Source: an optimization exercise on an open RTL-to-GDS flow (aim: small area and a short achievable clock period). Production flows keep margins and buffers that such runs may drop. At most, simulation tests tie the RTL to the original design; equivalence was not proved. Some runs may be left out. An edit can pass the tests and still lose a function that they never use. No functional check of the RTL was part of run 8.

<file path="design.v">
module  unsigned_seq_multiplier #(parameter N = 24) ( input clk,
    input rst,
    input start_s ,
    input signed [N-1:0] a, b,
    output   [2*N-1:0] c);
    reg  [N-1:0] A_r, B_r ;
    reg   [N-1:0] Accumulator;
    reg  [N-1:0] A_n, B_n ;
    reg   [N:0] Acc_n;
    assign c = {Accumulator,B_r};
    always @(*)
    begin
        A_n = A_r;
        B_n = B_r;
        Acc_n = {1'b0, Accumulator};
        if(start_s)
        begin
            A_n = a;
            B_n = b;
            Acc_n = 0;
        end
        if (B_n[0] == 1)
        begin
            Acc_n = Acc_n + A_n;
        end
        {Acc_n,B_n} = {Acc_n,B_n} >> 1;
    end
    always @(posedge clk)
    begin
        if (rst==1'b1)
            Accumulator <= 0;
        else
        begin
            A_r <= A_n;
            B_r <= B_n;
            Accumulator <= Acc_n[N-1:0];
        end
    end
endmodule
module fp_mul(
    input clk,
    input rst,
    input [31:0] a_s,
    input [31:0] b_s,
    output reg [31:0] c_out,
    output reg overflow
);
    reg [31:0] a;
    reg [31:0] b;
    reg [31:0] c;
    wire of_s;
    wire [7:0] a_exp, b_exp;
    wire [23:0] a_mant, b_mant;
    wire a_sign, b_sign;
    assign a_exp = a[30:23];
    assign b_exp = b[30:23];
    assign a_mant = {1'b1,a[22:0]};
    assign b_mant = {1'b1,b[22:0]};
    assign a_sign = a[31];
    assign b_sign = b[31];
    wire[8:0] res_exp ;
    assign  res_exp = a_exp + b_exp - 127;
    wire res_sign;
    assign res_sign = a_sign ^ b_sign;
    wire [25:0] res_mant;
    wire [47:0] tmp;
    assign res_mant = tmp[47:22];
    assign of_s = (res_exp[8]) ||(res_mant[25] == 1 && res_exp[7:0] == 255) ;
    always @(*) begin
        if (a_exp == 0 || b_exp == 0) begin
            c = {a_sign, 8'h0, 23'h0};
        end else begin
            c[31] = res_sign;
            if(res_mant[25] == 1) begin
                c[30:23] = res_exp[7:0] + 1;
                c[22:0] = res_mant[24:2];
            end else begin
                c[30:23] = res_exp[7:0];
                c[22:0] = res_mant[23:1];
            end
        end
    end
    reg [4:0] counter;
    wire start;
    assign start = (counter ==  0);
    wire done;
    assign done = (counter ==  25);
    reg mul_start;
    unsigned_seq_multiplier
    #(
    .N (
    24 )
    )
    unsigned_seq_multiplier_dut (
        .start_s (mul_start ),
        .clk (clk ),
        .rst (rst),
        .a (a_mant ),
        .b (b_mant ),
        .c  ( tmp)
    );
    always @(posedge clk) begin
        if(rst) begin
            counter <= 0;
            c_out <= 0;
            overflow <= 0;
        end
        else begin
            mul_start <= start;
            if(start) begin
                a <= a_s;
                b <= b_s;
            end
            if(done) begin
                c_out <= c;
                overflow <= of_s;
                counter <= 0;
            end
            else
                counter <= counter+1;
        end
    end
endmodule
</file>
<file path="constraint.sdc">
create_clock -name core_clock -period 4.0 [get_ports {clk}]
set_input_delay 0.8000 -clock core_clock [delete_from_list [all_inputs] [get_ports {clk}]]
set_output_delay 0.8000 -clock core_clock [all_outputs]
set_load 0.01 [all_outputs]
</file>
<file path="run.sh">
#!/bin/bash
# synth_recipe.tcl (not shown) runs the flow's synth.tcl, then flattens the netlist and writes it again
# the make line also repeats each setting of config.mk as NAME=value (left out here)
make -C /OpenROAD-flow-scripts/flow DESIGN_CONFIG=/design/flow/config.mk WORK_HOME=/design/flow/orfs CLKGATE_MAP_FILE= SYNTH_SCRIPT=/design/flow/synth_recipe.tcl finish
</file>
<file path="config.mk">
export PLATFORM = sky130hd
export DESIGN_NAME = fp_mul
export DESIGN_NICKNAME = fp_mul
export VERILOG_FILES = /design/flow/design.v
export SDC_FILE = /design/flow/constraint.sdc
export NUM_CORES = 4
export LEC_CHECK = 0
export CAP_MARGIN = 20
export CORE_MARGIN = 2
export CORE_UTILIZATION = 40
export SLEW_MARGIN = 20
</file>
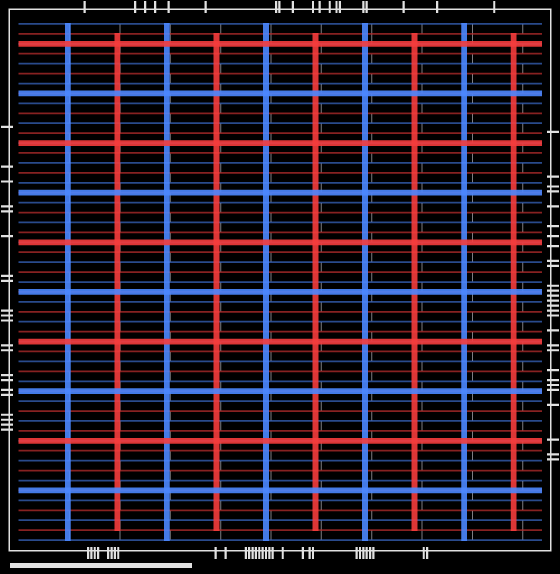
Run 1: power grid
Scale bar: 50 um. Pins as bars on the die edge. Tap cells in grey.
legend:
  red:
    net: VDD
  blue:
    net: VSS
signal pins: 99
met5 straps: 10
die height: 148.0 um
core area: 20300 um2
Horiz. Die Dim: 148.0 um

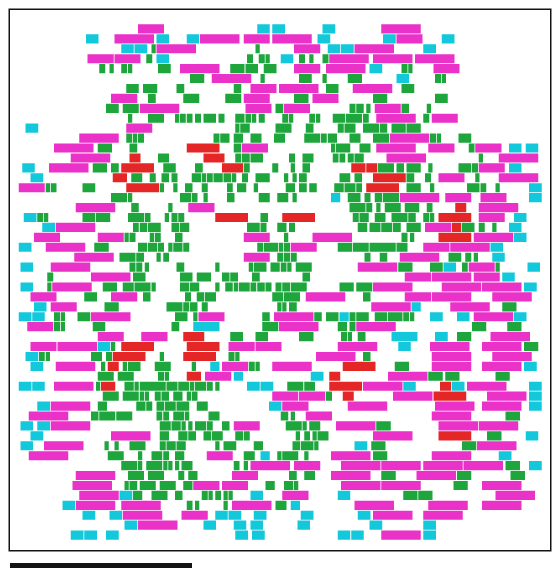
Run 1: cells coloured by class
Scale bar: 50 um.
legend:
  cyan:
    class: other buffers and delay cells
    cells: 107
    share_of_their_area: 11%
  magenta:
    class: flops
    cells: 175
    share_of_their_area: 47%
  green:
    class: all other logic
    cells: 498
    share_of_their_area: 36%
  red:
    class: clock drivers and dummy loads
    cells: 32
    share_of_their_area: 6.0%
Core Util, Final: 50.15%
cell area after layout: 10180 um2
sequential share of cell area: 45.52%

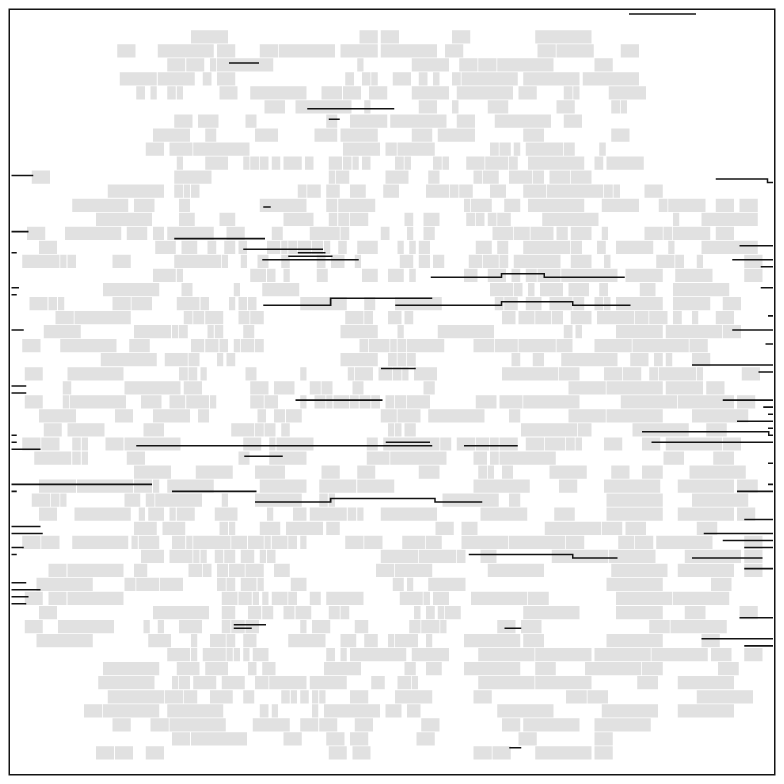
Run 1: signal wires on met3
Cells faint in the background.
longest straight run: 57.0 um
share of all routed wire: 4.0%
vias post-DR: 5590
Routed Wire Length: 18.00 mm

==> metrics.cfg, run 1 <==
[synth]
ys_types=62
synth.avg_cell_area_um2=11.80
ys_seq_elements=175
synth_compound_area_share_pct=11.09
ys.flop_type=edfxtp_1
synthMuxAreaShare_pct=9.490
synthSimpleGateAreaFrac_pct=11.51
synth.largest_area_cell=edfxtp_1

[clocking]
cts_resized=0
htree_levels=4
cts_hold_buf=0

[cells_and_area]
signal_buffer_area_fraction_pct=10.54
area_delta_synth_final_pct=22.77
drive_gt1_share_pct=12.68
regArea_um2=4634
largestRegisters=a x32, b x32, c_out x32
fillers=1843

[critical_path]
crit_cells=9
endpoint_kind=flip-flop
crit_path_start=mul_start
worst_path_largest_cell_delay_ns=0.46
required_ns=4.31
worstPathMaxFanout=50
worstPathCellList=buf_12 -> mux2_2 -> ha_1 -> and3_1 -> a221oi_1 -> o2111a_1 -> or3_1 -> a32o_1 -> a31o_2
critPathKind=flip-flop to flip-flop

[timing]
tightest_slew_ns=0.8909
fmax_ghz=0.3100
finalWorstSetupSlack_ns=0.7738
finalMaxSlewViolations=0

[hold_path]
whs_path_depth=2

[status]
status=no timing/DRC/antenna violations

[global_route]
grt_max_degree=51
grt.busiest_layer=met2
grt_use_met3_pct=3.673
use_met1_pct=23.23
grt_pass1_wl_mm=29.41

[routing]
met1_length_mm=8.927
routed-wl-met2_mm=8.144
dr.pass1.iters=4

[floorplanning]
initial_core_util_pct=40.85

[placed_design]
place_inst=1050

run 1: cell usage in the layout (no fill, tap or decap), types with 13 or more instances in the layout:
cell type,instances
a21oi_1,29
nand3_1,15
mux2_2,45
inv_1,18
ha_1,43
o21ai_0,61
nor2b_1,28
edfxtp_1,113
mux2i_1,28
nand2_1,67
clkbuf_16,17
dfxtp_1,62
xor2_1,13
clkdlybuf4s50_1,98
xnor2_1,13
nor2_1,24
run 1: stage by stage:
| step | cell area [um2] | hold slack (ns) |
|---|---|---|
| 2_1_floorplan | 8293 | 0.4446 |
| 3_3_place_gp | 9593 | 0.4390 |
| 3_5_place_dp | 9593 | 0.4352 |
| 4_1_cts | 10180 | 0.4468 |
| 5_1_grt | 10180 | 0.4634 |
| 6_report | 10180 | 0.4456 |
==> run 2: changes to the inputs <==
==> design.v (replaced) <==
module fp_mul(
    input clk,
    input rst,
    input [31:0] a_s,
    input [31:0] b_s,
    output reg [31:0] c_out,
    output reg overflow
);
    reg [4:0] cnt;
    wire start = (cnt == 5'd0);
    wire done  = (cnt == 5'd25);
    wire eadd  = (cnt != 5'd0) && (cnt <= 5'd8);
    reg [22:0] A;         
    reg [22:0] B;         
    reg [23:0] P;         
    reg        p23;       
    reg [7:0]  X;         
    reg [7:0]  Y;         
    reg        cy;        
    reg        Z;         
    reg        sx, sr;    
    wire [23:0] pp = B[0] ? {1'b1, A} : 24'd0;
    wire [24:0] T  = {1'b0, P} + {1'b0, pp};
    wire es = X[0] ^ Y[0] ^ (cy & eadd);
    wire ec = (X[0] & Y[0]) | (X[0] & cy) | (Y[0] & cy);
    always @(posedge clk) begin
        if (start) begin
            A  <= a_s[22:0];
            B  <= b_s[22:0];
            X  <= a_s[30:23];
            Y  <= b_s[30:23];
            cy <= 1'b1;
            sx <= a_s[31];
            sr <= a_s[31] ^ b_s[31];
            P  <= 24'd0;
        end else begin
            B  <= {1'b1, B[22:1]};
            X  <= {es, X[7:1]};
            Y  <= {1'b0, Y[7:1]};
            if (eadd) cy <= ec;
            P  <= T[24:1];
        end
        p23 <= T[0];
        if (cnt == 5'd1) Z <= (X == 8'd0) || (Y == 8'd0);
    end
    wire        p47 = P[23];
    wire [7:0]  e   = {~X[7], X[6:0]};
    wire        e8  = ~(cy ^ X[7]);
    wire [7:0]  eo  = e + {7'd0, p47};
    wire        of  = e8 | (p47 & (&e));
    wire [22:0] fr  = p47 ? P[22:0] : {P[21:0], p23};
    always @(posedge clk) begin
        if (rst || done)
            cnt <= 5'd0;
        else
            cnt <= cnt + 5'd1;
        if (rst) begin
            c_out    <= 32'd0;
            overflow <= 1'b0;
        end else if (done) begin
            c_out    <= Z ? {sx, 31'd0} : {sr, eo, fr};
            overflow <= of;
        end
    end
endmodule
--- a/config.mk
+++ b/config.mk
@@ -5,7 +5,9 @@
 export SDC_FILE = /design/flow/constraint.sdc
 export NUM_CORES = 4
 export LEC_CHECK = 0
+export ABC_CLOCK_PERIOD_IN_PS = 2000
 export CAP_MARGIN = 20
 export CORE_MARGIN = 2
 export CORE_UTILIZATION = 40
+export SETUP_SLACK_MARGIN = 1.8
 export SLEW_MARGIN = 20
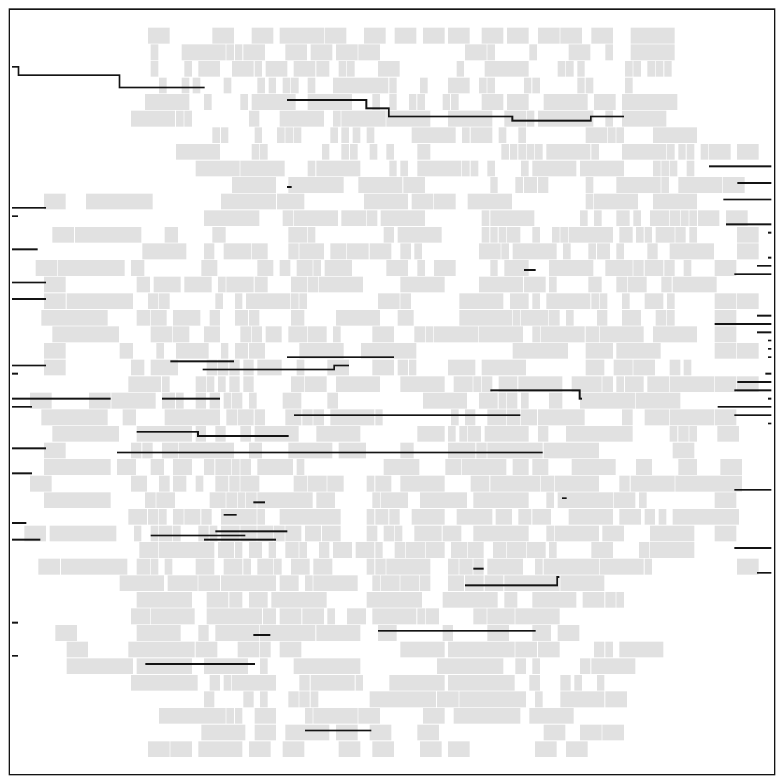
Run 2: signal wires on met3
Cells faint in the background.
GRT met3 Usage: 4.878%
vias post-DR: 4731
Routed Wire Length: 13.66 mm

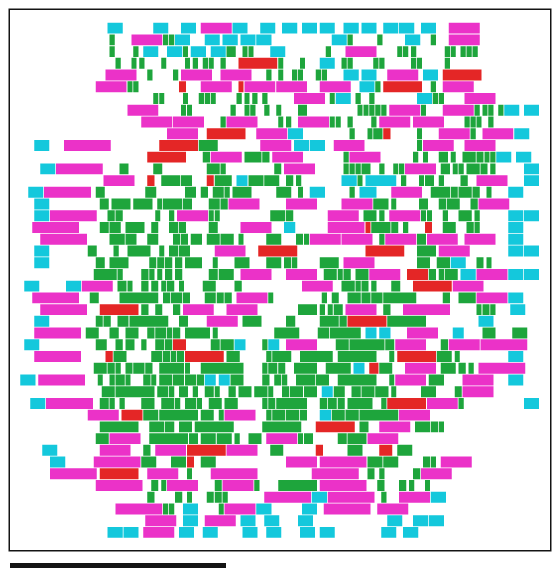
Run 2: cells coloured by class
Scale bar: 50 um.
Core Util, Final: 55.14%
core area: 14420 um2
cell area after layout: 7954 um2

==> run 2 against run 1 <==
Effect of this change: critical endpoint is now P[21]; worst hold slack worse by 0.027 ns; register-to-register slack better by 1.0 ns; non-clock buffer count up 5; synthesized cell count down 7.8%; critical path depth unchanged; final cell count down 12%; sequential cell count down 46; sequential share of layout area down 9.7 points; worst setup slack better by 1.0 ns; still clean on timing, DRC and antenna.
==> metrics.cfg, run 2 <==
[clocking]
htree_levels=4

[floorplanning]
die_w_um=125.3
die_h_um=125.3
initial_core_util_pct=40.77

[timing]
hold-worst-slack_ns=0.4191
tightest_slew_ns=0.5154
fmax_ghz=0.4561
finalWorstSetupSlack_ns=1.807
finalMaxSlewViolations=0

[critical_path]
critPathKind=flip-flop to flip-flop
worstPathCellList=and2_4 -> ha_4 -> fa_2 -> a21oi_4 -> o211ai_4 -> a41oi_4 -> o211ai_1 -> a211o_1 -> nand2_1
worstPathMaxFanout=4
worst_path_largest_cell_delay_ns=0.39
required_ns=4.36
endpoint_kind=flip-flop
critPathTopFamily=compound AO/OA/AOI/OAI gates

[cells_and_area]
regArea_um2=2846
final_common_cell=nand2_1
area_delta_synth_final_pct=35.26
largestRegisters=c_out x32, P x24
signal_buffer_area_fraction_pct=13.86
fillers=1336
sh_seq_area_pct=35.79
drive_gt1_share_pct=13.20

[routing]
dr.pass1.iters=4

[global_route]
grt_max_degree=88

[synth]
synth.largest_area_cell=dfxtp_1
synthMuxAreaShare_pct=4.255
synthSimpleGateAreaFrac_pct=20.02
ys_types=51

[placed_design]
placed_area_um2=6989
place_inst=906

[status]
status=no timing/DRC/antenna violations

## run 2: what timing repair did
item,4_1_cts,5_1_grt
endpoints found under the hold margin,0,0
pin swaps,18,13
endpoints found under the setup margin,21,42
gates resized for setup,36,36
hold buffers,0,0
setup buffers,6,5
## run 2: worst paths after layout
| path | start | end | slack [ns] | cells after the start |
|---|---|---|---|---|
| min reg2reg | B[13] | B[12] | 0.42 | 2 |
| max | A[0] | P[21] | 1.81 | 9 |
| max reg2reg | A[0] | P[21] | 1.81 | 9 |
| min | B[13] | B[12] | 0.42 | 2 |
## run 2: worst register-to-register path, stage by stage, from the launching register on
cell      delay, ns
edfxtp_1       0.39
and2_4         0.16
ha_4           0.16
fa_2           0.37
a21oi_4        0.20
o211ai_4       0.13
a41oi_4        0.20
o211ai_1       0.18
a211o_1        0.29
nand2_1        0.06
## run 2: per-layer routing
layer	vias up	GRT usage [%]	wire (um)
li1	2430	-	-
met1	2211	22.74	6354
met2	76	28.96	6514
met3	14	4.878	573
met4	0	5.098	215
met5	-	0	0
==> run 3: changes to the inputs <==
--- a/config.mk
+++ b/config.mk
@@ -5,9 +5,7 @@
 export SDC_FILE = /design/flow/constraint.sdc
 export NUM_CORES = 4
 export LEC_CHECK = 0
-export ABC_CLOCK_PERIOD_IN_PS = 2000
 export CAP_MARGIN = 20
 export CORE_MARGIN = 2
 export CORE_UTILIZATION = 40
-export SETUP_SLACK_MARGIN = 1.8
 export SLEW_MARGIN = 20
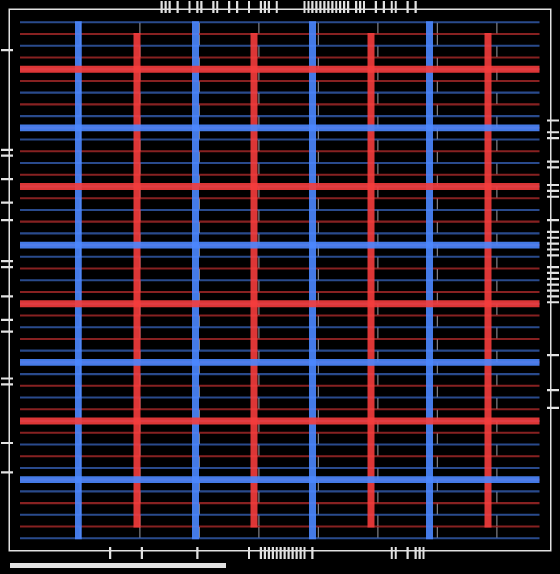
Run 3: power grid
Scale bar: 50 um. Pins as bars on the die edge. Tap cells in grey.
legend:
  red:
    net: VDD
  blue:
    net: VSS
signal pins: 99
met5 straps: 8
tap cells: 184
rows: 44
met1 rails: 45
die height: 125.3 um
Horiz. Die Dim: 125.3 um

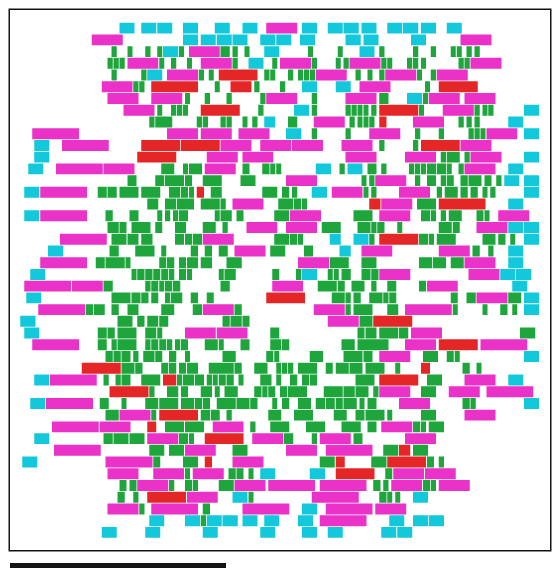
Run 3: cells coloured by class
Scale bar: 50 um.
legend:
  magenta:
    class: flops
    cells: 129
    share_of_their_area: 38%
  green:
    class: all other logic
    cells: 492
    share_of_their_area: 39%
  cyan:
    class: other buffers and delay cells
    cells: 101
    share_of_their_area: 14%
  red:
    class: clock drivers and dummy loads
    cells: 32
    share_of_their_area: 8.6%
Core Util, Final: 52.82%
cell area after layout: 7619 um2

==> run 3 against run 2 <==
Effect of this change: critical path depth unchanged; final area fell by 4.2%; area after synthesis unchanged; global-route usage fell by 0.62 points; worst setup slack worse by 0.56 ns; die area stayed put; critical path type unchanged; still clean; register-to-register slack lost 0.56 ns; via count down 0.87%; core utilization fell by 2.3 points; clock-buffer cell count stayed put.
==> metrics.cfg, run 3 <==
[synth]
synthMuxAreaShare_pct=4.255
ys.flop_type=dfxtp_1
synth_compound_area_share_pct=13.91
synth.avg_cell_area_um2=9.075

[global_route]
grt.busiest_layer=met2
grt_pass1_wl_mm=21.38
grt_use_met3_pct=4.621

[cells_and_area]
largestRegisters=c_out x32, P x24
drive_gt1_share_pct=6.631
area_delta_synth_final_pct=29.55
signal_buffer_area_fraction_pct=13.17
sh_seq_area_pct=37.31
mostFrequentLayoutCells=nand2_1 (166), dfxtp_1 (103), clkdlybuf4s50_1 (98)
final_common_cell=nand2_1

[critical_path]
worstPathCellList=and2_1 -> ha_1 -> fa_1 -> a21oi_2 -> o211ai_2 -> a41oi_2 -> o21a_1 -> or3_1 -> a21oi_1
crit_cells=9
worst_path_largest_cell_delay_ns=0.79
r2r_slack_ns=1.24
critPathKind=flip-flop to flip-flop
endpoint_kind=flip-flop
worstPathMaxFanout=24
critPathTopFamily=compound AO/OA/AOI/OAI gates

[routing]
wl_met3_um=509
routed-wl-met2_mm=6.072
via_count=4690
dr.pass1.iters=4
top_layer_used=met4

[floorplanning]
initial_core_util_pct=40.77
fp.coreArea_um2=14420

[clocking]
htree_levels=4
cts_hold_buf=0

[timing]
tightest_slew_ns=1.016
finalMaxSlewViolations=0
fmax_ghz=0.3629

[status]
status=no timing/DRC/antenna violations

[hold_path]
whs_endpoint=B[4]

==> run 3: changes by cell type in the layout (fill, tap and decap cells not counted), moves of 5 or more <==
cell,change
ha_1,+16
clkinv_2,-5
o21ai_0,+6
buf_4,-9
a21oi_1,+10
and2_1,+6
ha_4,-13
and2_4,-6
a21oi_2,-6
==> run 3: worst max-delay path by stage <==
stage | to | slack [ns] | startpoint
5_1_grt | P[17] | 1.0 | B[0]
3_3_place_gp | P[23] | 1.34 | B[0]
6_report | P[17] | 1.24 | B[0]
3_5_place_dp | P[17] | 1.25 | B[0]
4_1_cts | P[17] | 1.22 | B[0]
2_1_floorplan | P[23] | 1.79 | A[0]
==> run 3: metrics by stage <==
| step | hold WS (ns) | cells | utilization (%) |
|---|---|---|---|
| 3_3_place_gp | 0.4026 | 906 | 48.44 |
| 5_1_grt | 0.4388 | 938 | 52.82 |
| 6_report | 0.4170 | 938 | 52.82 |
| 4_1_cts | 0.4189 | 938 | 52.82 |
| 2_1_floorplan | 0.3988 | 648 | - |
| 3_5_place_dp | 0.4042 | 906 | 48.44 |
==> run 4: changes to the inputs <==
--- a/config.mk
+++ b/config.mk
@@ -7,5 +7,6 @@
 export LEC_CHECK = 0
 export CAP_MARGIN = 20
 export CORE_MARGIN = 2
-export CORE_UTILIZATION = 40
+export CORE_UTILIZATION = 60
+export CTS_BUF_LIST = sky130_fd_sc_hd__clkbuf_4 sky130_fd_sc_hd__clkbuf_8
 export SLEW_MARGIN = 20
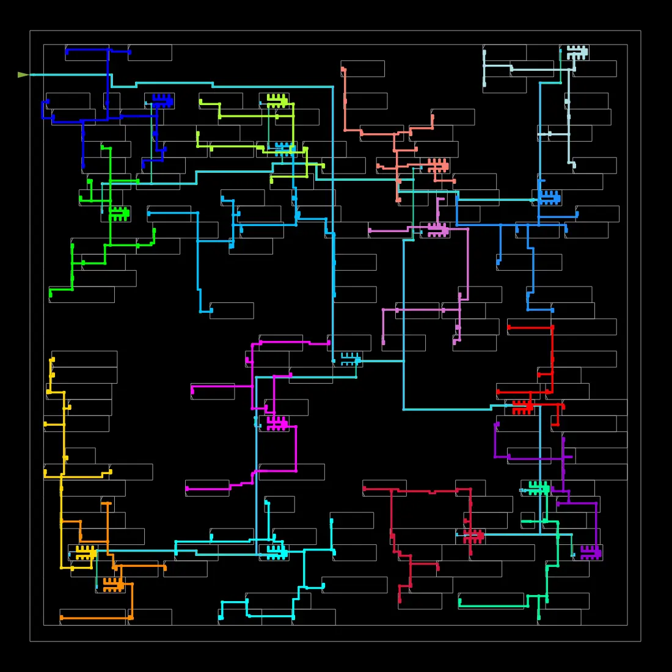
Run 4: clock tree after CTS
number of sequential cells: 129
Clk Tree Root Cell: clkbuf_8
# clock sinks: 129

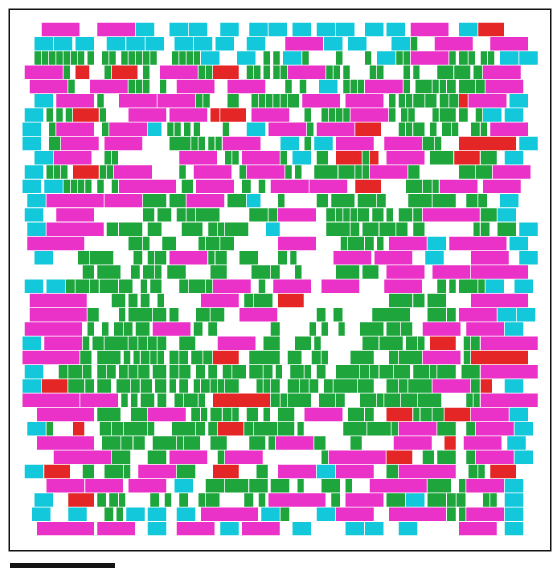
Run 4: cells coloured by class
Scale bar: 20 um.
legend:
  magenta:
    class: flops
    cells: 129
    share_of_their_area: 40%
  red:
    class: clock drivers and dummy loads
    cells: 32
    share_of_their_area: 6.0%
  cyan:
    class: other buffers and delay cells
    cells: 101
    share_of_their_area: 14%
  green:
    class: all other logic
    cells: 492
    share_of_their_area: 40%
core area: 9639 um2
Core Util, Final: 76.32%
FP Rows: 36

==> run 4 against run 3 <==
Effect of this change: highest routed layer unchanged; global-route usage up 6.9 points; final area down 3.4%; final cell count down 5.4%; sequential share of layout area up 1.3 points; critical path type unchanged; first-iteration DRC count down 38%; wire length down 7.6%; still clean on timing, DRC and antenna.
==> metrics.cfg, run 4 <==
[status]
status=no timing/DRC/antenna violations

[synth]
ys_warn_count=1
synth.largest_area_cell=dfxtp_1
yosysSeqAreaShare_pct=48.34
ys_seq_elements=129
synth.avg_cell_area_um2=9.075
syn_inst=648
ys_types=51
ys.flop_type=dfxtp_1

[timing]
finalWorstSetupSlack_ns=1.266
fmax_ghz=0.3657
finalMaxSlewViolations=0
hold-worst-slack_ns=0.4210

[routing]
via_count=4693
routed_wl_mm=12.00

[clocking]
htree_levels=4
cts_hold_buf=0
cts_resized=0
cts_setup_buffers=0

[critical_path]
critPathTopFamily=compound AO/OA/AOI/OAI gates
worstPathCellList=and2_1 -> ha_1 -> fa_1 -> a21oi_2 -> o211ai_2 -> a41oi_2 -> o211ai_1 -> a211oi_1 -> nor3_1
worstPathMaxFanout=24
required_ns=4.34
critPathKind=flip-flop to flip-flop
r2r_slack_ns=1.27
worst_path_largest_cell_delay_ns=0.54
crit_buf_inv=0
endpoint_kind=flip-flop

[cells_and_area]
final_common_cell=nand2_1
drive_gt1_share_pct=6.631
fin_area_um2=7357
mostFrequentLayoutCells=nand2_1 (166), dfxtp_1 (103), clkdlybuf4s50_1 (98)
largestRegisters=c_out x32, P x24
area_delta_synth_final_pct=25.11
final_cells=887

[placed_design]
place_inst=855
placed_area_um2=6923
gp_congestion=0.9148

[global_route]
grt_max_degree=88

[floorplanning]
die_w_um=103
initial_core_util_pct=61.01
die_h_um=103

==> run 4: cell counts after synthesis <==
Identical to the previous run, type by type.
==> run 4: final cells by class <==
cell class | instances | area, um2
repair buffers | 101 | 1003
fillers | 717 | 2282
well taps | 133 | 166.4
flip-flops and latches | 129 | 2843
clock inverters | 9 | 123.9
inverters | 12 | 52.55
multi-input cells | 480 | 2858
clock buffers | 23 | 310.3
==> run 4: logic make-up (layout without fill, tap and decap cells) <==
group / after synthesis / after routing / synth area share, %
AND/OR/NAND/NOR: 270 / 270 / 20.02
AO/OA/AOI/OAI: 130 / 130 / 13.92
flip-flops: 129 / 129 / 48.34
buffers and inverters: 39 / 145 / 3.170
adder cells (fa/ha/maj): 31 / 31 / 6.723
multiplexers: 25 / 25 / 4.255
XOR/XNOR: 24 / 24 / 3.574
==> run 4: path summary, 6_finish.rpt <==
path | cells after the start | end | from
setup / recovery | 9 | P[23] | B[0]
hold / removal | 2 | B[3] | B[4]
setup reg to reg | 9 | P[23] | B[0]
hold reg to reg | 2 | B[3] | B[4]
==> run 4: layer usage <==
layer / track usage, % / part of all wire, %
met5: 0 / 0
met4: 11.03 / 1.9
met3: 6.644 / 6.1
met2: 38.61 / 47
met1: 29.77 / 45
==> run 5: changes to the inputs <==
==> flow/run.sh (new file) <==
#!/bin/bash
# Standard layout, with the port buffers made of sky130_fd_sc_hd__buf_1 cells.
set -euo pipefail
export BUFFER_PORTS_ARGS="-buffer_cell sky130_fd_sc_hd__buf_1"
bash standard.sh > standard_make.log 2>&1
==> standard.sh (new file) <==
#!/bin/bash
# synth_recipe.tcl (not shown) runs the flow's synth.tcl, then flattens the netlist and writes it again
# the make line also repeats each setting of config.mk as NAME=value (left out here)
make -C /OpenROAD-flow-scripts/flow DESIGN_CONFIG=/design/flow/config.mk WORK_HOME=/design/flow/orfs CLKGATE_MAP_FILE= SYNTH_SCRIPT=/design/flow/synth_recipe.tcl "${@:-finish}"
==> config.mk (replaced) <==
export PLATFORM = sky130hd
export DESIGN_NAME = fp_mul
export DESIGN_NICKNAME = fp_mul
export VERILOG_FILES = /design/flow/design.v
export SDC_FILE = /design/flow/constraint.sdc
export NUM_CORES = 4
export LEC_CHECK = 0
export ABC_CLOCK_PERIOD_IN_PS = 2000
export CAP_MARGIN = 20
export CORE_MARGIN = 2
export CORE_UTILIZATION = 40
export SETUP_SLACK_MARGIN = 1.8
export SLEW_MARGIN = 20
removed: run.sh
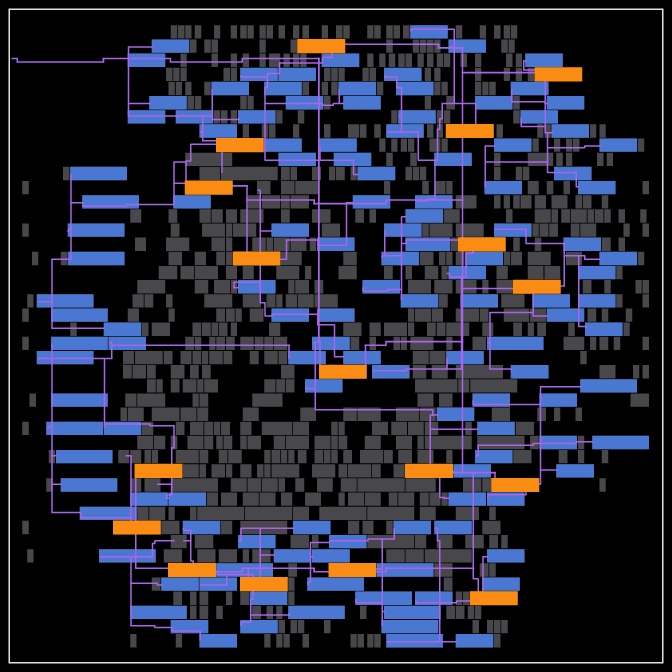
Run 5: routed clock nets over the placement
legend:
  orange:
    item: cells driving clock nets
    count: 17
  purple:
    item: clock wires
    length: 1780 um
  blue:
    item: flip-flops
    count: 129
routed clock nets: 18
flops lie: widely spread
Skew-Pair Late Insertion Delay: 0.43 ns

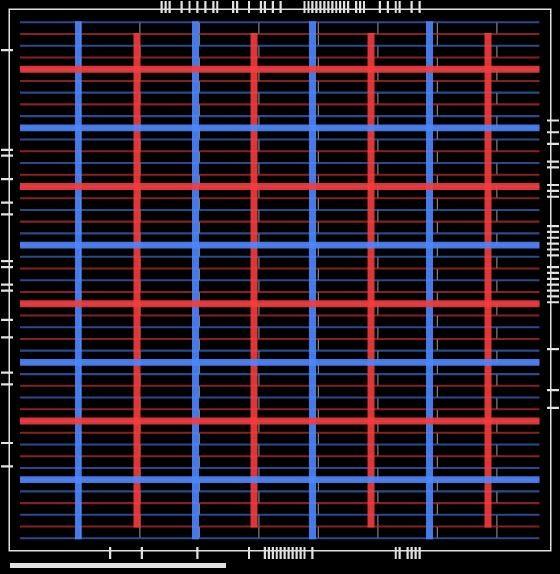
Run 5: power grid
Scale bar: 50 um. Pins as bars on the die edge. Tap cells in grey.
core area: 14420 um2

==> run 5 against run 4 <==
Effect of this change: first-iteration DRC count up 47%; sequential share of layout area increased by 0.24 points; sequential cell count unchanged; core utilization decreased by 26 points; worst setup slack better by 0.50 ns; critical endpoint is now P[18]; highest routed layer unchanged.
==> metrics.cfg, run 5 <==
[status]
status=no timing/DRC/antenna violations

[hold_path]
whs_endpoint=B[11]
whs_path_depth=2

[floorplanning]
die_h_um=125.3
initial_core_util_pct=40.77

[clocking]
root_buffer=clkbuf_16
htree_levels=4

[routing]
dr.pass1.iters=4
routed_wl_mm=13.49

[cells_and_area]
fin_area_um2=7322
drive_gt1_share_pct=12.48
regArea_um2=2846
final_cells=945
final_common_cell=nand2_1

[critical_path]
worst_path_largest_cell_delay_ns=0.42
reg2reg_from=B[0]
endpoint_kind=flip-flop
critPathKind=flip-flop to flip-flop
crit_buf_inv=1
required_ns=4.30
r2r_cells=9
crit_path_start=B[0]
critPathTopFamily=compound AO/OA/AOI/OAI gates
worstPathMaxFanout=8
crit_cells=9
r2r_slack_ns=1.77
r2r_end=P[18]

[synth]
ys_warn_count=1
ys.flop_type=dfxtp_1
synth.largest_area_cell=dfxtp_1
yosysSeqAreaShare_pct=48.34
syn_inst=648
ys_types=51
ys_seq_elements=129

[global_route]
grt_max_degree=88

[placed_design]
gp_congestion=0.9142

[timing]
fmax_ghz=0.4478

## run 5: cell counts after synthesis
No cell type changed its count.
## run 5: what timing repair did
| item | 4_1_cts | 5_1_grt |
|---|---|---|
| pin swaps | 9 | 9 |
| setup buffers | 3 | 4 |
| gates resized for setup | 20 | 38 |
| setup endpoints to repair | 35 | 68 |
## run 5: layer usage
layer	vias to the layer above	part of all wire (%)	global-route usage, %
li1	2434	-	-
met1	2177	46	22.83
met2	102	46	27.49
met3	15	6.5	5.477
met4	0	1.3	6.340
met5	-	0	0
## run 5: logic make-up (layout without fill, tap and decap cells)
family | count (synthesis) | after routing | share of synthesized area, %
simple gates | 270 | 270 | 20.02
compound gates | 130 | 130 | 13.92
flops | 129 | 129 | 48.34
buf+inv | 39 | 152 | 3.170
fa+ha+maj | 31 | 31 | 6.723
mux | 25 | 25 | 4.255
xor+xnor | 24 | 24 | 3.574
## run 5: final cells by class
type | count | share of cell area [%]
inverter | 12 | 0.7177
tap | 184 | 3.144
clock buffer | 24 | 7.604
clock inverter | 8 | 1.145
multi-input combinational | 480 | 42.31
timing repair buffer | 108 | 6.203
sequential | 129 | 38.88
==> run 6: changes to the inputs <==
--- a/config.mk
+++ b/config.mk
@@ -5,9 +5,9 @@
 export SDC_FILE = /design/flow/constraint.sdc
 export NUM_CORES = 4
 export LEC_CHECK = 0
-export ABC_CLOCK_PERIOD_IN_PS = 2000
+export ABC_CLOCK_PERIOD_IN_PS = 1800
 export CAP_MARGIN = 20
 export CORE_MARGIN = 2
 export CORE_UTILIZATION = 40
-export SETUP_SLACK_MARGIN = 1.8
+export SETUP_SLACK_MARGIN = 2.2
 export SLEW_MARGIN = 20
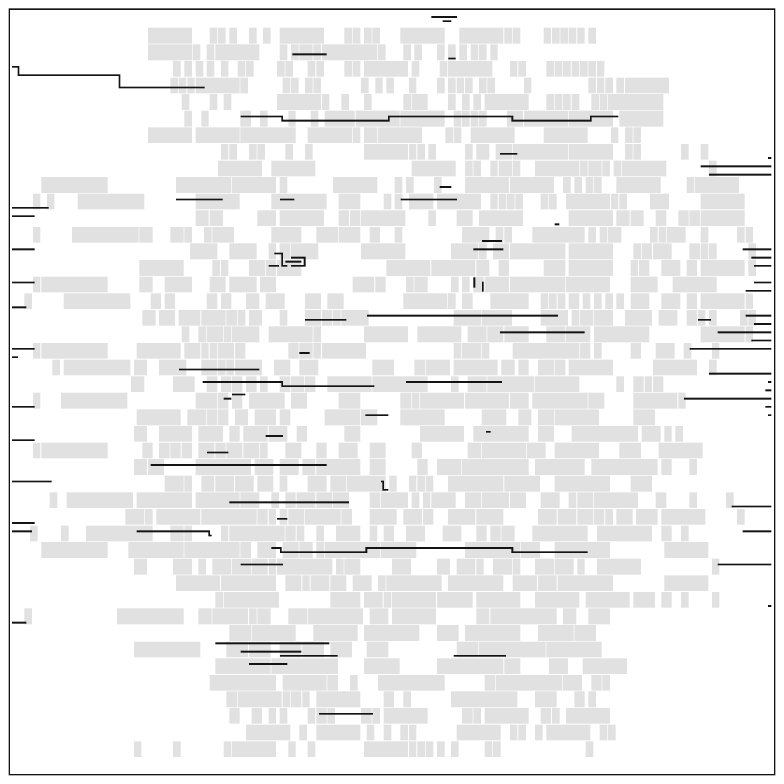
Run 6: signal wires on met3
Cells faint in the background.
Routed Wire Length: 14.94 mm
vias post-DR: 4981
GRT met3 Usage: 5.092%

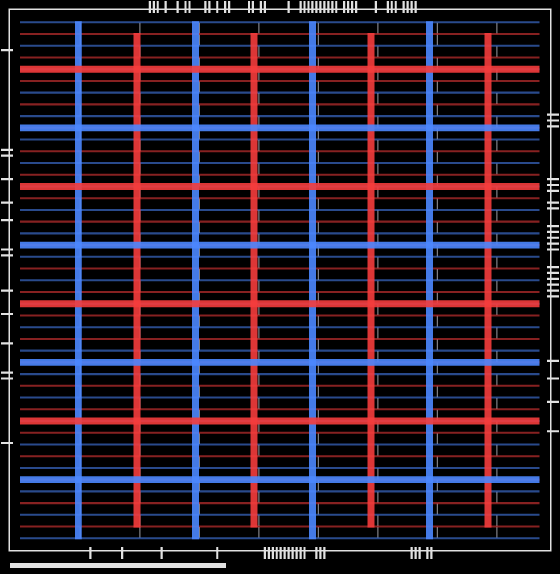
Run 6: power grid
Scale bar: 50 um. Pins as bars on the die edge. Tap cells in grey.
legend:
  red:
    net: VDD
  blue:
    net: VSS
rows: 44
signal pins: 99
met4 straps: 8

==> run 6 against run 5 <==
Effect of this change: die area unchanged; first-iteration DRC count up 13%; via count up 5.4%; critical endpoint is now P[22]; final area up 5.4%.
==> metrics.cfg, run 6 <==
[status]
status=no timing/DRC/antenna violations

[synth]
synth.avg_cell_area_um2=9.075
yosysSeqAreaShare_pct=48.34
ys_seq_elements=129

[critical_path]
worstPathCellList=buf_12 -> and2_1 -> ha_4 -> nand2_1 -> o21ai_1 -> a211o_1 -> a21oi_4 -> a2111o_1 -> o21ai_2
crit_cells=9
endpoint_kind=flip-flop
crit_buf_inv=1
required_ns=4.36
crit_path_start=B[0]
worstPathMaxFanout=10
reg2reg_from=B[0]
r2r_cells=9

[clocking]
clkLatencyLatePin_ns=0.42
root_buffer=clkbuf_16
htree_levels=4
cts_hold_buf=0

[floorplanning]
num_rows=44
initial_core_util_pct=40.77

[global_route]
grt_max_degree=45
grt_pass1_wl_mm=23.23
grt.busiest_layer=met2
use_met2_pct=31.46

[cells_and_area]
mostFrequentLayoutCells=nand2_1 (165), dfxtp_1 (102), buf_1 (96)
drive_gt1_share_pct=17.35

[timing]
finalWorstSetupSlack_ns=1.792

[routing]
wl_met3_um=621
met1_length_mm=6.585

## run 6: cell counts after synthesis
No cell type changed its count.
## run 6: area by class of cell
class,instances,area [um2]
repair inverters,1,11.26
multi-input cells,484,3332
inverters,12,61.31
repair buffers,127,628.1
clock buffers,26,574.3
fillers,1330,6706
flip-flops and latches,129,2846
clock inverters,5,33.78
well taps,184,230.2
## run 6: worst min path at each step
stage | slack (ns) | depth (start not counted) | end
after floorplan | 0.40 | 2 | B[0]
after global placement | 0.40 | 2 | B[13]
after detailed placement | 0.41 | 2 | B[15]
after CTS | 0.42 | 2 | B[14]
after global routing | 0.43 | 2 | B[15]
final | 0.42 | 2 | B[14]
## run 6: logic make-up after synthesis
logic type	after synthesis	synth area share, %
simple gates	270	20.02
compound gates	130	13.92
flops	129	48.34
buf+inv	39	3.170
fa+ha+maj	31	6.723
mux	25	4.255
xor+xnor	24	3.574
==> run 7: changes to the inputs <==
==> flow/run.sh (replaced) <==
#!/bin/bash
# Standard layout, with the port buffers made of sky130_fd_sc_hd__buf_2 cells.
set -euo pipefail
export BUFFER_PORTS_ARGS="-buffer_cell sky130_fd_sc_hd__buf_2"
bash standard.sh > standard_make.log 2>&1
--- a/config.mk
+++ b/config.mk
@@ -5,9 +5,9 @@
 export SDC_FILE = /design/flow/constraint.sdc
 export NUM_CORES = 4
 export LEC_CHECK = 0
-export ABC_CLOCK_PERIOD_IN_PS = 1800
+export ABC_CLOCK_PERIOD_IN_PS = 2000
 export CAP_MARGIN = 20
 export CORE_MARGIN = 2
 export CORE_UTILIZATION = 40
-export SETUP_SLACK_MARGIN = 2.2
+export SETUP_SLACK_MARGIN = 1.8
 export SLEW_MARGIN = 20
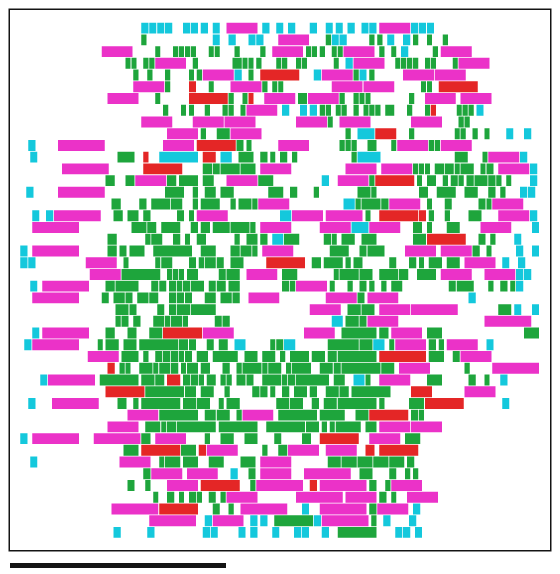
Run 7: cells coloured by class
Scale bar: 50 um.
FP Rows: 44
Core Util, Final: 52.17%
sequential share of cell area: 37.83%

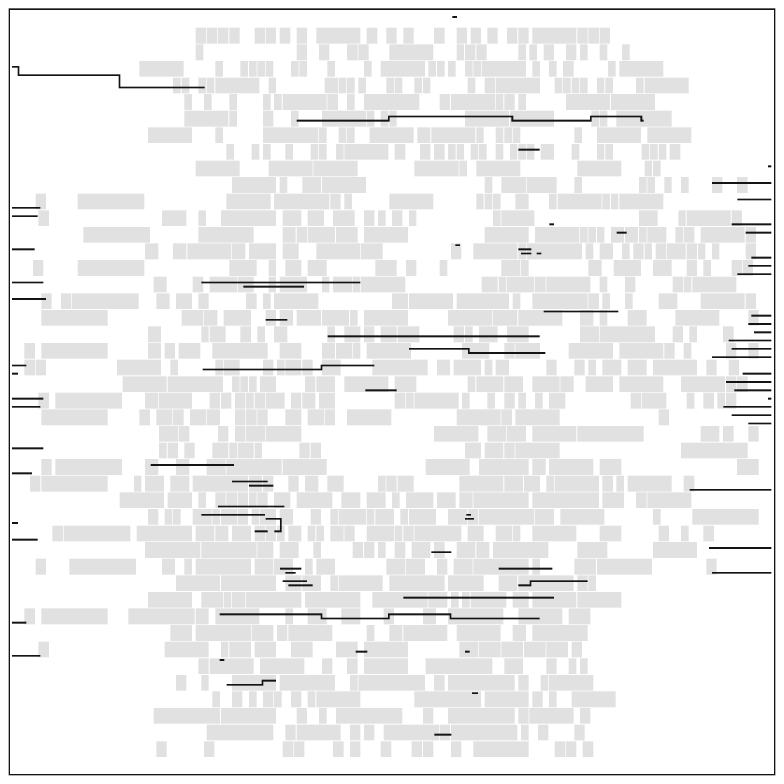
Run 7: signal wires on met3
Cells faint in the background.
GRT met3 Usage: 4.664%
Routed Wire Length: 14.18 mm
vias post-DR: 4817

==> run 7 against run 6 <==
Effect of this change: sequential cell count did not move; still clean; core utilization fell by 1.3 points; global-route usage fell by 0.51 points; final cell count fell by 2.1%; synthesized cell count did not move; final area fell by 2.5%; critical path type unchanged; worst hold slack improved by 0.0024 ns; register-to-register slack got worse by 0.06 ns; worst setup slack got worse by 0.061 ns.
==> metrics.cfg, run 7 <==
[status]
status=no timing/DRC/antenna violations

[synth]
synth.avg_cell_area_um2=9.075
yosysSeqAreaShare_pct=48.34
ys_types=51
synth.largest_area_cell=dfxtp_1
yosys.area_share.adder_pct=6.723
ys_seq_elements=129
synth_top_family_by_area=simple AND/OR/NAND/NOR gates
synth_compound_area_share_pct=13.91
synthSimpleGateAreaFrac_pct=20.02
syn_inst=648
ys_warn_count=1
ys.flop_type=dfxtp_1

[placed_design]
place_inst=906
placed_area_um2=6499
gp_congestion=0.9042
dp_hpwl_mm=9.360

[critical_path]
critPathKind=flip-flop to flip-flop
endpoint_kind=flip-flop
r2r_cells=10
worstPathMaxFanout=7
required_ns=4.31
worst_path_largest_cell_delay_ns=0.37
r2r_slack_ns=1.73

[clocking]
clock_sinks=129
cts_hold_buf=0
root_buffer=clkbuf_16
htree_levels=4

[timing]
tightest_slew_ns=0.5596
finalWorstSetupSlack_ns=1.731
fmax_ghz=0.4407

[floorplanning]
initial_core_util_pct=40.77
fp.coreArea_um2=14420
die_h_um=125.3
die_w_um=125.3

[routing]
dr.pass1.iters=4
ant_nets=0

[cells_and_area]
fin_area_um2=7525
final_common_cell=nand2_1
largestRegisters=c_out x32, P x24
area_delta_synth_final_pct=27.96
final_cells=948

[global_route]
grt_max_degree=88

[hold_path]
whs_path_depth=2

[run 7: worst paths after layout]
check,start,end
setup / recovery,B[0],P[23]
hold / removal,B[12],B[11]
setup reg to reg,B[0],P[23]
hold reg to reg,B[12],B[11]
[run 7: worst max-delay path, delay by kind of cell, from the launching register on]
family	cells	cell delay, ns
AO/OA/AOI/OAI	3	0.74
adder cells (fa/ha/maj)	1	0.37
buffers and inverters	2	0.31
flip-flops	1	0.37
AND/OR/NAND/NOR	4	0.38
[run 7: timing repair]
action,in CTS,in global routing
setup buffers,5,4
setup endpoints to repair,27,40
gates cloned,0,1
hold endpoints to repair,0,0
pin swaps,17,15
resized for setup,37,35
[run 7: layout make-up]
cell class              instances  area, um2
clock buffers                  23      489.2
clock inverters                 9      78.83
fillers                      1362       6899
inverters                      12      52.55
multi-input cells             480       3207
flip-flops and latches        129       2846
well taps                     184      230.2
repair buffers                111      620.6
[run 7: per-layer routing]
metal | part of all wire [%] | track usage (%) | up-vias
li1 | - | - | 2437
met1 | 46 | 23.28 | 2246
met2 | 47 | 28.90 | 113
met3 | 4.3 | 4.664 | 21
met4 | 2.5 | 6.667 | 0
met5 | 0 | 0 | -
==> run 8: changes to the inputs <==
--- a/design.v
+++ b/design.v
@@ -19,8 +19,8 @@
     reg        cy;        
     reg        Z;         
     reg        sx, sr;    
-    wire [23:0] pp = B[0] ? {1'b1, A} : 24'd0;
-    wire [24:0] T  = {1'b0, P} + {1'b0, pp};
+    wire [24:0] T = {1'b0, P} + {2'b01, A};
+    wire [24:0] U = B[0] ? T : {1'b0, P};
     wire es = X[0] ^ Y[0] ^ (cy & eadd);
     wire ec = (X[0] & Y[0]) | (X[0] & cy) | (Y[0] & cy);
     always @(posedge clk) begin
@@ -38,9 +38,9 @@
             X  <= {es, X[7:1]};
             Y  <= {1'b0, Y[7:1]};
             if (eadd) cy <= ec;
-            P  <= T[24:1];
+            P  <= U[24:1];
         end
-        p23 <= T[0];
+        p23 <= U[0];
         if (cnt == 5'd1) Z <= (X == 8'd0) || (Y == 8'd0);
     end
     wire        p47 = P[23];
@@ -49,17 +49,17 @@
     wire [7:0]  eo  = e + {7'd0, p47};
     wire        of  = e8 | (p47 & (&e));
     wire [22:0] fr  = p47 ? P[22:0] : {P[21:0], p23};
+    wire        zr  = Z | rst;
     always @(posedge clk) begin
         if (rst || done)
             cnt <= 5'd0;
         else
             cnt <= cnt + 5'd1;
-        if (rst) begin
-            c_out    <= 32'd0;
-            overflow <= 1'b0;
-        end else if (done) begin
-            c_out    <= Z ? {sx, 31'd0} : {sr, eo, fr};
-            overflow <= of;
+        if (rst || done) begin
+            c_out[31]    <= ~rst & (Z ? sx : sr);
+            c_out[30:23] <= zr ? 8'd0 : eo;
+            c_out[22:0]  <= zr ? 23'd0 : fr;
+            overflow     <= ~rst & of;
         end
     end
 endmodule
==> flow/run.sh (replaced) <==
#!/bin/bash
# Standard layout, with the port buffers made of sky130_fd_sc_hd__buf_1 cells.
set -euo pipefail
export BUFFER_PORTS_ARGS="-buffer_cell sky130_fd_sc_hd__buf_1"
bash standard.sh > standard_make.log 2>&1
--- a/config.mk
+++ b/config.mk
@@ -5,9 +5,9 @@
 export SDC_FILE = /design/flow/constraint.sdc
 export NUM_CORES = 4
 export LEC_CHECK = 0
-export ABC_CLOCK_PERIOD_IN_PS = 2000
+export ABC_CLOCK_PERIOD_IN_PS = 1800
 export CAP_MARGIN = 20
 export CORE_MARGIN = 2
 export CORE_UTILIZATION = 40
-export SETUP_SLACK_MARGIN = 1.8
+export SETUP_SLACK_MARGIN = 2.2
 export SLEW_MARGIN = 20
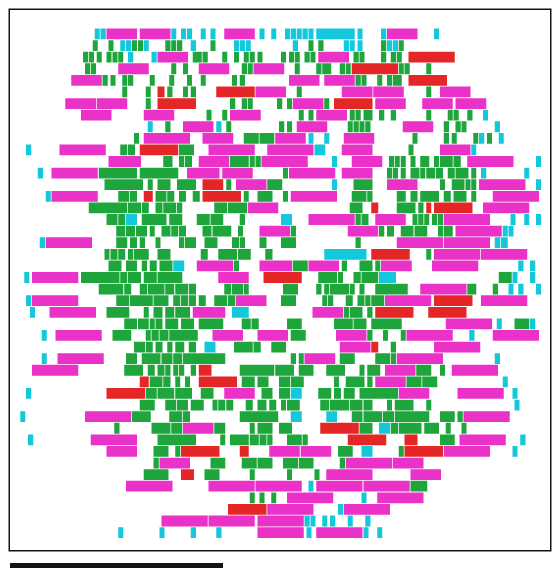
Run 8: cells coloured by class
Scale bar: 50 um.
legend:
  cyan:
    class: other buffers and delay cells
    cells: 112
    share_of_their_area: 7.1%
  red:
    class: clock drivers and dummy loads
    cells: 32
    share_of_their_area: 8.4%
  green:
    class: all other logic
    cells: 449
    share_of_their_area: 41%
  magenta:
    class: flops
    cells: 129
    share_of_their_area: 44%
cell area after layout: 7533 um2
Core Util, Final: 51.44%
core area: 14640 um2
sequential share of cell area: 42.24%

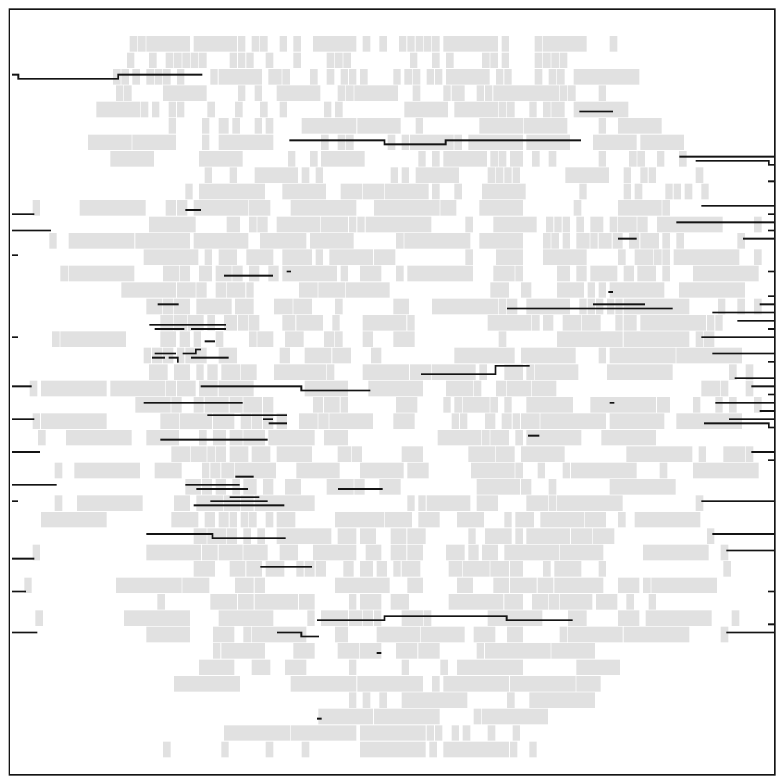
Run 8: signal wires on met3
Cells faint in the background.
GRT met3 Usage: 4.935%
vias post-DR: 4672
Routed Wire Length: 13.47 mm

==> run 8 against run 7 <==
Effect of this change: non-clock buffer count is 1 higher; critical endpoint is now P[15]; clock-buffer cell count is 2 lower; core utilization is 0.72 points lower; worst hold slack hardly changed; sequential cell count stayed put.
==> metrics.cfg, run 8 <==
[status]
status=no timing/DRC/antenna violations

[synth]
synth_top_family_by_area=simple AND/OR/NAND/NOR gates
synth_compound_area_share_pct=11.46
synth.avg_cell_area_um2=9.964
synth.largest_area_cell=edfxtp_1
syn_inst=604
synthMuxAreaShare_pct=5.676
ys_types=57
yosysSeqAreaShare_pct=52.72
synthSimpleGateAreaFrac_pct=17.38
synth_xor_area_share_pct=3.929

[critical_path]
required_ns=4.31
r2r_cells=9
critPathKind=flip-flop to flip-flop
crit_path_start=A[0]
worstPathCellList=ha_2 -> fa_2 -> a211oi_2 -> nor2_2 -> o32a_4 -> o32ai_4 -> o21bai_2 -> xnor2_1 -> o21ai_1
r2r_slack_ns=1.62
crit_cells=9
worst_path_largest_cell_delay_ns=0.39
crit_buf_inv=0
reg2reg_from=A[0]
r2r_end=P[15]

[floorplanning]
die_w_um=126.7
die_h_um=126.7

[cells_and_area]
mostFrequentLayoutCells=nand2_1 (135), buf_1 (97), dfxtp_1 (65)
final_cells=906
multi_input_area_um2=2923
regArea_um2=3182
area_delta_synth_final_pct=25.18
drive_gt1_share_pct=13.85
largestRegisters=c_out x32, P x24

[global_route]
grt_pass1_wl_mm=21.82
grt_max_degree=47
use_met2_pct=27.19
grt.busiest_layer=met2

[clocking]
clkLatencyLatePin_ns=0.43
clock_sinks=129
htree_levels=4
root_buffer=clkbuf_16
cts_hold_buf=0

[placed_design]
place_inst=863

[timing]
hold-worst-slack_ns=0.4183
fmax_ghz=0.4196
finalMaxSlewViolations=0

[routing]
wl_met3_um=645
top_layer_used=met4
ant_nets=0

==> run 8: cell types whose count changed after synthesis, sizes merged, moves of 6 or more <==
cell    before  now
a21oi       39   26
and2        27    3
dfxtp      103   70
edfxtp      26   59
mux2i       25   33
nand2      167  137
nor2        32   66
o21ai       49   29
xnor2        8   14
==> run 8: how the worst min path moves through the flow <==
stage / from / to / slack, ns
final: B[15] / B[14] / 0.42
after global routing: B[1] / B[0] / 0.44
after CTS: B[15] / B[14] / 0.42
after detailed placement: B[1] / B[0] / 0.41
after global placement: B[7] / B[6] / 0.40
after floorplan: B[1] / B[0] / 0.40
==> run 8: worst reg2reg max path, delay by kind of cell, from the launching register on <==
kind,cells,cell delay [ns]
AO/OA/AOI/OAI,5,1.09
adder cells (fa/ha/maj),2,0.56
flip-flops,1,0.39
XOR/XNOR,1,0.18
AND/OR/NAND/NOR,1,0.08
==> run 8: cell type report <==
type / instances / share of cell area [%]
clock buffers: 21 / 6.544
multi-input cells: 437 / 38.80
well taps: 184 / 3.056
flip-flops and latches: 129 / 42.24
repair buffers: 112 / 6.893
repair inverters: 1 / 0.1163
clock inverters: 11 / 1.594
inverters: 11 / 0.7640
==> run 9: changes to the inputs <==
--- a/design.v
+++ b/design.v
@@ -6,6 +6,7 @@
     output reg [31:0] c_out,
     output reg overflow
 );
+    localparam M = 12;    
     reg [4:0] cnt;
     wire start = (cnt == 5'd0);
     wire done  = (cnt == 5'd25);
@@ -13,42 +14,52 @@
     reg [22:0] A;         
     reg [22:0] B;         
     reg [23:0] P;         
-    reg        p23;       
+    reg        k;         
+    reg        q24, q23;  
     reg [7:0]  X;         
     reg [7:0]  Y;         
     reg        cy;        
     reg        Z;         
     reg        sx, sr;    
-    wire [24:0] T = {1'b0, P} + {2'b01, A};
-    wire [24:0] U = B[0] ? T : {1'b0, P};
+    wire [23:0] pp = B[0] ? {1'b1, A} : 24'd0;
+    wire [M-1:0] lo  = {1'b0, P[M-2:0]} + {1'b0, pp[M-2:0]};
+    wire         s1  = P[M-1] ^ pp[M-1] ^ k;
+    wire         c1  = (P[M-1] & pp[M-1]) | (P[M-1] & k) | (pp[M-1] & k);
+    wire         sm  = s1 ^ lo[M-1];
+    wire         c2  = s1 & lo[M-1];
+    wire [24-M:0] hi = {1'b0, P[23:M]} + {1'b0, pp[23:M]} + {{(24-M){1'b0}}, c1};
+    wire [24:0]  U   = {hi, sm, lo[M-2:0]};
     wire es = X[0] ^ Y[0] ^ (cy & eadd);
     wire ec = (X[0] & Y[0]) | (X[0] & cy) | (Y[0] & cy);
     always @(posedge clk) begin
         if (start) begin
             A  <= a_s[22:0];
-            B  <= b_s[22:0];
+            B  <= {1'b1, b_s[22:1]};
             X  <= a_s[30:23];
             Y  <= b_s[30:23];
             cy <= 1'b1;
             sx <= a_s[31];
             sr <= a_s[31] ^ b_s[31];
-            P  <= 24'd0;
+            P  <= b_s[0] ? {1'b0, 1'b1, a_s[22:1]} : 24'd0;
+            k  <= 1'b0;
         end else begin
-            B  <= {1'b1, B[22:1]};
+            B  <= {1'b0, B[22:1]};
             X  <= {es, X[7:1]};
             Y  <= {1'b0, Y[7:1]};
             if (eadd) cy <= ec;
             P  <= U[24:1];
+            k  <= c2;
         end
-        p23 <= U[0];
+        q24 <= U[0];
+        q23 <= q24;
         if (cnt == 5'd1) Z <= (X == 8'd0) || (Y == 8'd0);
     end
-    wire        p47 = P[23];
+    wire        p47 = P[22];
     wire [7:0]  e   = {~X[7], X[6:0]};
     wire        e8  = ~(cy ^ X[7]);
     wire [7:0]  eo  = e + {7'd0, p47};
     wire        of  = e8 | (p47 & (&e));
-    wire [22:0] fr  = p47 ? P[22:0] : {P[21:0], p23};
+    wire [22:0] fr  = p47 ? {P[21:0], q24} : {P[20:0], q24, q23};
     wire        zr  = Z | rst;
     always @(posedge clk) begin
         if (rst || done)
--- a/config.mk
+++ b/config.mk
@@ -5,7 +5,7 @@
 export SDC_FILE = /design/flow/constraint.sdc
 export NUM_CORES = 4
 export LEC_CHECK = 0
-export ABC_CLOCK_PERIOD_IN_PS = 1800
+export ABC_AREA = 1
 export CAP_MARGIN = 20
 export CORE_MARGIN = 2
 export CORE_UTILIZATION = 40
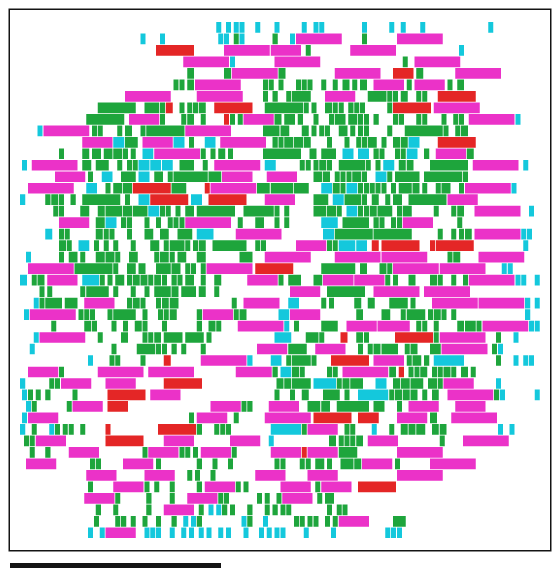
Run 9: cells coloured by class
Scale bar: 50 um.
legend:
  cyan:
    class: other buffers and delay cells
    cells: 140
    share_of_their_area: 9.6%
  green:
    class: all other logic
    cells: 598
    share_of_their_area: 42%
  red:
    class: clock drivers and dummy loads
    cells: 32
    share_of_their_area: 7.1%
  magenta:
    class: flops
    cells: 131
    share_of_their_area: 41%
Core Util, Final: 53.40%
FP Rows: 45
sequential share of cell area: 39.98%

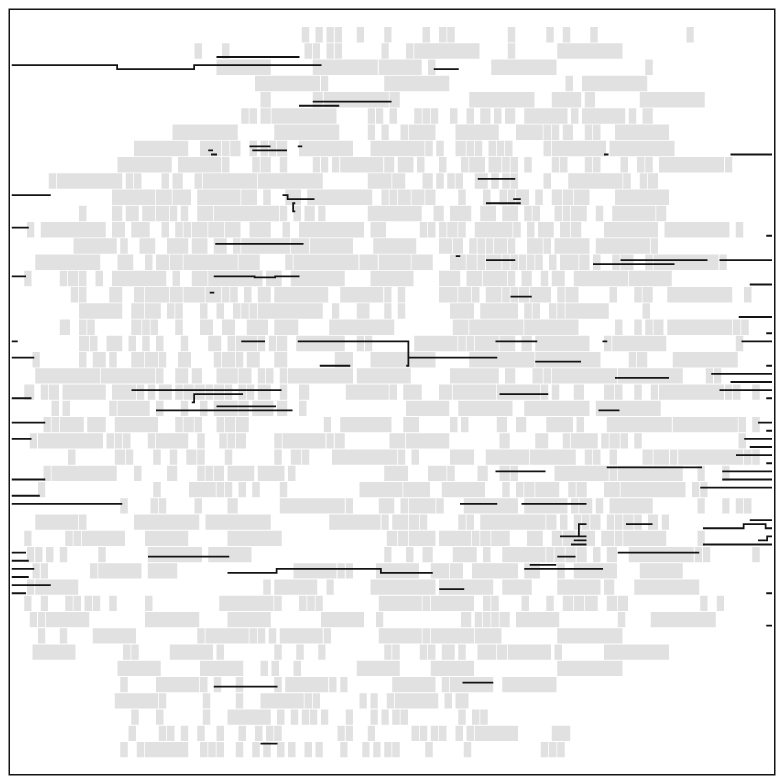
Run 9: signal wires on met3
Cells faint in the background.
share of all routed wire: 4.7%
main direction: horizontal
nets with wire on the layer: 80
wire length on this layer: 696 um
longest straight run: 24.8 um
Routed Wire Length: 14.74 mm
GRT met3 Usage: 4.257%
vias post-DR: 5272

==> run 9 against run 8 <==
Effect of this change: still clean on timing, DRC and antenna; global-route usage is 1.4 points higher; worst hold slack worse by 0.049 ns; core utilization is 2.0 points higher; final cell count is 20% higher; via count is 13% higher; register-to-register slack better by 0.26 ns; sequential cell count is 2 higher; final area is 7.0% higher; sequential share of layout area is 2.3 points lower.
==> metrics.cfg, run 9 <==
[status]
status=no timing/DRC/antenna violations

[cells_and_area]
fillers=1435
mostFrequentLayoutCells=nand2_1 (263), buf_1 (96), inv_1 (72)
drive_gt1_share_pct=18.53
largestRegisters=c_out x32, P x24
final_common_cell=nand2_1

[synth]
ys_warn_count=1
synth_top_family_by_area=simple AND/OR/NAND/NOR gates
synth_xor_area_share_pct=1.141
yosysSeqAreaShare_pct=52.33
ys_types=32

[routing]
ant_nets=0
dr.pass1.iters=4

[timing]
tightest_slew_ns=0.8262
hold-worst-slack_ns=0.3697

[critical_path]
worstPathMaxFanout=8
worst_path_largest_cell_delay_ns=0.38
worstPathCellList=buf_4 -> buf_6 -> buf_12 -> buf_4 -> nand2_1 -> inv_2 -> fa_2 -> nand2_2 -> nand3_2 -> nand2_2 -> inv_1 -> nand2_1 -> nand2_2 -> nand2_1 -> nand3_1 -> nand2_1 -> inv_1

[clocking]
htree_levels=4
clock_sinks=131
clkLatencyLatePin_ns=0.41

[placed_design]
dp_hpwl_mm=9.254

[run 9: path summary, 6_finish.rpt]
| check | from | end | slack (ns) | cells past startpoint |
|---|---|---|---|---|
| setup / recovery | B[0] | P[23] | 1.87 | 17 |
| hold / removal | q24 | q23 | 0.37 | 0 |
| setup reg to reg | B[0] | P[23] | 1.87 | 17 |
| hold reg to reg | q24 | q23 | 0.37 | 0 |
[run 9: layout make-up]
cell class              count  area [um2]  area share, %
clock inverters             4       20.02         0.2484
multi-input cells         508        2927          36.32
flip-flops and latches    131        3222          39.98
clock buffers              28       539.3          6.693
well taps                 188       235.2          2.919
repair buffers            140       749.5          9.301
inverters                  88       351.6          4.363
repair inverters            2       13.76         0.1708
[run 9: metal layers]
| metal | wire length (um) | global-route usage [%] |
|---|---|---|
| met3 | 695 | 4.257 |
| met4 | 265 | 7.240 |
| met5 | 0 | 0 |
| met1 | 6727 | 23.41 |
| met2 | 7052 | 30.67 |
[run 9: per-stage QoR]
stage          area [um2]  std cells
4_1_cts              7812       1076
6_report             8058       1089
5_1_grt              8058       1089
3_3_place_gp         6713       1016
3_5_place_dp         6713       1016
2_1_floorplan        6202        747
==> run 10: changes to the inputs <==
--- a/config.mk
+++ b/config.mk
@@ -9,5 +9,8 @@
 export CAP_MARGIN = 20
 export CORE_MARGIN = 2
 export CORE_UTILIZATION = 40
+export CTS_BUF_LIST = sky130_fd_sc_hd__clkbuf_8 sky130_fd_sc_hd__clkbuf_16
+export CTS_CLUSTER_DIAMETER = 150
+export CTS_CLUSTER_SIZE = 40
 export SETUP_SLACK_MARGIN = 2.2
 export SLEW_MARGIN = 20
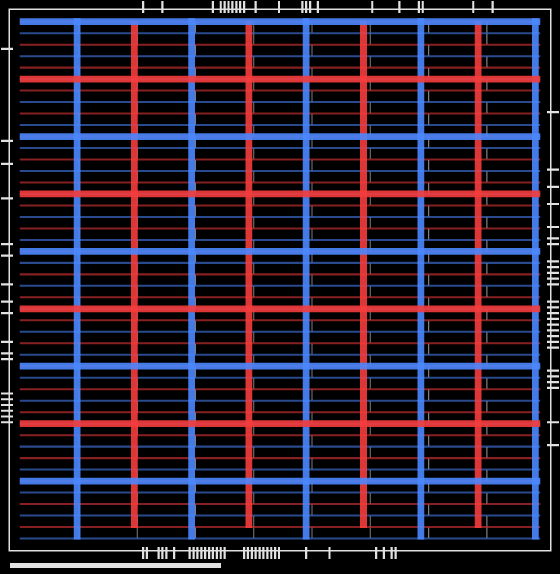
Run 10: power grid
Scale bar: 50 um. Pins as bars on the die edge. Tap cells in grey.
legend:
  red:
    net: VDD
  blue:
    net: VSS
rows: 45
met4 straps: 9
core area: 15090 um2
Horiz. Die Dim: 127.9 um
die height: 127.9 um

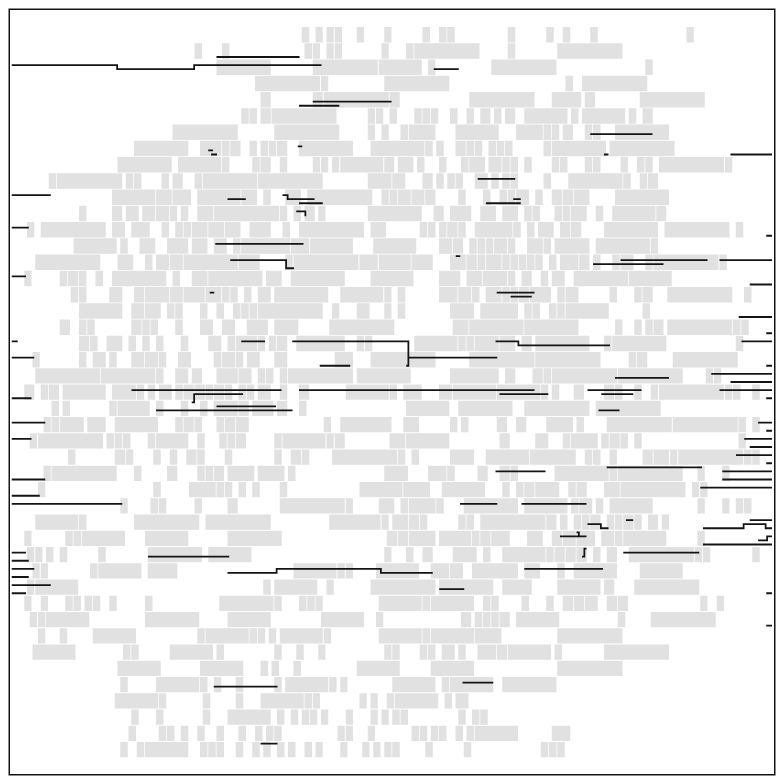
Run 10: signal wires on met3
Cells faint in the background.
longest straight run: 39.1 um
nets with wire on the layer: 77
share of all routed wire: 5.1%
wire length on this layer: 748 um
vias post-DR: 5261
Routed Wire Length: 14.70 mm

==> run 10 against run 9 <==
Effect of this change: non-clock buffer count stayed put; still clean on timing, DRC and antenna; via count is 0.21% lower; clock-buffer cell count is 6 lower; critical path depth stayed put; final area stayed put; die area stayed put; worst setup slack worse by 0.00053 ns; area after synthesis stayed put.
==> metrics.cfg, run 10 <==
[status]
status=no timing/DRC/antenna violations

[critical_path]
r2r_cells=17
reg2reg_from=B[0]
required_ns=4.31
endpoint_kind=flip-flop
crit_cells=17
r2r_slack_ns=1.87

[synth]
synth.avg_cell_area_um2=8.219
ys.flop_type=dfxtp_1
ys_types=32
synth_compound_area_share_pct=7.214
synthMuxAreaShare_pct=0
yosysSeqAreaShare_pct=52.33
syn_inst=747
synth.largest_area_cell=edfxtp_1

[cells_and_area]
fin_util_pct=53.40
multi_input_area_um2=2927
fillers=1435
drive_gt1_share_pct=18.53
final_common_cell=nand2_1
regArea_um2=3222

[timing]
hold-worst-slack_ns=0.3725
fmax_ghz=0.4702
finalWorstSetupSlack_ns=1.873
tightest_slew_ns=0.8337

[hold_path]
whs_path_depth=0
whs_endpoint=q23

[routing]
ant_nets=0
dr.pass1.iters=5

[clocking]
cts_hold_buf=0
clock_sinks=131

[placed_design]
placed_area_um2=6713
gp_congestion=0.8600

[floorplanning]
num_rows=45
initial_core_util_pct=40.69

[global_route]
grt_max_degree=53
grt_pass1_wl_mm=23.56

-- run 10: cell types whose count changed in the layout (fill, tap and decap cells not counted) --
| cell | delta |
|---|---|
| clkbuf_1 | -6 |
| inv_1 | +6 |
-- run 10: per-layer routing --
metal / track usage, % / up-vias / wire (um)
met1: 23.41 / 2412 / 6651
li1: - / 2687 / -
met3: 4.257 / 23 / 747
met5: 0 / - / 0
met4: 7.240 / 0 / 267
met2: 30.67 / 139 / 7030
-- run 10: what timing repair did --
item	in CTS	in global routing
resized for setup	71	51
buffers inserted	27	12
endpoints found under the setup margin	126	78
gates cloned	1	1
pin swaps	32	27
-- run 10: layout make-up --
| type | instances | area share [%] |
|---|---|---|
| Clock buffer | 22 | 6.413 |
| Clock inverter | 10 | 0.5280 |
| Sequential cell | 131 | 39.98 |
| Timing Repair inverter | 2 | 0.1708 |
| Tap cell | 188 | 2.919 |
| Multi-Input combinational cell | 508 | 36.32 |
| Inverter | 88 | 4.363 |
| Timing Repair Buffer | 140 | 9.301 |
==> run 11: changes to the inputs <==
==> flow/run.sh (replaced) <==
#!/bin/bash
# Standard layout (standard.sh), with two changes:
#  - port buffers made of sky130_fd_sc_hd__buf_1 cells instead of the default pick;
#  - clock tree leaves of clkbuf_4 under a clkbuf_16 root, no dummy loads.
set -euo pipefail
export BUFFER_PORTS_ARGS="-buffer_cell sky130_fd_sc_hd__buf_1"
export CTS_ARGS="-sink_clustering_enable -repair_clock_nets -buf_list sky130_fd_sc_hd__clkbuf_4 -root_buf sky130_fd_sc_hd__clkbuf_16 -dont_use_dummy_load"
bash standard.sh > standard_make.log 2>&1
==> config.mk (replaced) <==
export PLATFORM = sky130hd
export DESIGN_NAME = fp_mul
export DESIGN_NICKNAME = fp_mul
export VERILOG_FILES = /design/flow/design.v
export SDC_FILE = /design/flow/constraint.sdc
export NUM_CORES = 4
export LEC_CHECK = 0
export ABC_CLOCK_PERIOD_IN_PS = 1800
export CAP_MARGIN = 20
export CORE_MARGIN = 2
export CORE_UTILIZATION = 40
export SETUP_SLACK_MARGIN = 2.2
export SLEW_MARGIN = 20
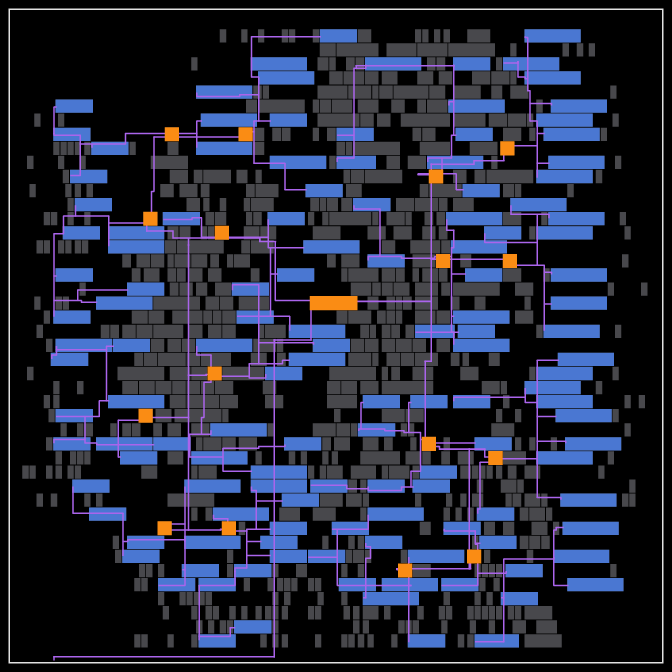
Run 11: routed clock nets over the placement
legend:
  orange:
    item: cells driving clock nets
    count: 17
  purple:
    item: clock wires
    length: 1590 um
  blue:
    item: flip-flops
    count: 131
flops lie: widely spread
routed clock nets: 18
Clock Skew: 0.03612 ns
Skew-Pair Late Insertion Delay: 0.38 ns

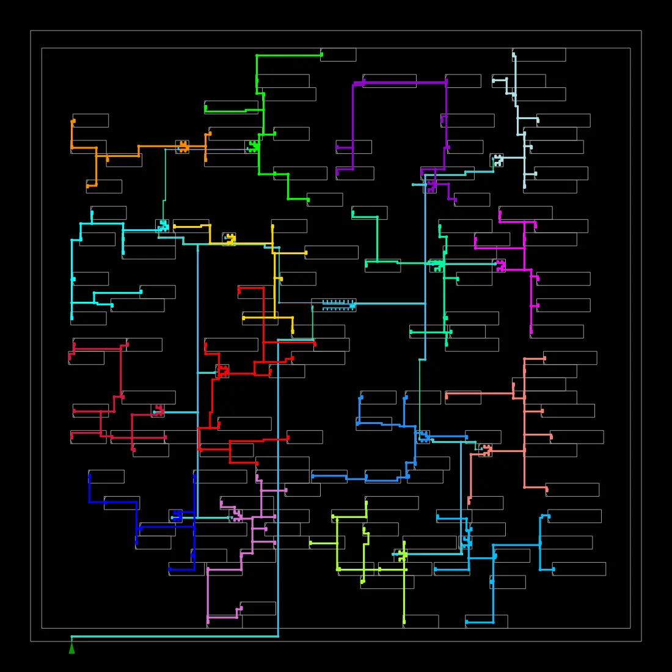
Run 11: clock tree after CTS
number of sequential cells: 131
# clock sinks: 131
Clk Tree Root Cell: clkbuf_16
Num CTS Buffers: 17

==> run 11 against run 10 <==
Effect of this change: die area decreased by 2.9%; worst hold slack worse by 0.0079 ns; synthesized cell count down 20%; critical path depth is 6 lower; worst setup slack got worse by 0.37 ns; area after synthesis shrank 3.0%; critical path type unchanged; largest cell class unchanged.
==> metrics.cfg, run 11 <==
[status]
status=no timing/DRC/antenna violations

[critical_path]
cp-endpoint=P[19]
worstPathCellList=nand2_2 -> fa_2 -> inv_2 -> fa_2 -> fa_2 -> a21o_1 -> a311oi_4 -> buf_4 -> o31ai_2 -> xnor2_1 -> o21ai_0
crit_cells=11
r2r_end=P[19]
critPathKind=flip-flop to flip-flop
critPathTopFamily=adder cells
worst_path_largest_cell_delay_ns=0.39
crit_path_start=B[0]
r2r_cells=11
crit_buf_inv=2
required_ns=4.29
endpoint_kind=flip-flop

[timing]
hold-worst-slack_ns=0.3646
fmax_ghz=0.3997
finalMaxSlewViolations=0

[placed_design]
dp_hpwl_mm=8.785

[global_route]
grt_pass1_wl_mm=22.74
grt.busiest_layer=met2
grt_max_degree=39

[clocking]
cts_hold_buf=0
htree_levels=4

[hold_path]
hold_start=q24
whs_path_depth=0
whs_endpoint=q23

[floorplanning]
die_w_um=126.0
die_h_um=126.0
initial_core_util_pct=40.98
fp.coreArea_um2=14530
num_rows=44

[routing]
via_count=4752
dr.pass1.iters=4
wl_met3_um=676
routed_wl_mm=14.62
met1_length_mm=6.539

[synth]
ys_warn_count=1
synth.avg_cell_area_um2=9.959
synth.largest_area_cell=edfxtp_1

[cells_and_area]
area_delta_synth_final_pct=25.65
fillers=1350

[run 11: cell count changes after synthesis, sizes merged, moves of 9 or more]
| cell | change |
|---|---|
| inv | -73 |
| and2 | +25 |
| mux2i | +25 |
| a21oi | -14 |
| nand2 | -159 |
| clkbuf | +9 |
| xnor2 | +9 |
[run 11: logic make-up after synthesis]
kind of cell | synth area share [%]
fa+ha+maj | 7.437
xor+xnor | 3.235
mux | 4.202
compound gates | 9.286
buf+inv | 2.941
flops | 53.95
simple gates | 18.95
[run 11: final cells by class]
type | count | area (um2) | area share, %
Sequential cell | 131 | 3219 | 43.02
Clock buffer | 17 | 145.1 | 1.939
Inverter | 15 | 68.82 | 0.9196
Tap cell | 184 | 230.2 | 3.076
Timing Repair inverter | 1 | 8.758 | 0.1170
Multi-Input combinational cell | 426 | 3038 | 40.60
Timing Repair Buffer | 141 | 773.2 | 10.33
[run 11: metrics by stage]
step | util [%] | cell area, um2 | cells
finish | 51.49 | 7483 | 915
detailed placement | 44.78 | 6509 | 857
global placement | 44.78 | 6509 | 857
CTS | 49.75 | 7231 | 902
global route | 51.49 | 7483 | 915
floorplan | - | 6008 | 598
==> run 12: changes to the inputs <==
==> flow/run.sh (replaced) <==
#!/bin/bash
# Standard layout (standard.sh), with two changes:
#  - port buffers made of sky130_fd_sc_hd__buf_1 cells instead of the default pick;
#  - clock tree leaves of clkbuf_4 under a clkbuf_16 root, no dummy loads;
#  - no mapping of adders to full/half-adder cells (abc maps them).
set -euo pipefail
export BUFFER_PORTS_ARGS="-buffer_cell sky130_fd_sc_hd__buf_1"
export CTS_ARGS="-sink_clustering_enable -repair_clock_nets -buf_list sky130_fd_sc_hd__clkbuf_4 -root_buf sky130_fd_sc_hd__clkbuf_16 -dont_use_dummy_load"
bash standard.sh ADDER_MAP_FILE= finish > standard_make.log 2>&1
--- a/config.mk
+++ b/config.mk
@@ -5,9 +5,9 @@
 export SDC_FILE = /design/flow/constraint.sdc
 export NUM_CORES = 4
 export LEC_CHECK = 0
-export ABC_CLOCK_PERIOD_IN_PS = 1800
+export ABC_CLOCK_PERIOD_IN_PS = 2500
 export CAP_MARGIN = 20
 export CORE_MARGIN = 2
 export CORE_UTILIZATION = 40
-export SETUP_SLACK_MARGIN = 2.2
+export SETUP_SLACK_MARGIN = 1.8
 export SLEW_MARGIN = 20
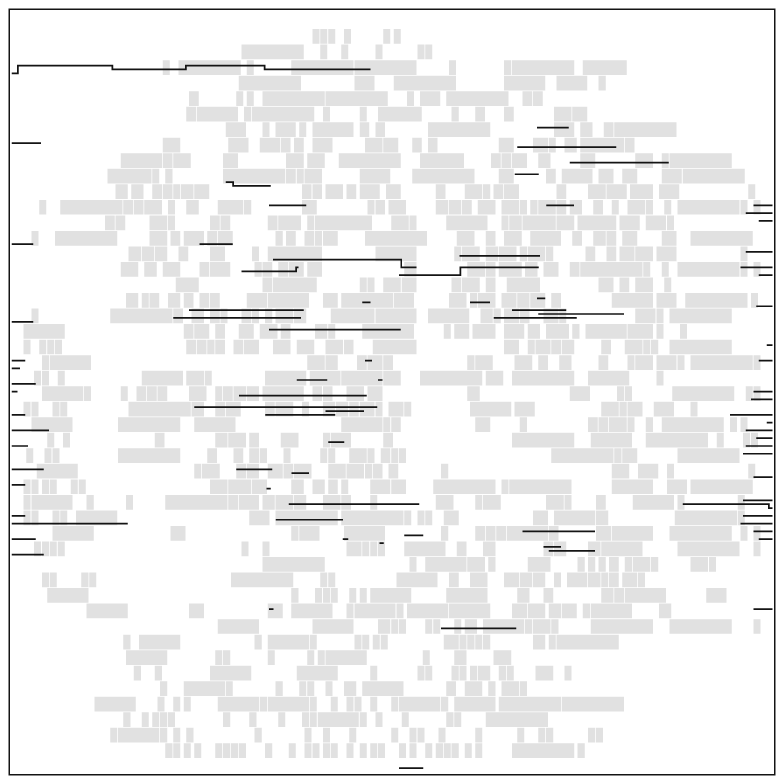
Run 12: signal wires on met3
Cells faint in the background.
wire length on this layer: 655 um
main direction: horizontal
GRT met3 Usage: 3.477%
vias post-DR: 5453
Routed Wire Length: 15.30 mm

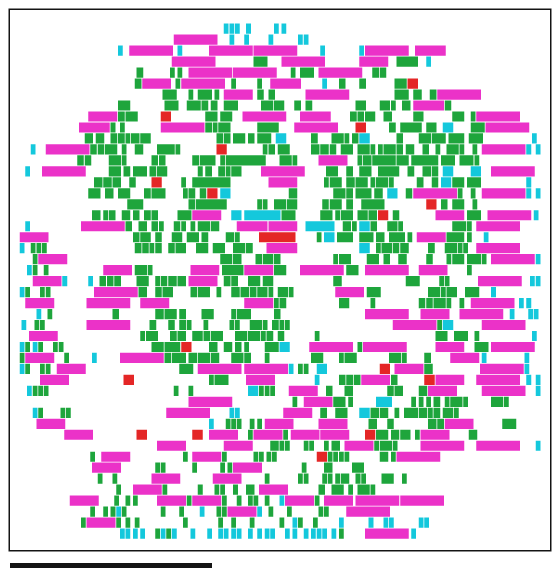
Run 12: cells coloured by class
Scale bar: 50 um.
legend:
  magenta:
    class: flops
    cells: 131
    share_of_their_area: 44%
  cyan:
    class: other buffers and delay cells
    cells: 118
    share_of_their_area: 7.6%
  red:
    class: cells driving clock nets
    cells: 17
    share_of_their_area: 2.0%
  green:
    class: all other logic
    cells: 560
    share_of_their_area: 46%
Core Util, Final: 45.54%
core area: 16520 um2
sequential share of cell area: 42.82%
cell area after layout: 7525 um2

==> run 12 against run 11 <==
Effect of this change: non-clock buffer count decreased by 23; clock-buffer cell count unchanged; register-to-register slack improved by 0.36 ns; maximum frequency increased by 17%; via count increased by 15%; critical path type unchanged.
==> metrics.cfg, run 12 <==
[clocking]
htree_levels=4
clkLatencyLatePin_ns=0.37
clock_sinks=131
cts_buffers=17
root_buffer=clkbuf_16

[synth]
synth_compound_area_share_pct=16.42
ys_types=70
synthMuxAreaShare_pct=3.934
synth.largest_area_cell=edfxtp_1
synthSimpleGateAreaFrac_pct=19.47
ys_warn_count=1
ys.flop_type=dfxtp_1
synth.avg_cell_area_um2=9.002
synth_xor_area_share_pct=7.664
syn_inst=749

[placed_design]
placed_area_um2=7189
gp_congestion=0.8433

[timing]
fmax_ghz=0.4668
fin_skew_ns=0.03024
finalWorstSetupSlack_ns=1.858

[hold_path]
whs_endpoint=q23
hold_start=q24

[cells_and_area]
design.seq.count=131
largest_cell_class=multi-input gates
regArea_um2=3222
final.clkbuf_count=17
final_cells=1046
largestRegisters=c_out x32, P x24
fillers=1639
multi_input_area_um2=3302
multi_input_area_share_pct=43.88
signal_buffers=118
area_delta_synth_final_pct=11.60
final_common_cell=nand2_1

[critical_path]
r2r_end=P[6]
reg2reg_from=A[3]
required_ns=4.28
crit_path_start=A[3]

[global_route]
grt_pass1_wl_mm=24.90

[routing]
dr.pass1.iters=5
ant_nets=0

[floorplanning]
num_rows=47
taps=220

[status]
status=no timing/DRC/antenna violations

[run 12: cell types whose count changed in the layout (fill, tap and decap cells not counted), sizes merged, moves of 5 or more]
| cell | change |
|---|---|
| inv | -8 |
| o21ai | +17 |
| xor2 | +7 |
| nand2b | +7 |
| a21oi | +17 |
| ha | -29 |
| xnor2 | +30 |
| nor2 | +13 |
| nor3 | +9 |
| and2 | -20 |
| nand2 | +29 |
| a32oi | +5 |
| a31oi | +13 |
| buf | -24 |
[run 12: metal layers]
metal	vias up	wire, um	GRT usage [%]
met1	2557	7094	23.08
met3	19	654	3.477
met2	114	7282	27.75
li1	2763	-	-
met5	-	0	0
met4	0	272	6.619
[run 12: what timing repair did]
action	CTS	global route
setup buffers	0	11
endpoints found under the setup margin	6	46
pin swaps	0	6
hold buffers	0	0
gates resized for setup	4	19
cloned	0	1
[run 12: critical path: stages (launching register included)]
cell	delay [ns]
edfxtp_1	0.47
a21o_1	0.24
a2111oi_2	0.42
nor4_1	0.14
a21o_4	0.21
xnor2_1	0.13
or3_1	0.32
a31oi_1	0.16
==> run 13: changes to the inputs <==
==> flow/run.sh (replaced) <==
#!/bin/bash
# Standard layout (standard.sh), with these changes:
#  - port buffers made of sky130_fd_sc_hd__buf_1 cells instead of the default pick;
#  - clock tree leaves of clkbuf_8 under a clkbuf_16 root, no dummy loads;
#  - no mapping of adders to full/half-adder cells (abc maps them);
#  - abc maps the logic with flow/abc.script (no abc-level buffering or sizing;
#    the resizer does that after placement). Everything else in ORFS's scripts
#    folder is used unchanged, from a copy.
set -euo pipefail
cp -r "$FLOW_HOME/scripts" scripts_mod
cp flow/abc.script scripts_mod/abc_speed.script
export SCRIPTS_DIR="$PWD/scripts_mod"
export BUFFER_PORTS_ARGS="-buffer_cell sky130_fd_sc_hd__buf_1"
export CTS_ARGS="-sink_clustering_enable -repair_clock_nets -buf_list sky130_fd_sc_hd__clkbuf_8 -root_buf sky130_fd_sc_hd__clkbuf_16 -dont_use_dummy_load"
bash standard.sh ADDER_MAP_FILE= finish > standard_make.log 2>&1
==> flow/abc.script (new file) <==
strash
&get -n
&fraig -x
&put
scorr
dc2
dretime
strash
&get -n
&dch -f
&nf {D}
&put
--- a/config.mk
+++ b/config.mk
@@ -5,9 +5,8 @@
 export SDC_FILE = /design/flow/constraint.sdc
 export NUM_CORES = 4
 export LEC_CHECK = 0
-export ABC_CLOCK_PERIOD_IN_PS = 2500
 export CAP_MARGIN = 20
 export CORE_MARGIN = 2
 export CORE_UTILIZATION = 40
-export SETUP_SLACK_MARGIN = 1.8
+export SETUP_SLACK_MARGIN = 2.0
 export SLEW_MARGIN = 20
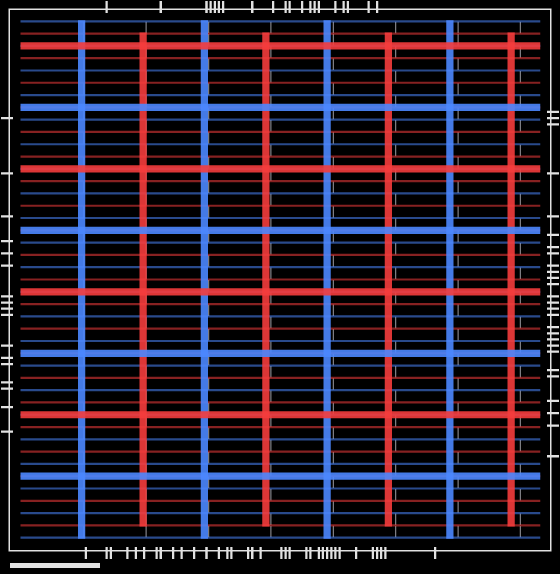
Run 13: power grid
Scale bar: 20 um. Pins as bars on the die edge. Tap cells in grey.
legend:
  blue:
    net: VSS
  red:
    net: VDD
met1 rails: 43
signal pins: 99
tap cells: 176
Horiz. Die Dim: 119.5 um
core area: 13140 um2
die height: 119.5 um

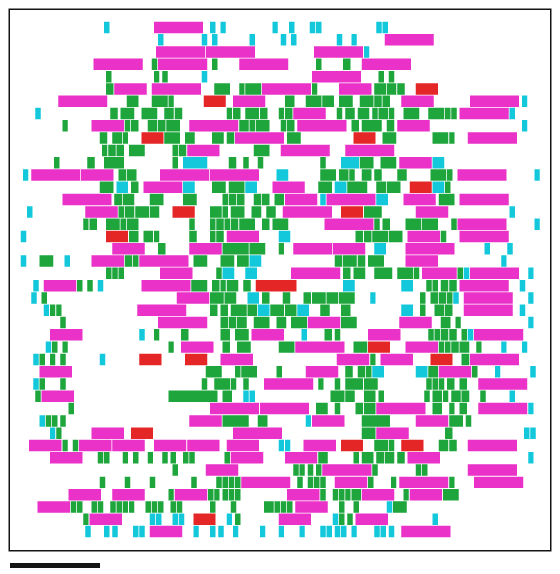
Run 13: cells coloured by class
Scale bar: 20 um.
legend:
  red:
    class: cells driving clock nets
    cells: 17
    share_of_their_area: 3.9%
  magenta:
    class: flops
    cells: 131
    share_of_their_area: 51%
  cyan:
    class: other buffers and delay cells
    cells: 121
    share_of_their_area: 8.8%
  green:
    class: all other logic
    cells: 398
    share_of_their_area: 36%
FP Rows: 42
cell area after layout: 6509 um2

==> run 13 against run 12 <==
Effect of this change: wire length is 20% lower; critical path type unchanged.
==> metrics.cfg, run 13 <==
[timing]
finalMaxSlewViolations=0
fmax_ghz=0.2825
fin_skew_ns=0.01577

[clocking]
clkLatencyLatePin_ns=0.36
clock_sinks=131
root_buffer=clkbuf_16

[synth]
ys.flop_type=dfxtp_1
synth_xor_area_share_pct=3.613
yosys.area_share.adder_pct=0
synthMuxAreaShare_pct=4.505
synth.largest_area_cell=edfxtp_1
synth_top_family_by_area=simple AND/OR/NAND/NOR gates
synth_compound_area_share_pct=11.33
ys_types=33
yosysSeqAreaShare_pct=60.25

[critical_path]
r2r_cells=11
r2r_slack_ns=0.46
reg2reg_from=A[1]
required_ns=4.25
cp_common_cell=a211o_1
endpoint_kind=flip-flop
r2r_end=P[10]

[routing]
via_count=4215
ant_nets=0

[placed_design]
gp_congestion=0.8195

[cells_and_area]
fillers=1291
multi_input_area_share_pct=33.93
largestRegisters=c_out x32, P x24
signal_buffers=121
mostFrequentLayoutCells=nand2_1 (136), buf_1 (98), dfxtp_1 (69)

[floorplanning]
taps=176

[status]
status=no timing/DRC/antenna violations

[global_route]
use_met2_pct=29.96
grt_max_degree=42
grt_use_met3_pct=4.550

run 13: changes by cell type after synthesis, moves of 14 or more:
cell and change:
clkbuf_1 -28, and3_1 +14, o21ai_0 -16, buf_2 -15
nand2_1 -27, xnor2_1 -25
run 13: worst max path at each step:
| stage | start | endpoint | cells past startpoint |
|---|---|---|---|
| after floorplan | B[0] | P[10] | 11 |
| after global placement | A[1] | P[10] | 11 |
| after detailed placement | A[1] | P[10] | 11 |
| after CTS | A[1] | P[10] | 11 |
| after global routing | A[1] | P[10] | 11 |
| final | A[1] | P[10] | 11 |
run 13: what timing repair did:
action | CTS | global route
resized for setup | 12 | 8
buffers inserted | 11 | 10
pin swaps | 8 | 6
endpoints found under the setup margin | 54 | 96
gates cloned | 5 | 1
run 13: critical path, delay by kind of cell (launching register included):
kind / cells / cell delay, ns
compound gates: 8 / 2.13
flops: 1 / 0.42
simple gates: 3 / 0.88
run 13: per-layer routing:
metal / routed length, um / share of wire [%]
met5: 0 / 0
met3: 595 / 4.8
met1: 5563 / 45
met4: 246 / 2.0
met2: 5906 / 48
==> run 14: changes to the inputs <==
==> flow/abc.script (replaced) <==
&get -n
&st
&dch
&nf
&put
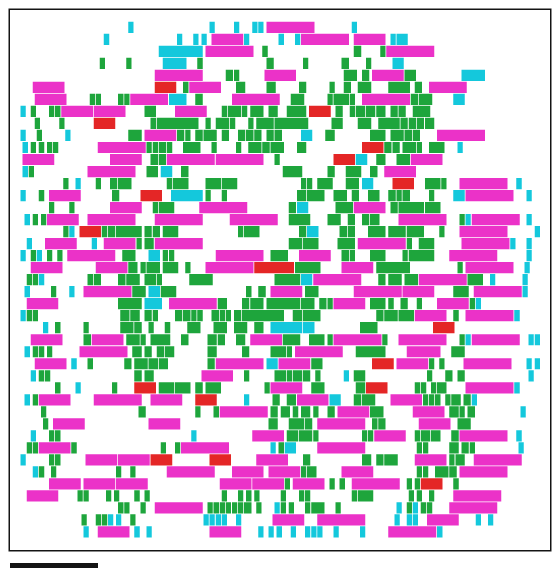
Run 14: cells coloured by class
Scale bar: 20 um.
core area: 13770 um2
Core Util, Final: 51.01%

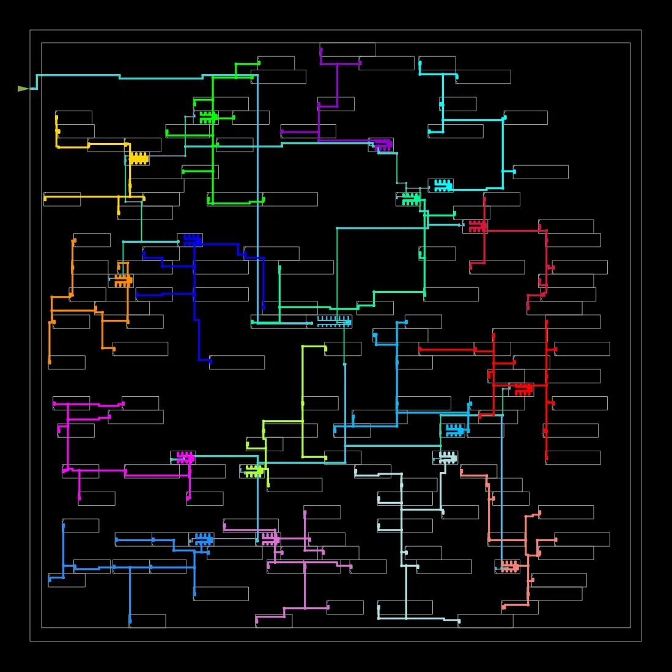
Run 14: clock tree after CTS
H-tree levels: 4

==> run 14 against run 13 <==
Effect of this change: wire length increased by 9.3%; maximum frequency is 69% higher; final area increased by 7.9%; critical endpoint is now P[19]; highest routed layer unchanged.
==> metrics.cfg, run 14 <==
[synth]
synth_compound_area_share_pct=10.85
yosysSeqAreaShare_pct=57.45
synth.largest_area_cell=edfxtp_1
synth_top_family_by_area=simple AND/OR/NAND/NOR gates
ys_warn_count=1
synthSimpleGateAreaFrac_pct=22.57
ys_types=42
synth_xor_area_share_pct=4.698
syn_inst=584

[routing]
met1_length_mm=5.777
routed_wl_mm=13.46
ant_nets=0
top_layer_used=met4
wl_met3_um=800
routed-wl-met2_mm=6.705

[cells_and_area]
fin_area_um2=7025
mostFrequentLayoutCells=nand2_1 (151), buf_1 (98), dfxtp_1 (69)
final_cells=903
area_delta_synth_final_pct=25.62

[global_route]
use_met2_pct=31.77
grt.busiest_layer=met2
grt_use_met3_pct=5.112
use_met1_pct=23.26
grt_pass1_wl_mm=21.67

[timing]
finalMaxSlewViolations=0
tightest_slew_ns=0.6807
finalWorstSetupSlack_ns=1.908
fmax_ghz=0.4780
hold-worst-slack_ns=0.3714
fin_skew_ns=0.01787

[critical_path]
r2r_end=P[19]
worst_path_largest_cell_delay_ns=0.41
crit_path_start=B[0]
crit_buf_inv=1
worstPathCellList=buf_6 -> and3_4 -> a311oi_4 -> o21ai_2 -> a21oi_2 -> o2111a_2 -> or3_1 -> a32o_1
endpoint_kind=flip-flop
r2r_slack_ns=1.91
worstPathMaxFanout=7
r2r_cells=8
reg2reg_from=B[0]

[floorplanning]
die_h_um=122.2

[hold_path]
whs_endpoint=q23
hold_start=q24

[clocking]
cts_buffers=17

[status]
status=no timing/DRC/antenna violations

[placed_design]
place_inst=864

run 14: changes by cell type in the layout (fill, tap and decap cells not counted), sizes merged, moves of 4 or more:
cell | before | now
nor3 | 4 | 15
or2 | 7 | 1
nand2 | 137 | 153
nor2 | 43 | 62
a32o | 7 | 1
clkinv | 6 | 2
xor2 | 7 | 13
o21ai | 27 | 39
o211ai | 5 | 1
a211o | 5 | 0
run 14: cell type report:
cell class	count	area [um2]
tap	180	225.2
multi-input combinational	451	2705
timing repair buffer	122	615.6
inverter	2	12.51
sequential	131	3222
clock buffer	17	245.2
fill	1365	6748
run 14: timing repair:
action,in CTS,in global routing
gates resized for setup,33,52
buffers inserted,7,15
hold buffers,0,0
hold endpoints to repair,0,0
gates cloned,0,0
endpoints found under the setup margin,38,17
pin swaps,6,16
==> run 15: changes to the inputs <==
--- a/config.mk
+++ b/config.mk
@@ -8,5 +8,5 @@
 export CAP_MARGIN = 20
 export CORE_MARGIN = 2
 export CORE_UTILIZATION = 40
-export SETUP_SLACK_MARGIN = 2.0
+export SETUP_SLACK_MARGIN = 2.4
 export SLEW_MARGIN = 20
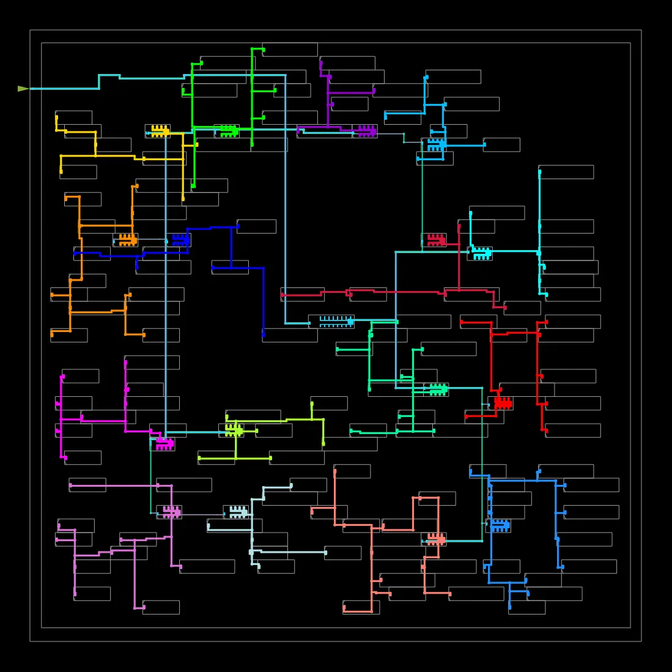
Run 15: clock tree after CTS

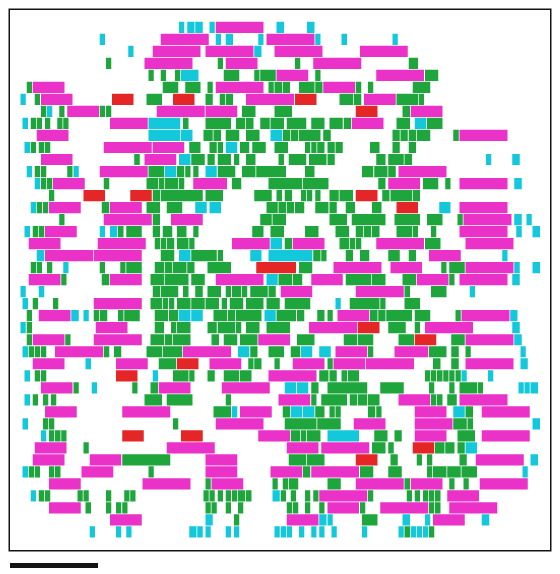
Run 15: cells coloured by class
Scale bar: 20 um.
legend:
  magenta:
    class: flops
    cells: 131
    share_of_their_area: 45%
  green:
    class: all other logic
    cells: 459
    share_of_their_area: 42%
  cyan:
    class: other buffers and delay cells
    cells: 129
    share_of_their_area: 9.8%
  red:
    class: cells driving clock nets
    cells: 17
    share_of_their_area: 3.4%
FP Rows: 43
Core Util, Final: 53.52%
cell area after layout: 7371 um2

==> run 15 against run 14 <==
Effect of this change: non-clock buffer count up 7; wire length increased by 10%; global-route usage up 0.58 points; final cell count increased by 1.4%; die area is the same; register-to-register slack better by 0.07 ns.
==> metrics.cfg, run 15 <==
[cells_and_area]
largestRegisters=c_out x32, P x24
mostFrequentLayoutCells=nand2_1 (148), buf_1 (70), dfxtp_1 (67)
fillers=1282
final_common_cell=nand2_1
area_delta_synth_final_pct=31.79
drive_gt1_share_pct=22.96
regArea_um2=3227

[routing]
top_layer_used=met4
met1_length_mm=6.506
dr.pass1.iters=5
via_count=4764
wl_met3_um=936
ant_nets=0
routed-wl-met2_mm=7.058

[placed_design]
dp_hpwl_mm=8.113
placed_area_um2=6292
gp_congestion=0.8477

[critical_path]
endpoint_kind=flip-flop
required_ns=4.24
worstPathMaxFanout=8
critPathKind=flip-flop to flip-flop
r2r_end=P[19]
slowest_stage=dfxtp_4
r2r_slack_ns=1.97
worst_path_largest_cell_delay_ns=0.43
crit_path_start=B[0]
cp-endpoint=P[19]
r2r_cells=8

[global_route]
grt.busiest_layer=met2
use_met2_pct=31.63
grt_pass1_wl_mm=22.20
grt_use_met3_pct=5.158
grt_max_degree=43

[synth]
ys_types=42
yosysSeqAreaShare_pct=57.45
synth_xor_area_share_pct=4.698
ys.flop_type=dfxtp_1
ys_warn_count=1
synth_compound_area_share_pct=10.85
syn_inst=584
ys_seq_elements=131
synthMuxAreaShare_pct=4.295
synthSimpleGateAreaFrac_pct=22.57

[status]
status=no timing/DRC/antenna violations

[clocking]
cts_buffers=17
root_buffer=clkbuf_16
clock_sinks=131
htree_levels=4

[floorplanning]
die_h_um=122.2

[timing]
finalMaxSlewViolations=0
finalWorstSetupSlack_ns=1.974
tightest_slew_ns=0.4187

==> run 15: cell counts after synthesis <==
No cell type changed its count.
==> run 15: worst min-delay path by stage <==
stage / end / slack [ns] / depth (start not counted) / start
finish: q23 / 0.39 / 0 / q24
global route: q23 / 0.40 / 0 / q24
CTS: q23 / 0.39 / 0 / q24
detailed placement: q23 / 0.36 / 0 / q24
global placement: q23 / 0.36 / 0 / q24
floorplan: q23 / 0.35 / 0 / q24
==> run 15: area by class of cell <==
type / count / share of cell area [%]
Tap cell: 180 / 3.056
Sequential cell: 131 / 43.78
Timing Repair Buffer: 129 / 9.455
Inverter: 2 / 0.4583
Clock buffer: 17 / 3.327
Multi-Input combinational cell: 456 / 39.70
Timing Repair inverter: 1 / 0.2207
==> run 15: worst max-delay path: cells and delay by family, from the launching register on <==
| family | cells | cell delay, ns |
|---|---|---|
| DFF | 1 | 0.43 |
| buffers and inverters | 1 | 0.17 |
| AOI/OAI and AO/OA | 3 | 0.58 |
| and+or+nand+nor | 4 | 0.72 |
==> run 15: repair_timing <==
item	CTS	global route
buffers inserted	17	14
endpoints found under the setup margin	185	108
gates cloned	3	3
gates resized for setup	64	84
pin swaps	13	25
hold buffers	0	0
==> run 16: changes to the inputs <==
--- a/design.v
+++ b/design.v
@@ -8,8 +8,9 @@
 );
     localparam M = 12;    
     reg [4:0] cnt;
-    wire start = (cnt == 5'd0);
-    wire done  = (cnt == 5'd25);
+    reg  st, dn;                
+    wire start = st;
+    wire done  = dn;
     wire eadd  = (cnt != 5'd0) && (cnt <= 5'd8);
     reg [22:0] A;         
     reg [22:0] B;         
@@ -66,6 +67,8 @@
             cnt <= 5'd0;
         else
             cnt <= cnt + 5'd1;
+        st <= rst | done;
+        dn <= ~rst & (cnt == 5'd24);
         if (rst || done) begin
             c_out[31]    <= ~rst & (Z ? sx : sr);
             c_out[30:23] <= zr ? 8'd0 : eo;
--- a/config.mk
+++ b/config.mk
@@ -8,5 +8,5 @@
 export CAP_MARGIN = 20
 export CORE_MARGIN = 2
 export CORE_UTILIZATION = 40
-export SETUP_SLACK_MARGIN = 2.4
+export SETUP_SLACK_MARGIN = 2.0
 export SLEW_MARGIN = 20
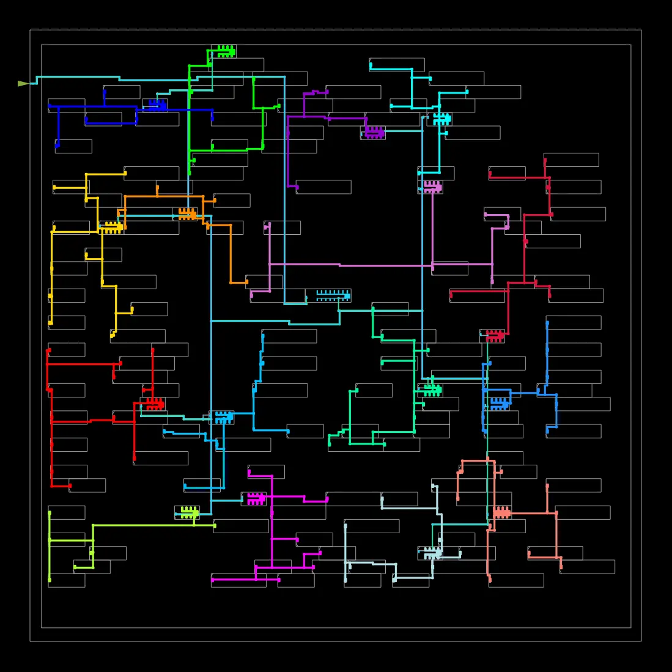
Run 16: clock tree after CTS
number of sequential cells: 133
# clock sinks: 133

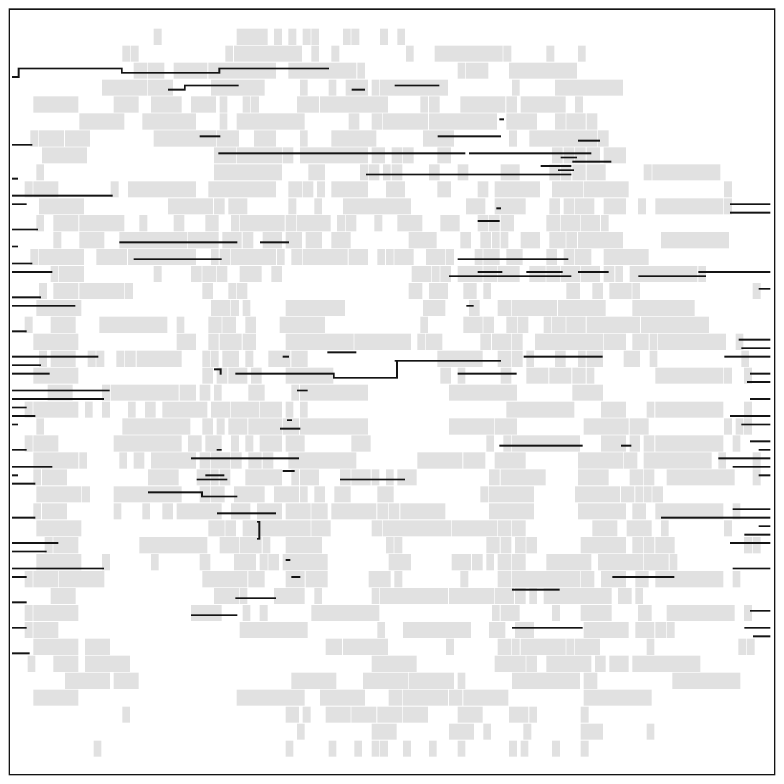
Run 16: signal wires on met3
Cells faint in the background.
nets with wire on the layer: 91
longest straight run: 39.3 um
main direction: horizontal
wire length on this layer: 793 um
Routed Wire Length: 12.91 mm
GRT met3 Usage: 4.879%

==> run 16 against run 15 <==
Effect of this change: final area down 6.9%; register-to-register slack got worse by 0.04 ns; critical path depth is 1 higher; worst hold slack got worse by 0.013 ns; largest cell class unchanged; final cell count is 9.9% lower; first-iteration DRC count down 17%; critical path type unchanged; still clean on timing, DRC and antenna.
==> metrics.cfg, run 16 <==
[status]
status=no timing/DRC/antenna violations

[critical_path]
cp_common_cell=o21ai_2
r2r_end=P[9]
cp-endpoint=P[9]
worstPathMaxFanout=8
required_ns=4.23
crit_path_start=B[0]
critPathKind=flip-flop to flip-flop
slowest_stage=dfxtp_4
reg2reg_from=B[0]
r2r_cells=9
worst_path_largest_cell_delay_ns=0.39
worstPathCellList=buf_6 -> buf_4 -> a21oi_1 -> o21ai_2 -> a221oi_4 -> o21ai_2 -> a31oi_1 -> xor2_1 -> o21ai_1

[placed_design]
placed_area_um2=6252
dp_hpwl_mm=8.024

[cells_and_area]
area_delta_synth_final_pct=21.90
final_common_cell=buf_1
fin_area_um2=6860
fin_util_pct=49.62
largestRegisters=c_out x32, P x24
drive_gt1_share_pct=11.78

[routing]
routed-wl-met2_mm=6.093
top_layer_used=met4
dr.pass1.iters=6
met1_length_mm=5.711
ant_nets=0

[global_route]
grt.busiest_layer=met2
grt_max_degree=60
use_met1_pct=22.69
grt_pass1_wl_mm=20.18
use_met2_pct=27.78

[synth]
ys.flop_type=dfxtp_1
synth.largest_area_cell=edfxtp_1
ys_seq_elements=133
synth.avg_cell_area_um2=10.97
ys_types=36
ys_warn_count=1

[clocking]
cts_buffers=17
cts_hold_buf=0

[timing]
tightest_slew_ns=0.9419
finalWorstSetupSlack_ns=1.936
fin_skew_ns=0.02398

[floorplanning]
initial_core_util_pct=40.70
fp.coreArea_um2=13830
num_rows=43

[hold_path]
whs_path_depth=0

-- run 16: layout make-up --
| type | count | area (um2) |
|---|---|---|
| Fill cell | 1317 | 6967 |
| Timing Repair Buffer | 115 | 550.5 |
| Clock buffer | 17 | 245.2 |
| Multi-Input combinational cell | 379 | 2570 |
| Tap cell | 180 | 225.2 |
| Sequential cell | 133 | 3266 |
| Inverter | 1 | 3.754 |
-- run 16: cells by family (layout without fill, tap and decap cells) --
logic type	count (synthesis)	count (layout)	share of synthesized area [%]
compound gates	101	101	10.40
mux	60	60	11.47
flops	133	133	57.80
buf+inv	1	133	0.06663
xor+xnor	33	33	5.136
simple gates	185	185	15.12
-- run 16: repair_timing --
action,4_1_cts,5_1_grt
endpoints found under the setup margin,24,15
gates resized for setup,18,38
endpoints found under the hold margin,0,0
pin swaps,1,12
setup buffers,7,8
-- run 16: worst max-delay path: cells and delay by family (launching register included) --
family,cells,cell delay (ns)
AO/OA/AOI/OAI,6,1.10
flip-flops,1,0.39
buffers and inverters,2,0.28
XOR/XNOR,1,0.17
==> run 17: changes to the inputs <==
==> flow/abc.script (replaced) <==
strash
dch
map -B 0.9
topo
--- a/config.mk
+++ b/config.mk
@@ -8,5 +8,5 @@
 export CAP_MARGIN = 20
 export CORE_MARGIN = 2
 export CORE_UTILIZATION = 40
-export SETUP_SLACK_MARGIN = 2.0
+export SETUP_SLACK_MARGIN = 2.3
 export SLEW_MARGIN = 20
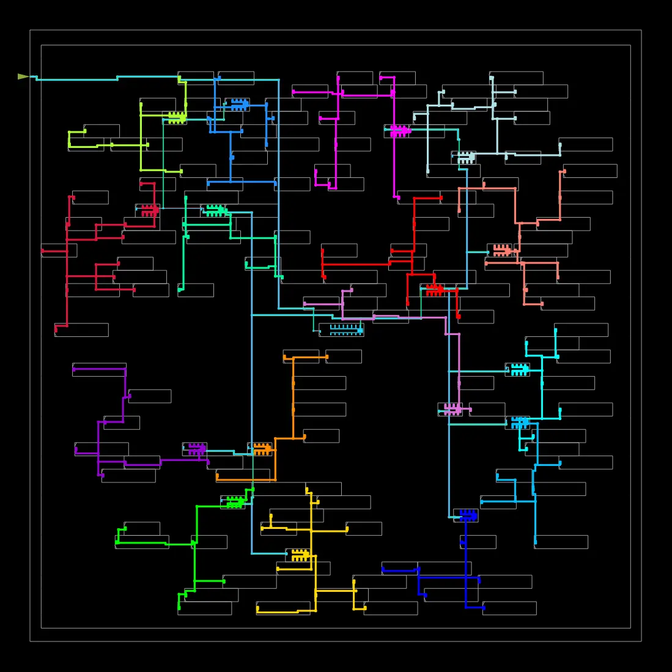
Run 17: clock tree after CTS

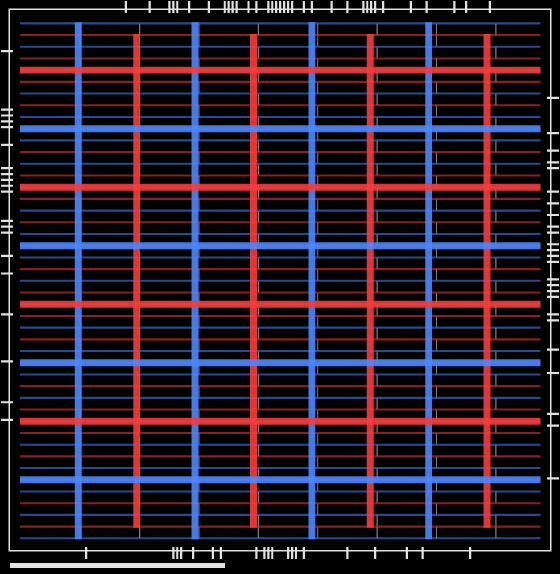
Run 17: power grid
Scale bar: 50 um. Pins as bars on the die edge. Tap cells in grey.
legend:
  blue:
    net: VSS
  red:
    net: VDD
met5 straps: 8
tap cells: 184
met1 rails: 45
met4 straps: 8
rows: 44
die height: 125.5 um
Horiz. Die Dim: 125.5 um

==> run 17 against run 16 <==
Effect of this change: still clean; global-route usage is 1.3 points higher; clock-buffer cell count did not move; register-to-register slack better by 0.30 ns; sequential cell count unchanged; maximum frequency increased by 17%; final area grew 15%; core utilization rose by 4.8 points.
==> metrics.cfg, run 17 <==
[synth]
synthMuxAreaShare_pct=0
synth_compound_area_share_pct=11.08
ys_warn_count=1
synth_xor_area_share_pct=0.7415
synth.avg_cell_area_um2=8.002
synth_top_family_by_area=simple AND/OR/NAND/NOR gates
ys_seq_elements=133
ys.flop_type=dfxtp_1
synthSimpleGateAreaFrac_pct=28.39
ys_types=23
yosysSeqAreaShare_pct=55.08

[critical_path]
endpoint_kind=flip-flop
r2r_cells=17
critPathKind=flip-flop to flip-flop
crit_cells=17
required_ns=4.26
cp_common_cell=nand2_2
crit_buf_inv=3
slowest_stage=dfxtp_4
worstPathCellList=buf_12 -> buf_12 -> nand2_4 -> inv_2 -> nand2_2 -> nand2_2 -> nand2_4 -> nand2_4 -> nand2_4 -> nand2_4 -> nand2_2 -> nand2_2 -> nand2_2 -> nand2_2 -> nand2_1 -> nand3_1 -> nand2_1
r2r_slack_ns=2.24

[clocking]
clkLatencyLatePin_ns=0.37
htree_levels=4
root_buffer=clkbuf_16
clock_sinks=133

[placed_design]
dp_hpwl_mm=9.288
place_inst=1021
gp_congestion=0.8844

[routing]
met1_length_mm=7.018
wl_met3_um=898
via_count=5408

[cells_and_area]
mostFrequentLayoutCells=nand2_1 (201), buf_1 (80), dfxtp_1 (70)
final_common_cell=nand2_1
drive_gt1_share_pct=27.33
area_delta_synth_final_pct=33.52
fin_util_pct=54.46
final_cells=1073

[timing]
fmax_ghz=0.5668
finalMaxSlewViolations=0
fin_skew_ns=0.02162

[floorplanning]
fp.coreArea_um2=14480
initial_core_util_pct=40.79

[global_route]
grt_use_met3_pct=4.365
use_met1_pct=24.99

[status]
status=no timing/DRC/antenna violations

-- run 17: cell type report --
| type | count | area [um2] |
|---|---|---|
| inverter | 74 | 292.8 |
| multi-input combinational | 531 | 3050 |
| tap | 184 | 230.2 |
| clock buffer | 17 | 245.2 |
| timing repair buffer | 134 | 798.3 |
| fill | 1318 | 6594 |
| sequential | 133 | 3268 |
-- run 17: worst paths after layout --
kind	endpoint	startpoint
setup / recovery	P[19]	B[0]
hold / removal	q23	q24
setup reg to reg	P[19]	B[0]
hold reg to reg	q23	q24
-- run 17: stage by stage --
| stage | hold WS, ns | cell area (um2) | setup WS (ns) |
|---|---|---|---|
| floorplan | 0.3510 | 5944 | 2.304 |
| global placement | 0.3570 | 6550 | 1.846 |
| detailed placement | 0.3560 | 6550 | 1.845 |
| CTS | 0.3672 | 7043 | 2.226 |
| global route | 0.3816 | 7885 | 2.133 |
| finish | 0.3714 | 7885 | 2.236 |
-- run 17: timing repair --
item                                    in CTS  in global routing
resized for setup                           51                206
endpoints found under the setup margin      38                 44
pin swaps                                    5                 59
setup buffers                                9                 22
hold buffers                                 0                  0
cloned                                       0                  4

==> notes/layouts.md <==
Pictures saved along the way, in no particular order.

Power grid.
image #1
Scale bar: 50 um. Pins as bars on the die edge. Tap cells in grey.
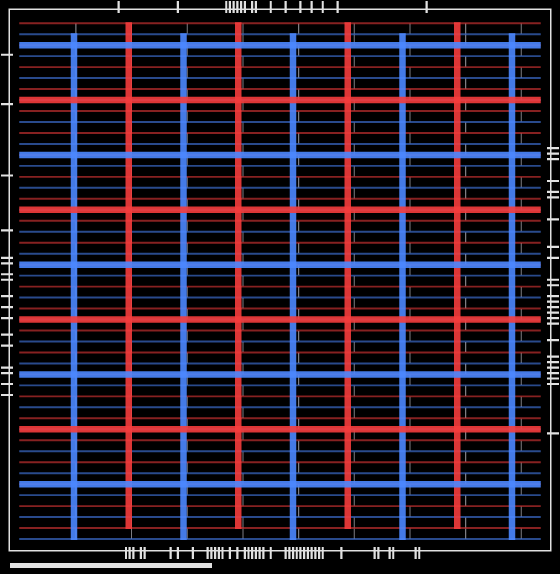
image #2
Scale bar: 20 um. Pins as bars on the die edge. Tap cells in grey.
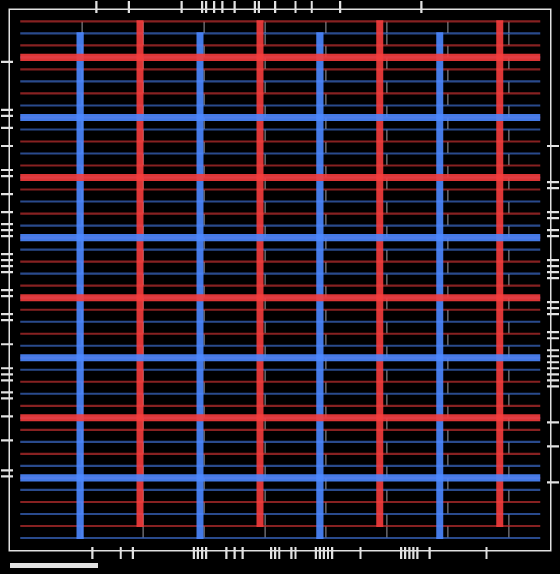
image #3
Scale bar: 50 um. Pins as bars on the die edge. Tap cells in grey.
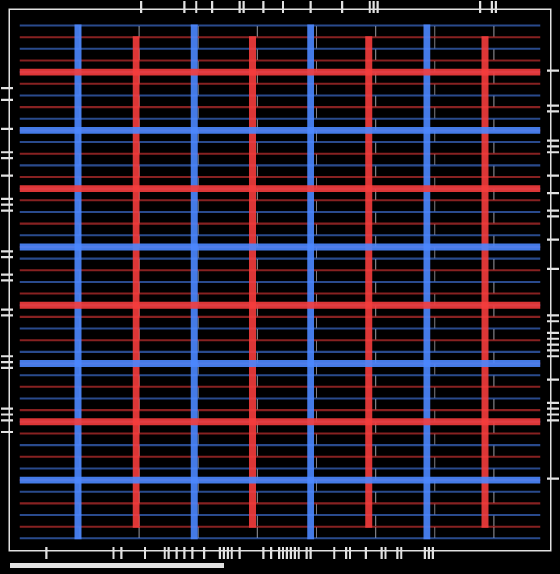
image #4
Scale bar: 50 um. Pins as bars on the die edge. Tap cells in grey.
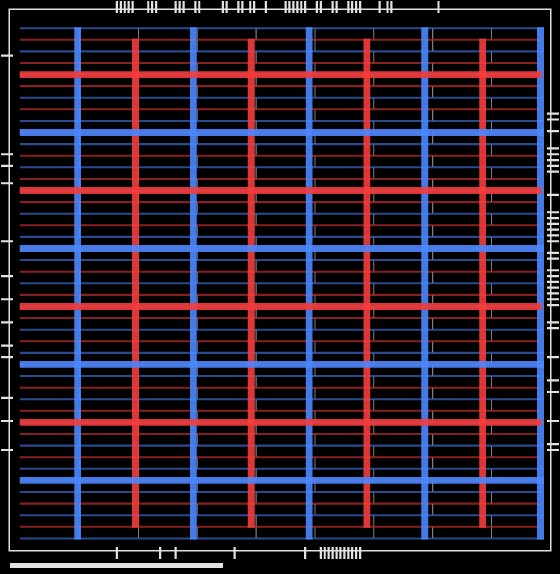
image #5
Scale bar: 20 um. Pins as bars on the die edge. Tap cells in grey.
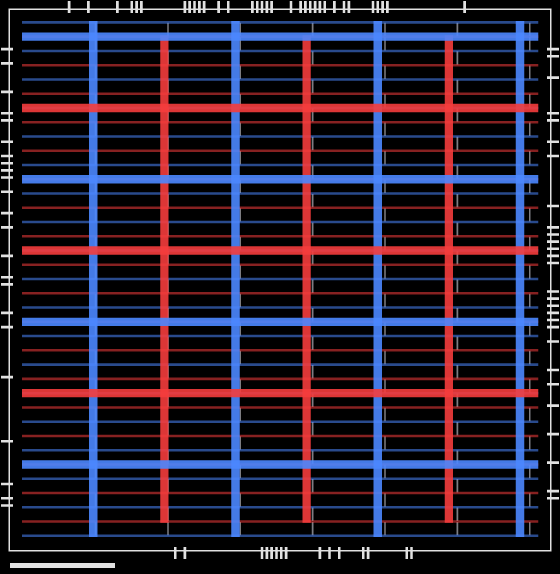
Of these, smallest die: image #5
Image #5 comes from run 4.
Image #4 comes from run 8.
Image #3 comes from run 11.
Image #2 comes from run 15.
Image #1 comes from run 12.

Key to image #3:
legend:
  blue:
    net: VSS
  red:
    net: VDD
tap cells: 184
met5 straps: 8
rows: 44


## Gallery

Cells coloured by class.
(a)
Scale bar: 20 um.
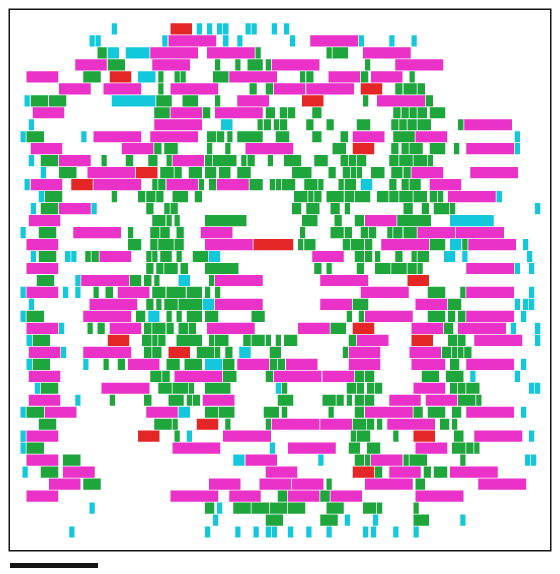
(b)
Scale bar: 50 um.
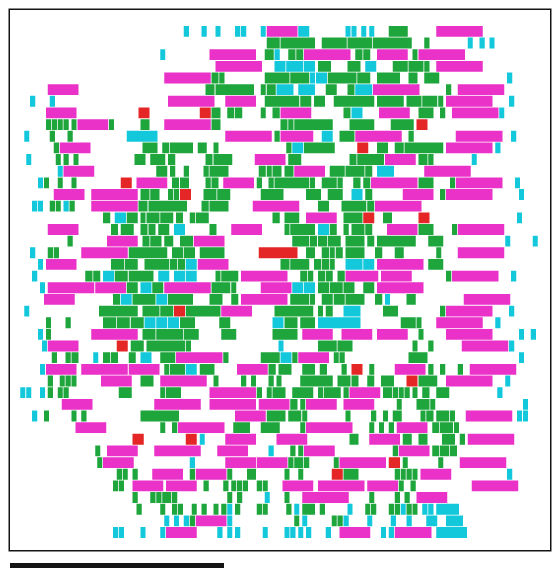
(c)
Scale bar: 50 um.
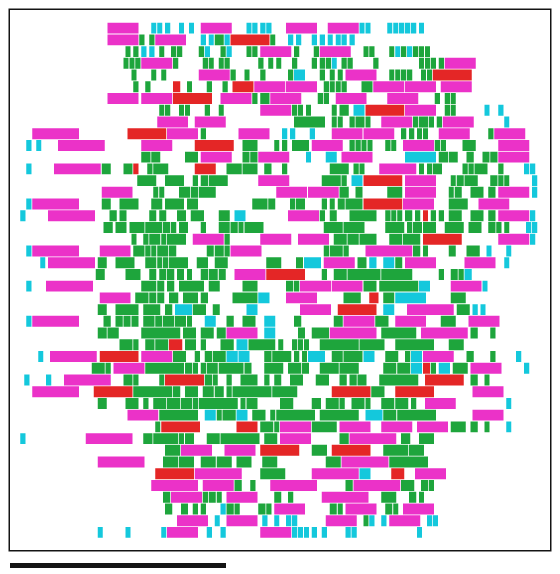
run 11 -> (b)
run 6 -> (c)
run 16 -> (a)

Key to (c):
legend:
  green:
    class: all other logic
    cells: 497
    share_of_their_area: 45%
  cyan:
    class: other buffers and delay cells
    cells: 127
    share_of_their_area: 8.4%
  red:
    class: clock drivers and dummy loads
    cells: 31
    share_of_their_area: 8.1%
  magenta:
    class: flops
    cells: 129
    share_of_their_area: 38%

port drivers added, routing unchanged:
The results above use ideal ports. As a check the final layouts listed here were re-extracted and re-timed, cells and wires unchanged.
Step 1 assumes that a clkbuf_16 drives the clock port and a buf_2 every other input.
Step 2 moves the port delays by t, midway between the first and last clock arrival at a register: inputs arrive t later, outputs are due t later. That takes back most of the time a late clock gives input paths.
Slacks: ideal / step 1 / step 2; pairs: ideal / step 1.
run | t (ns) | setup slack, ns | worst register clock-pin slew, ns
run 1 | 0.459 | 0.774 / 0.774 / 0.774 | 0.08 / 0.08
run 2 | 0.453 | 1.807 / 1.801 / 1.575 | 0.06 / 0.06
run 3 | 0.456 | 1.244 / 1.244 / 1.244 | 0.06 / 0.06
run 4 | 0.481 | 1.266 / 1.266 / 1.266 | 0.07 / 0.07
run 5 | 0.465 | 1.767 / 1.767 / 1.767 | 0.06 / 0.06
run 6 | 0.462 | 1.792 / 1.792 / 1.792 | 0.06 / 0.06
run 7 | 0.465 | 1.731 / 1.731 / 1.731 | 0.06 / 0.06
run 8 | 0.462 | 1.617 / 1.617 / 1.617 | 0.06 / 0.06
run 9 | 0.450 | 1.874 / 1.874 / 1.874 | 0.06 / 0.06
run 10 | 0.452 | 1.873 / 1.873 / 1.873 | 0.06 / 0.06
run 11 | 0.400 | 1.498 / 1.498 / 1.498 | 0.12 / 0.12
run 12 | 0.396 | 1.858 / 1.858 / 1.823 | 0.11 / 0.11
run 13 | 0.398 | 0.460 / 0.460 / 0.460 | 0.07 / 0.07
run 14 | 0.397 | 1.908 / 1.908 / 1.908 | 0.07 / 0.07
run 15 | 0.392 | 1.974 / 1.974 / 1.974 | 0.08 / 0.08
run 16 | 0.398 | 1.936 / 1.936 / 1.815 | 0.07 / 0.07
run 17 | 0.404 | 2.236 / 2.235 / 2.089 | 0.07 / 0.07
After both steps setup and hold are still met in every run listed. The setup slack of run 2, which loses most, moves by -0.006 ns with the drivers and by -0.232 ns with both steps.
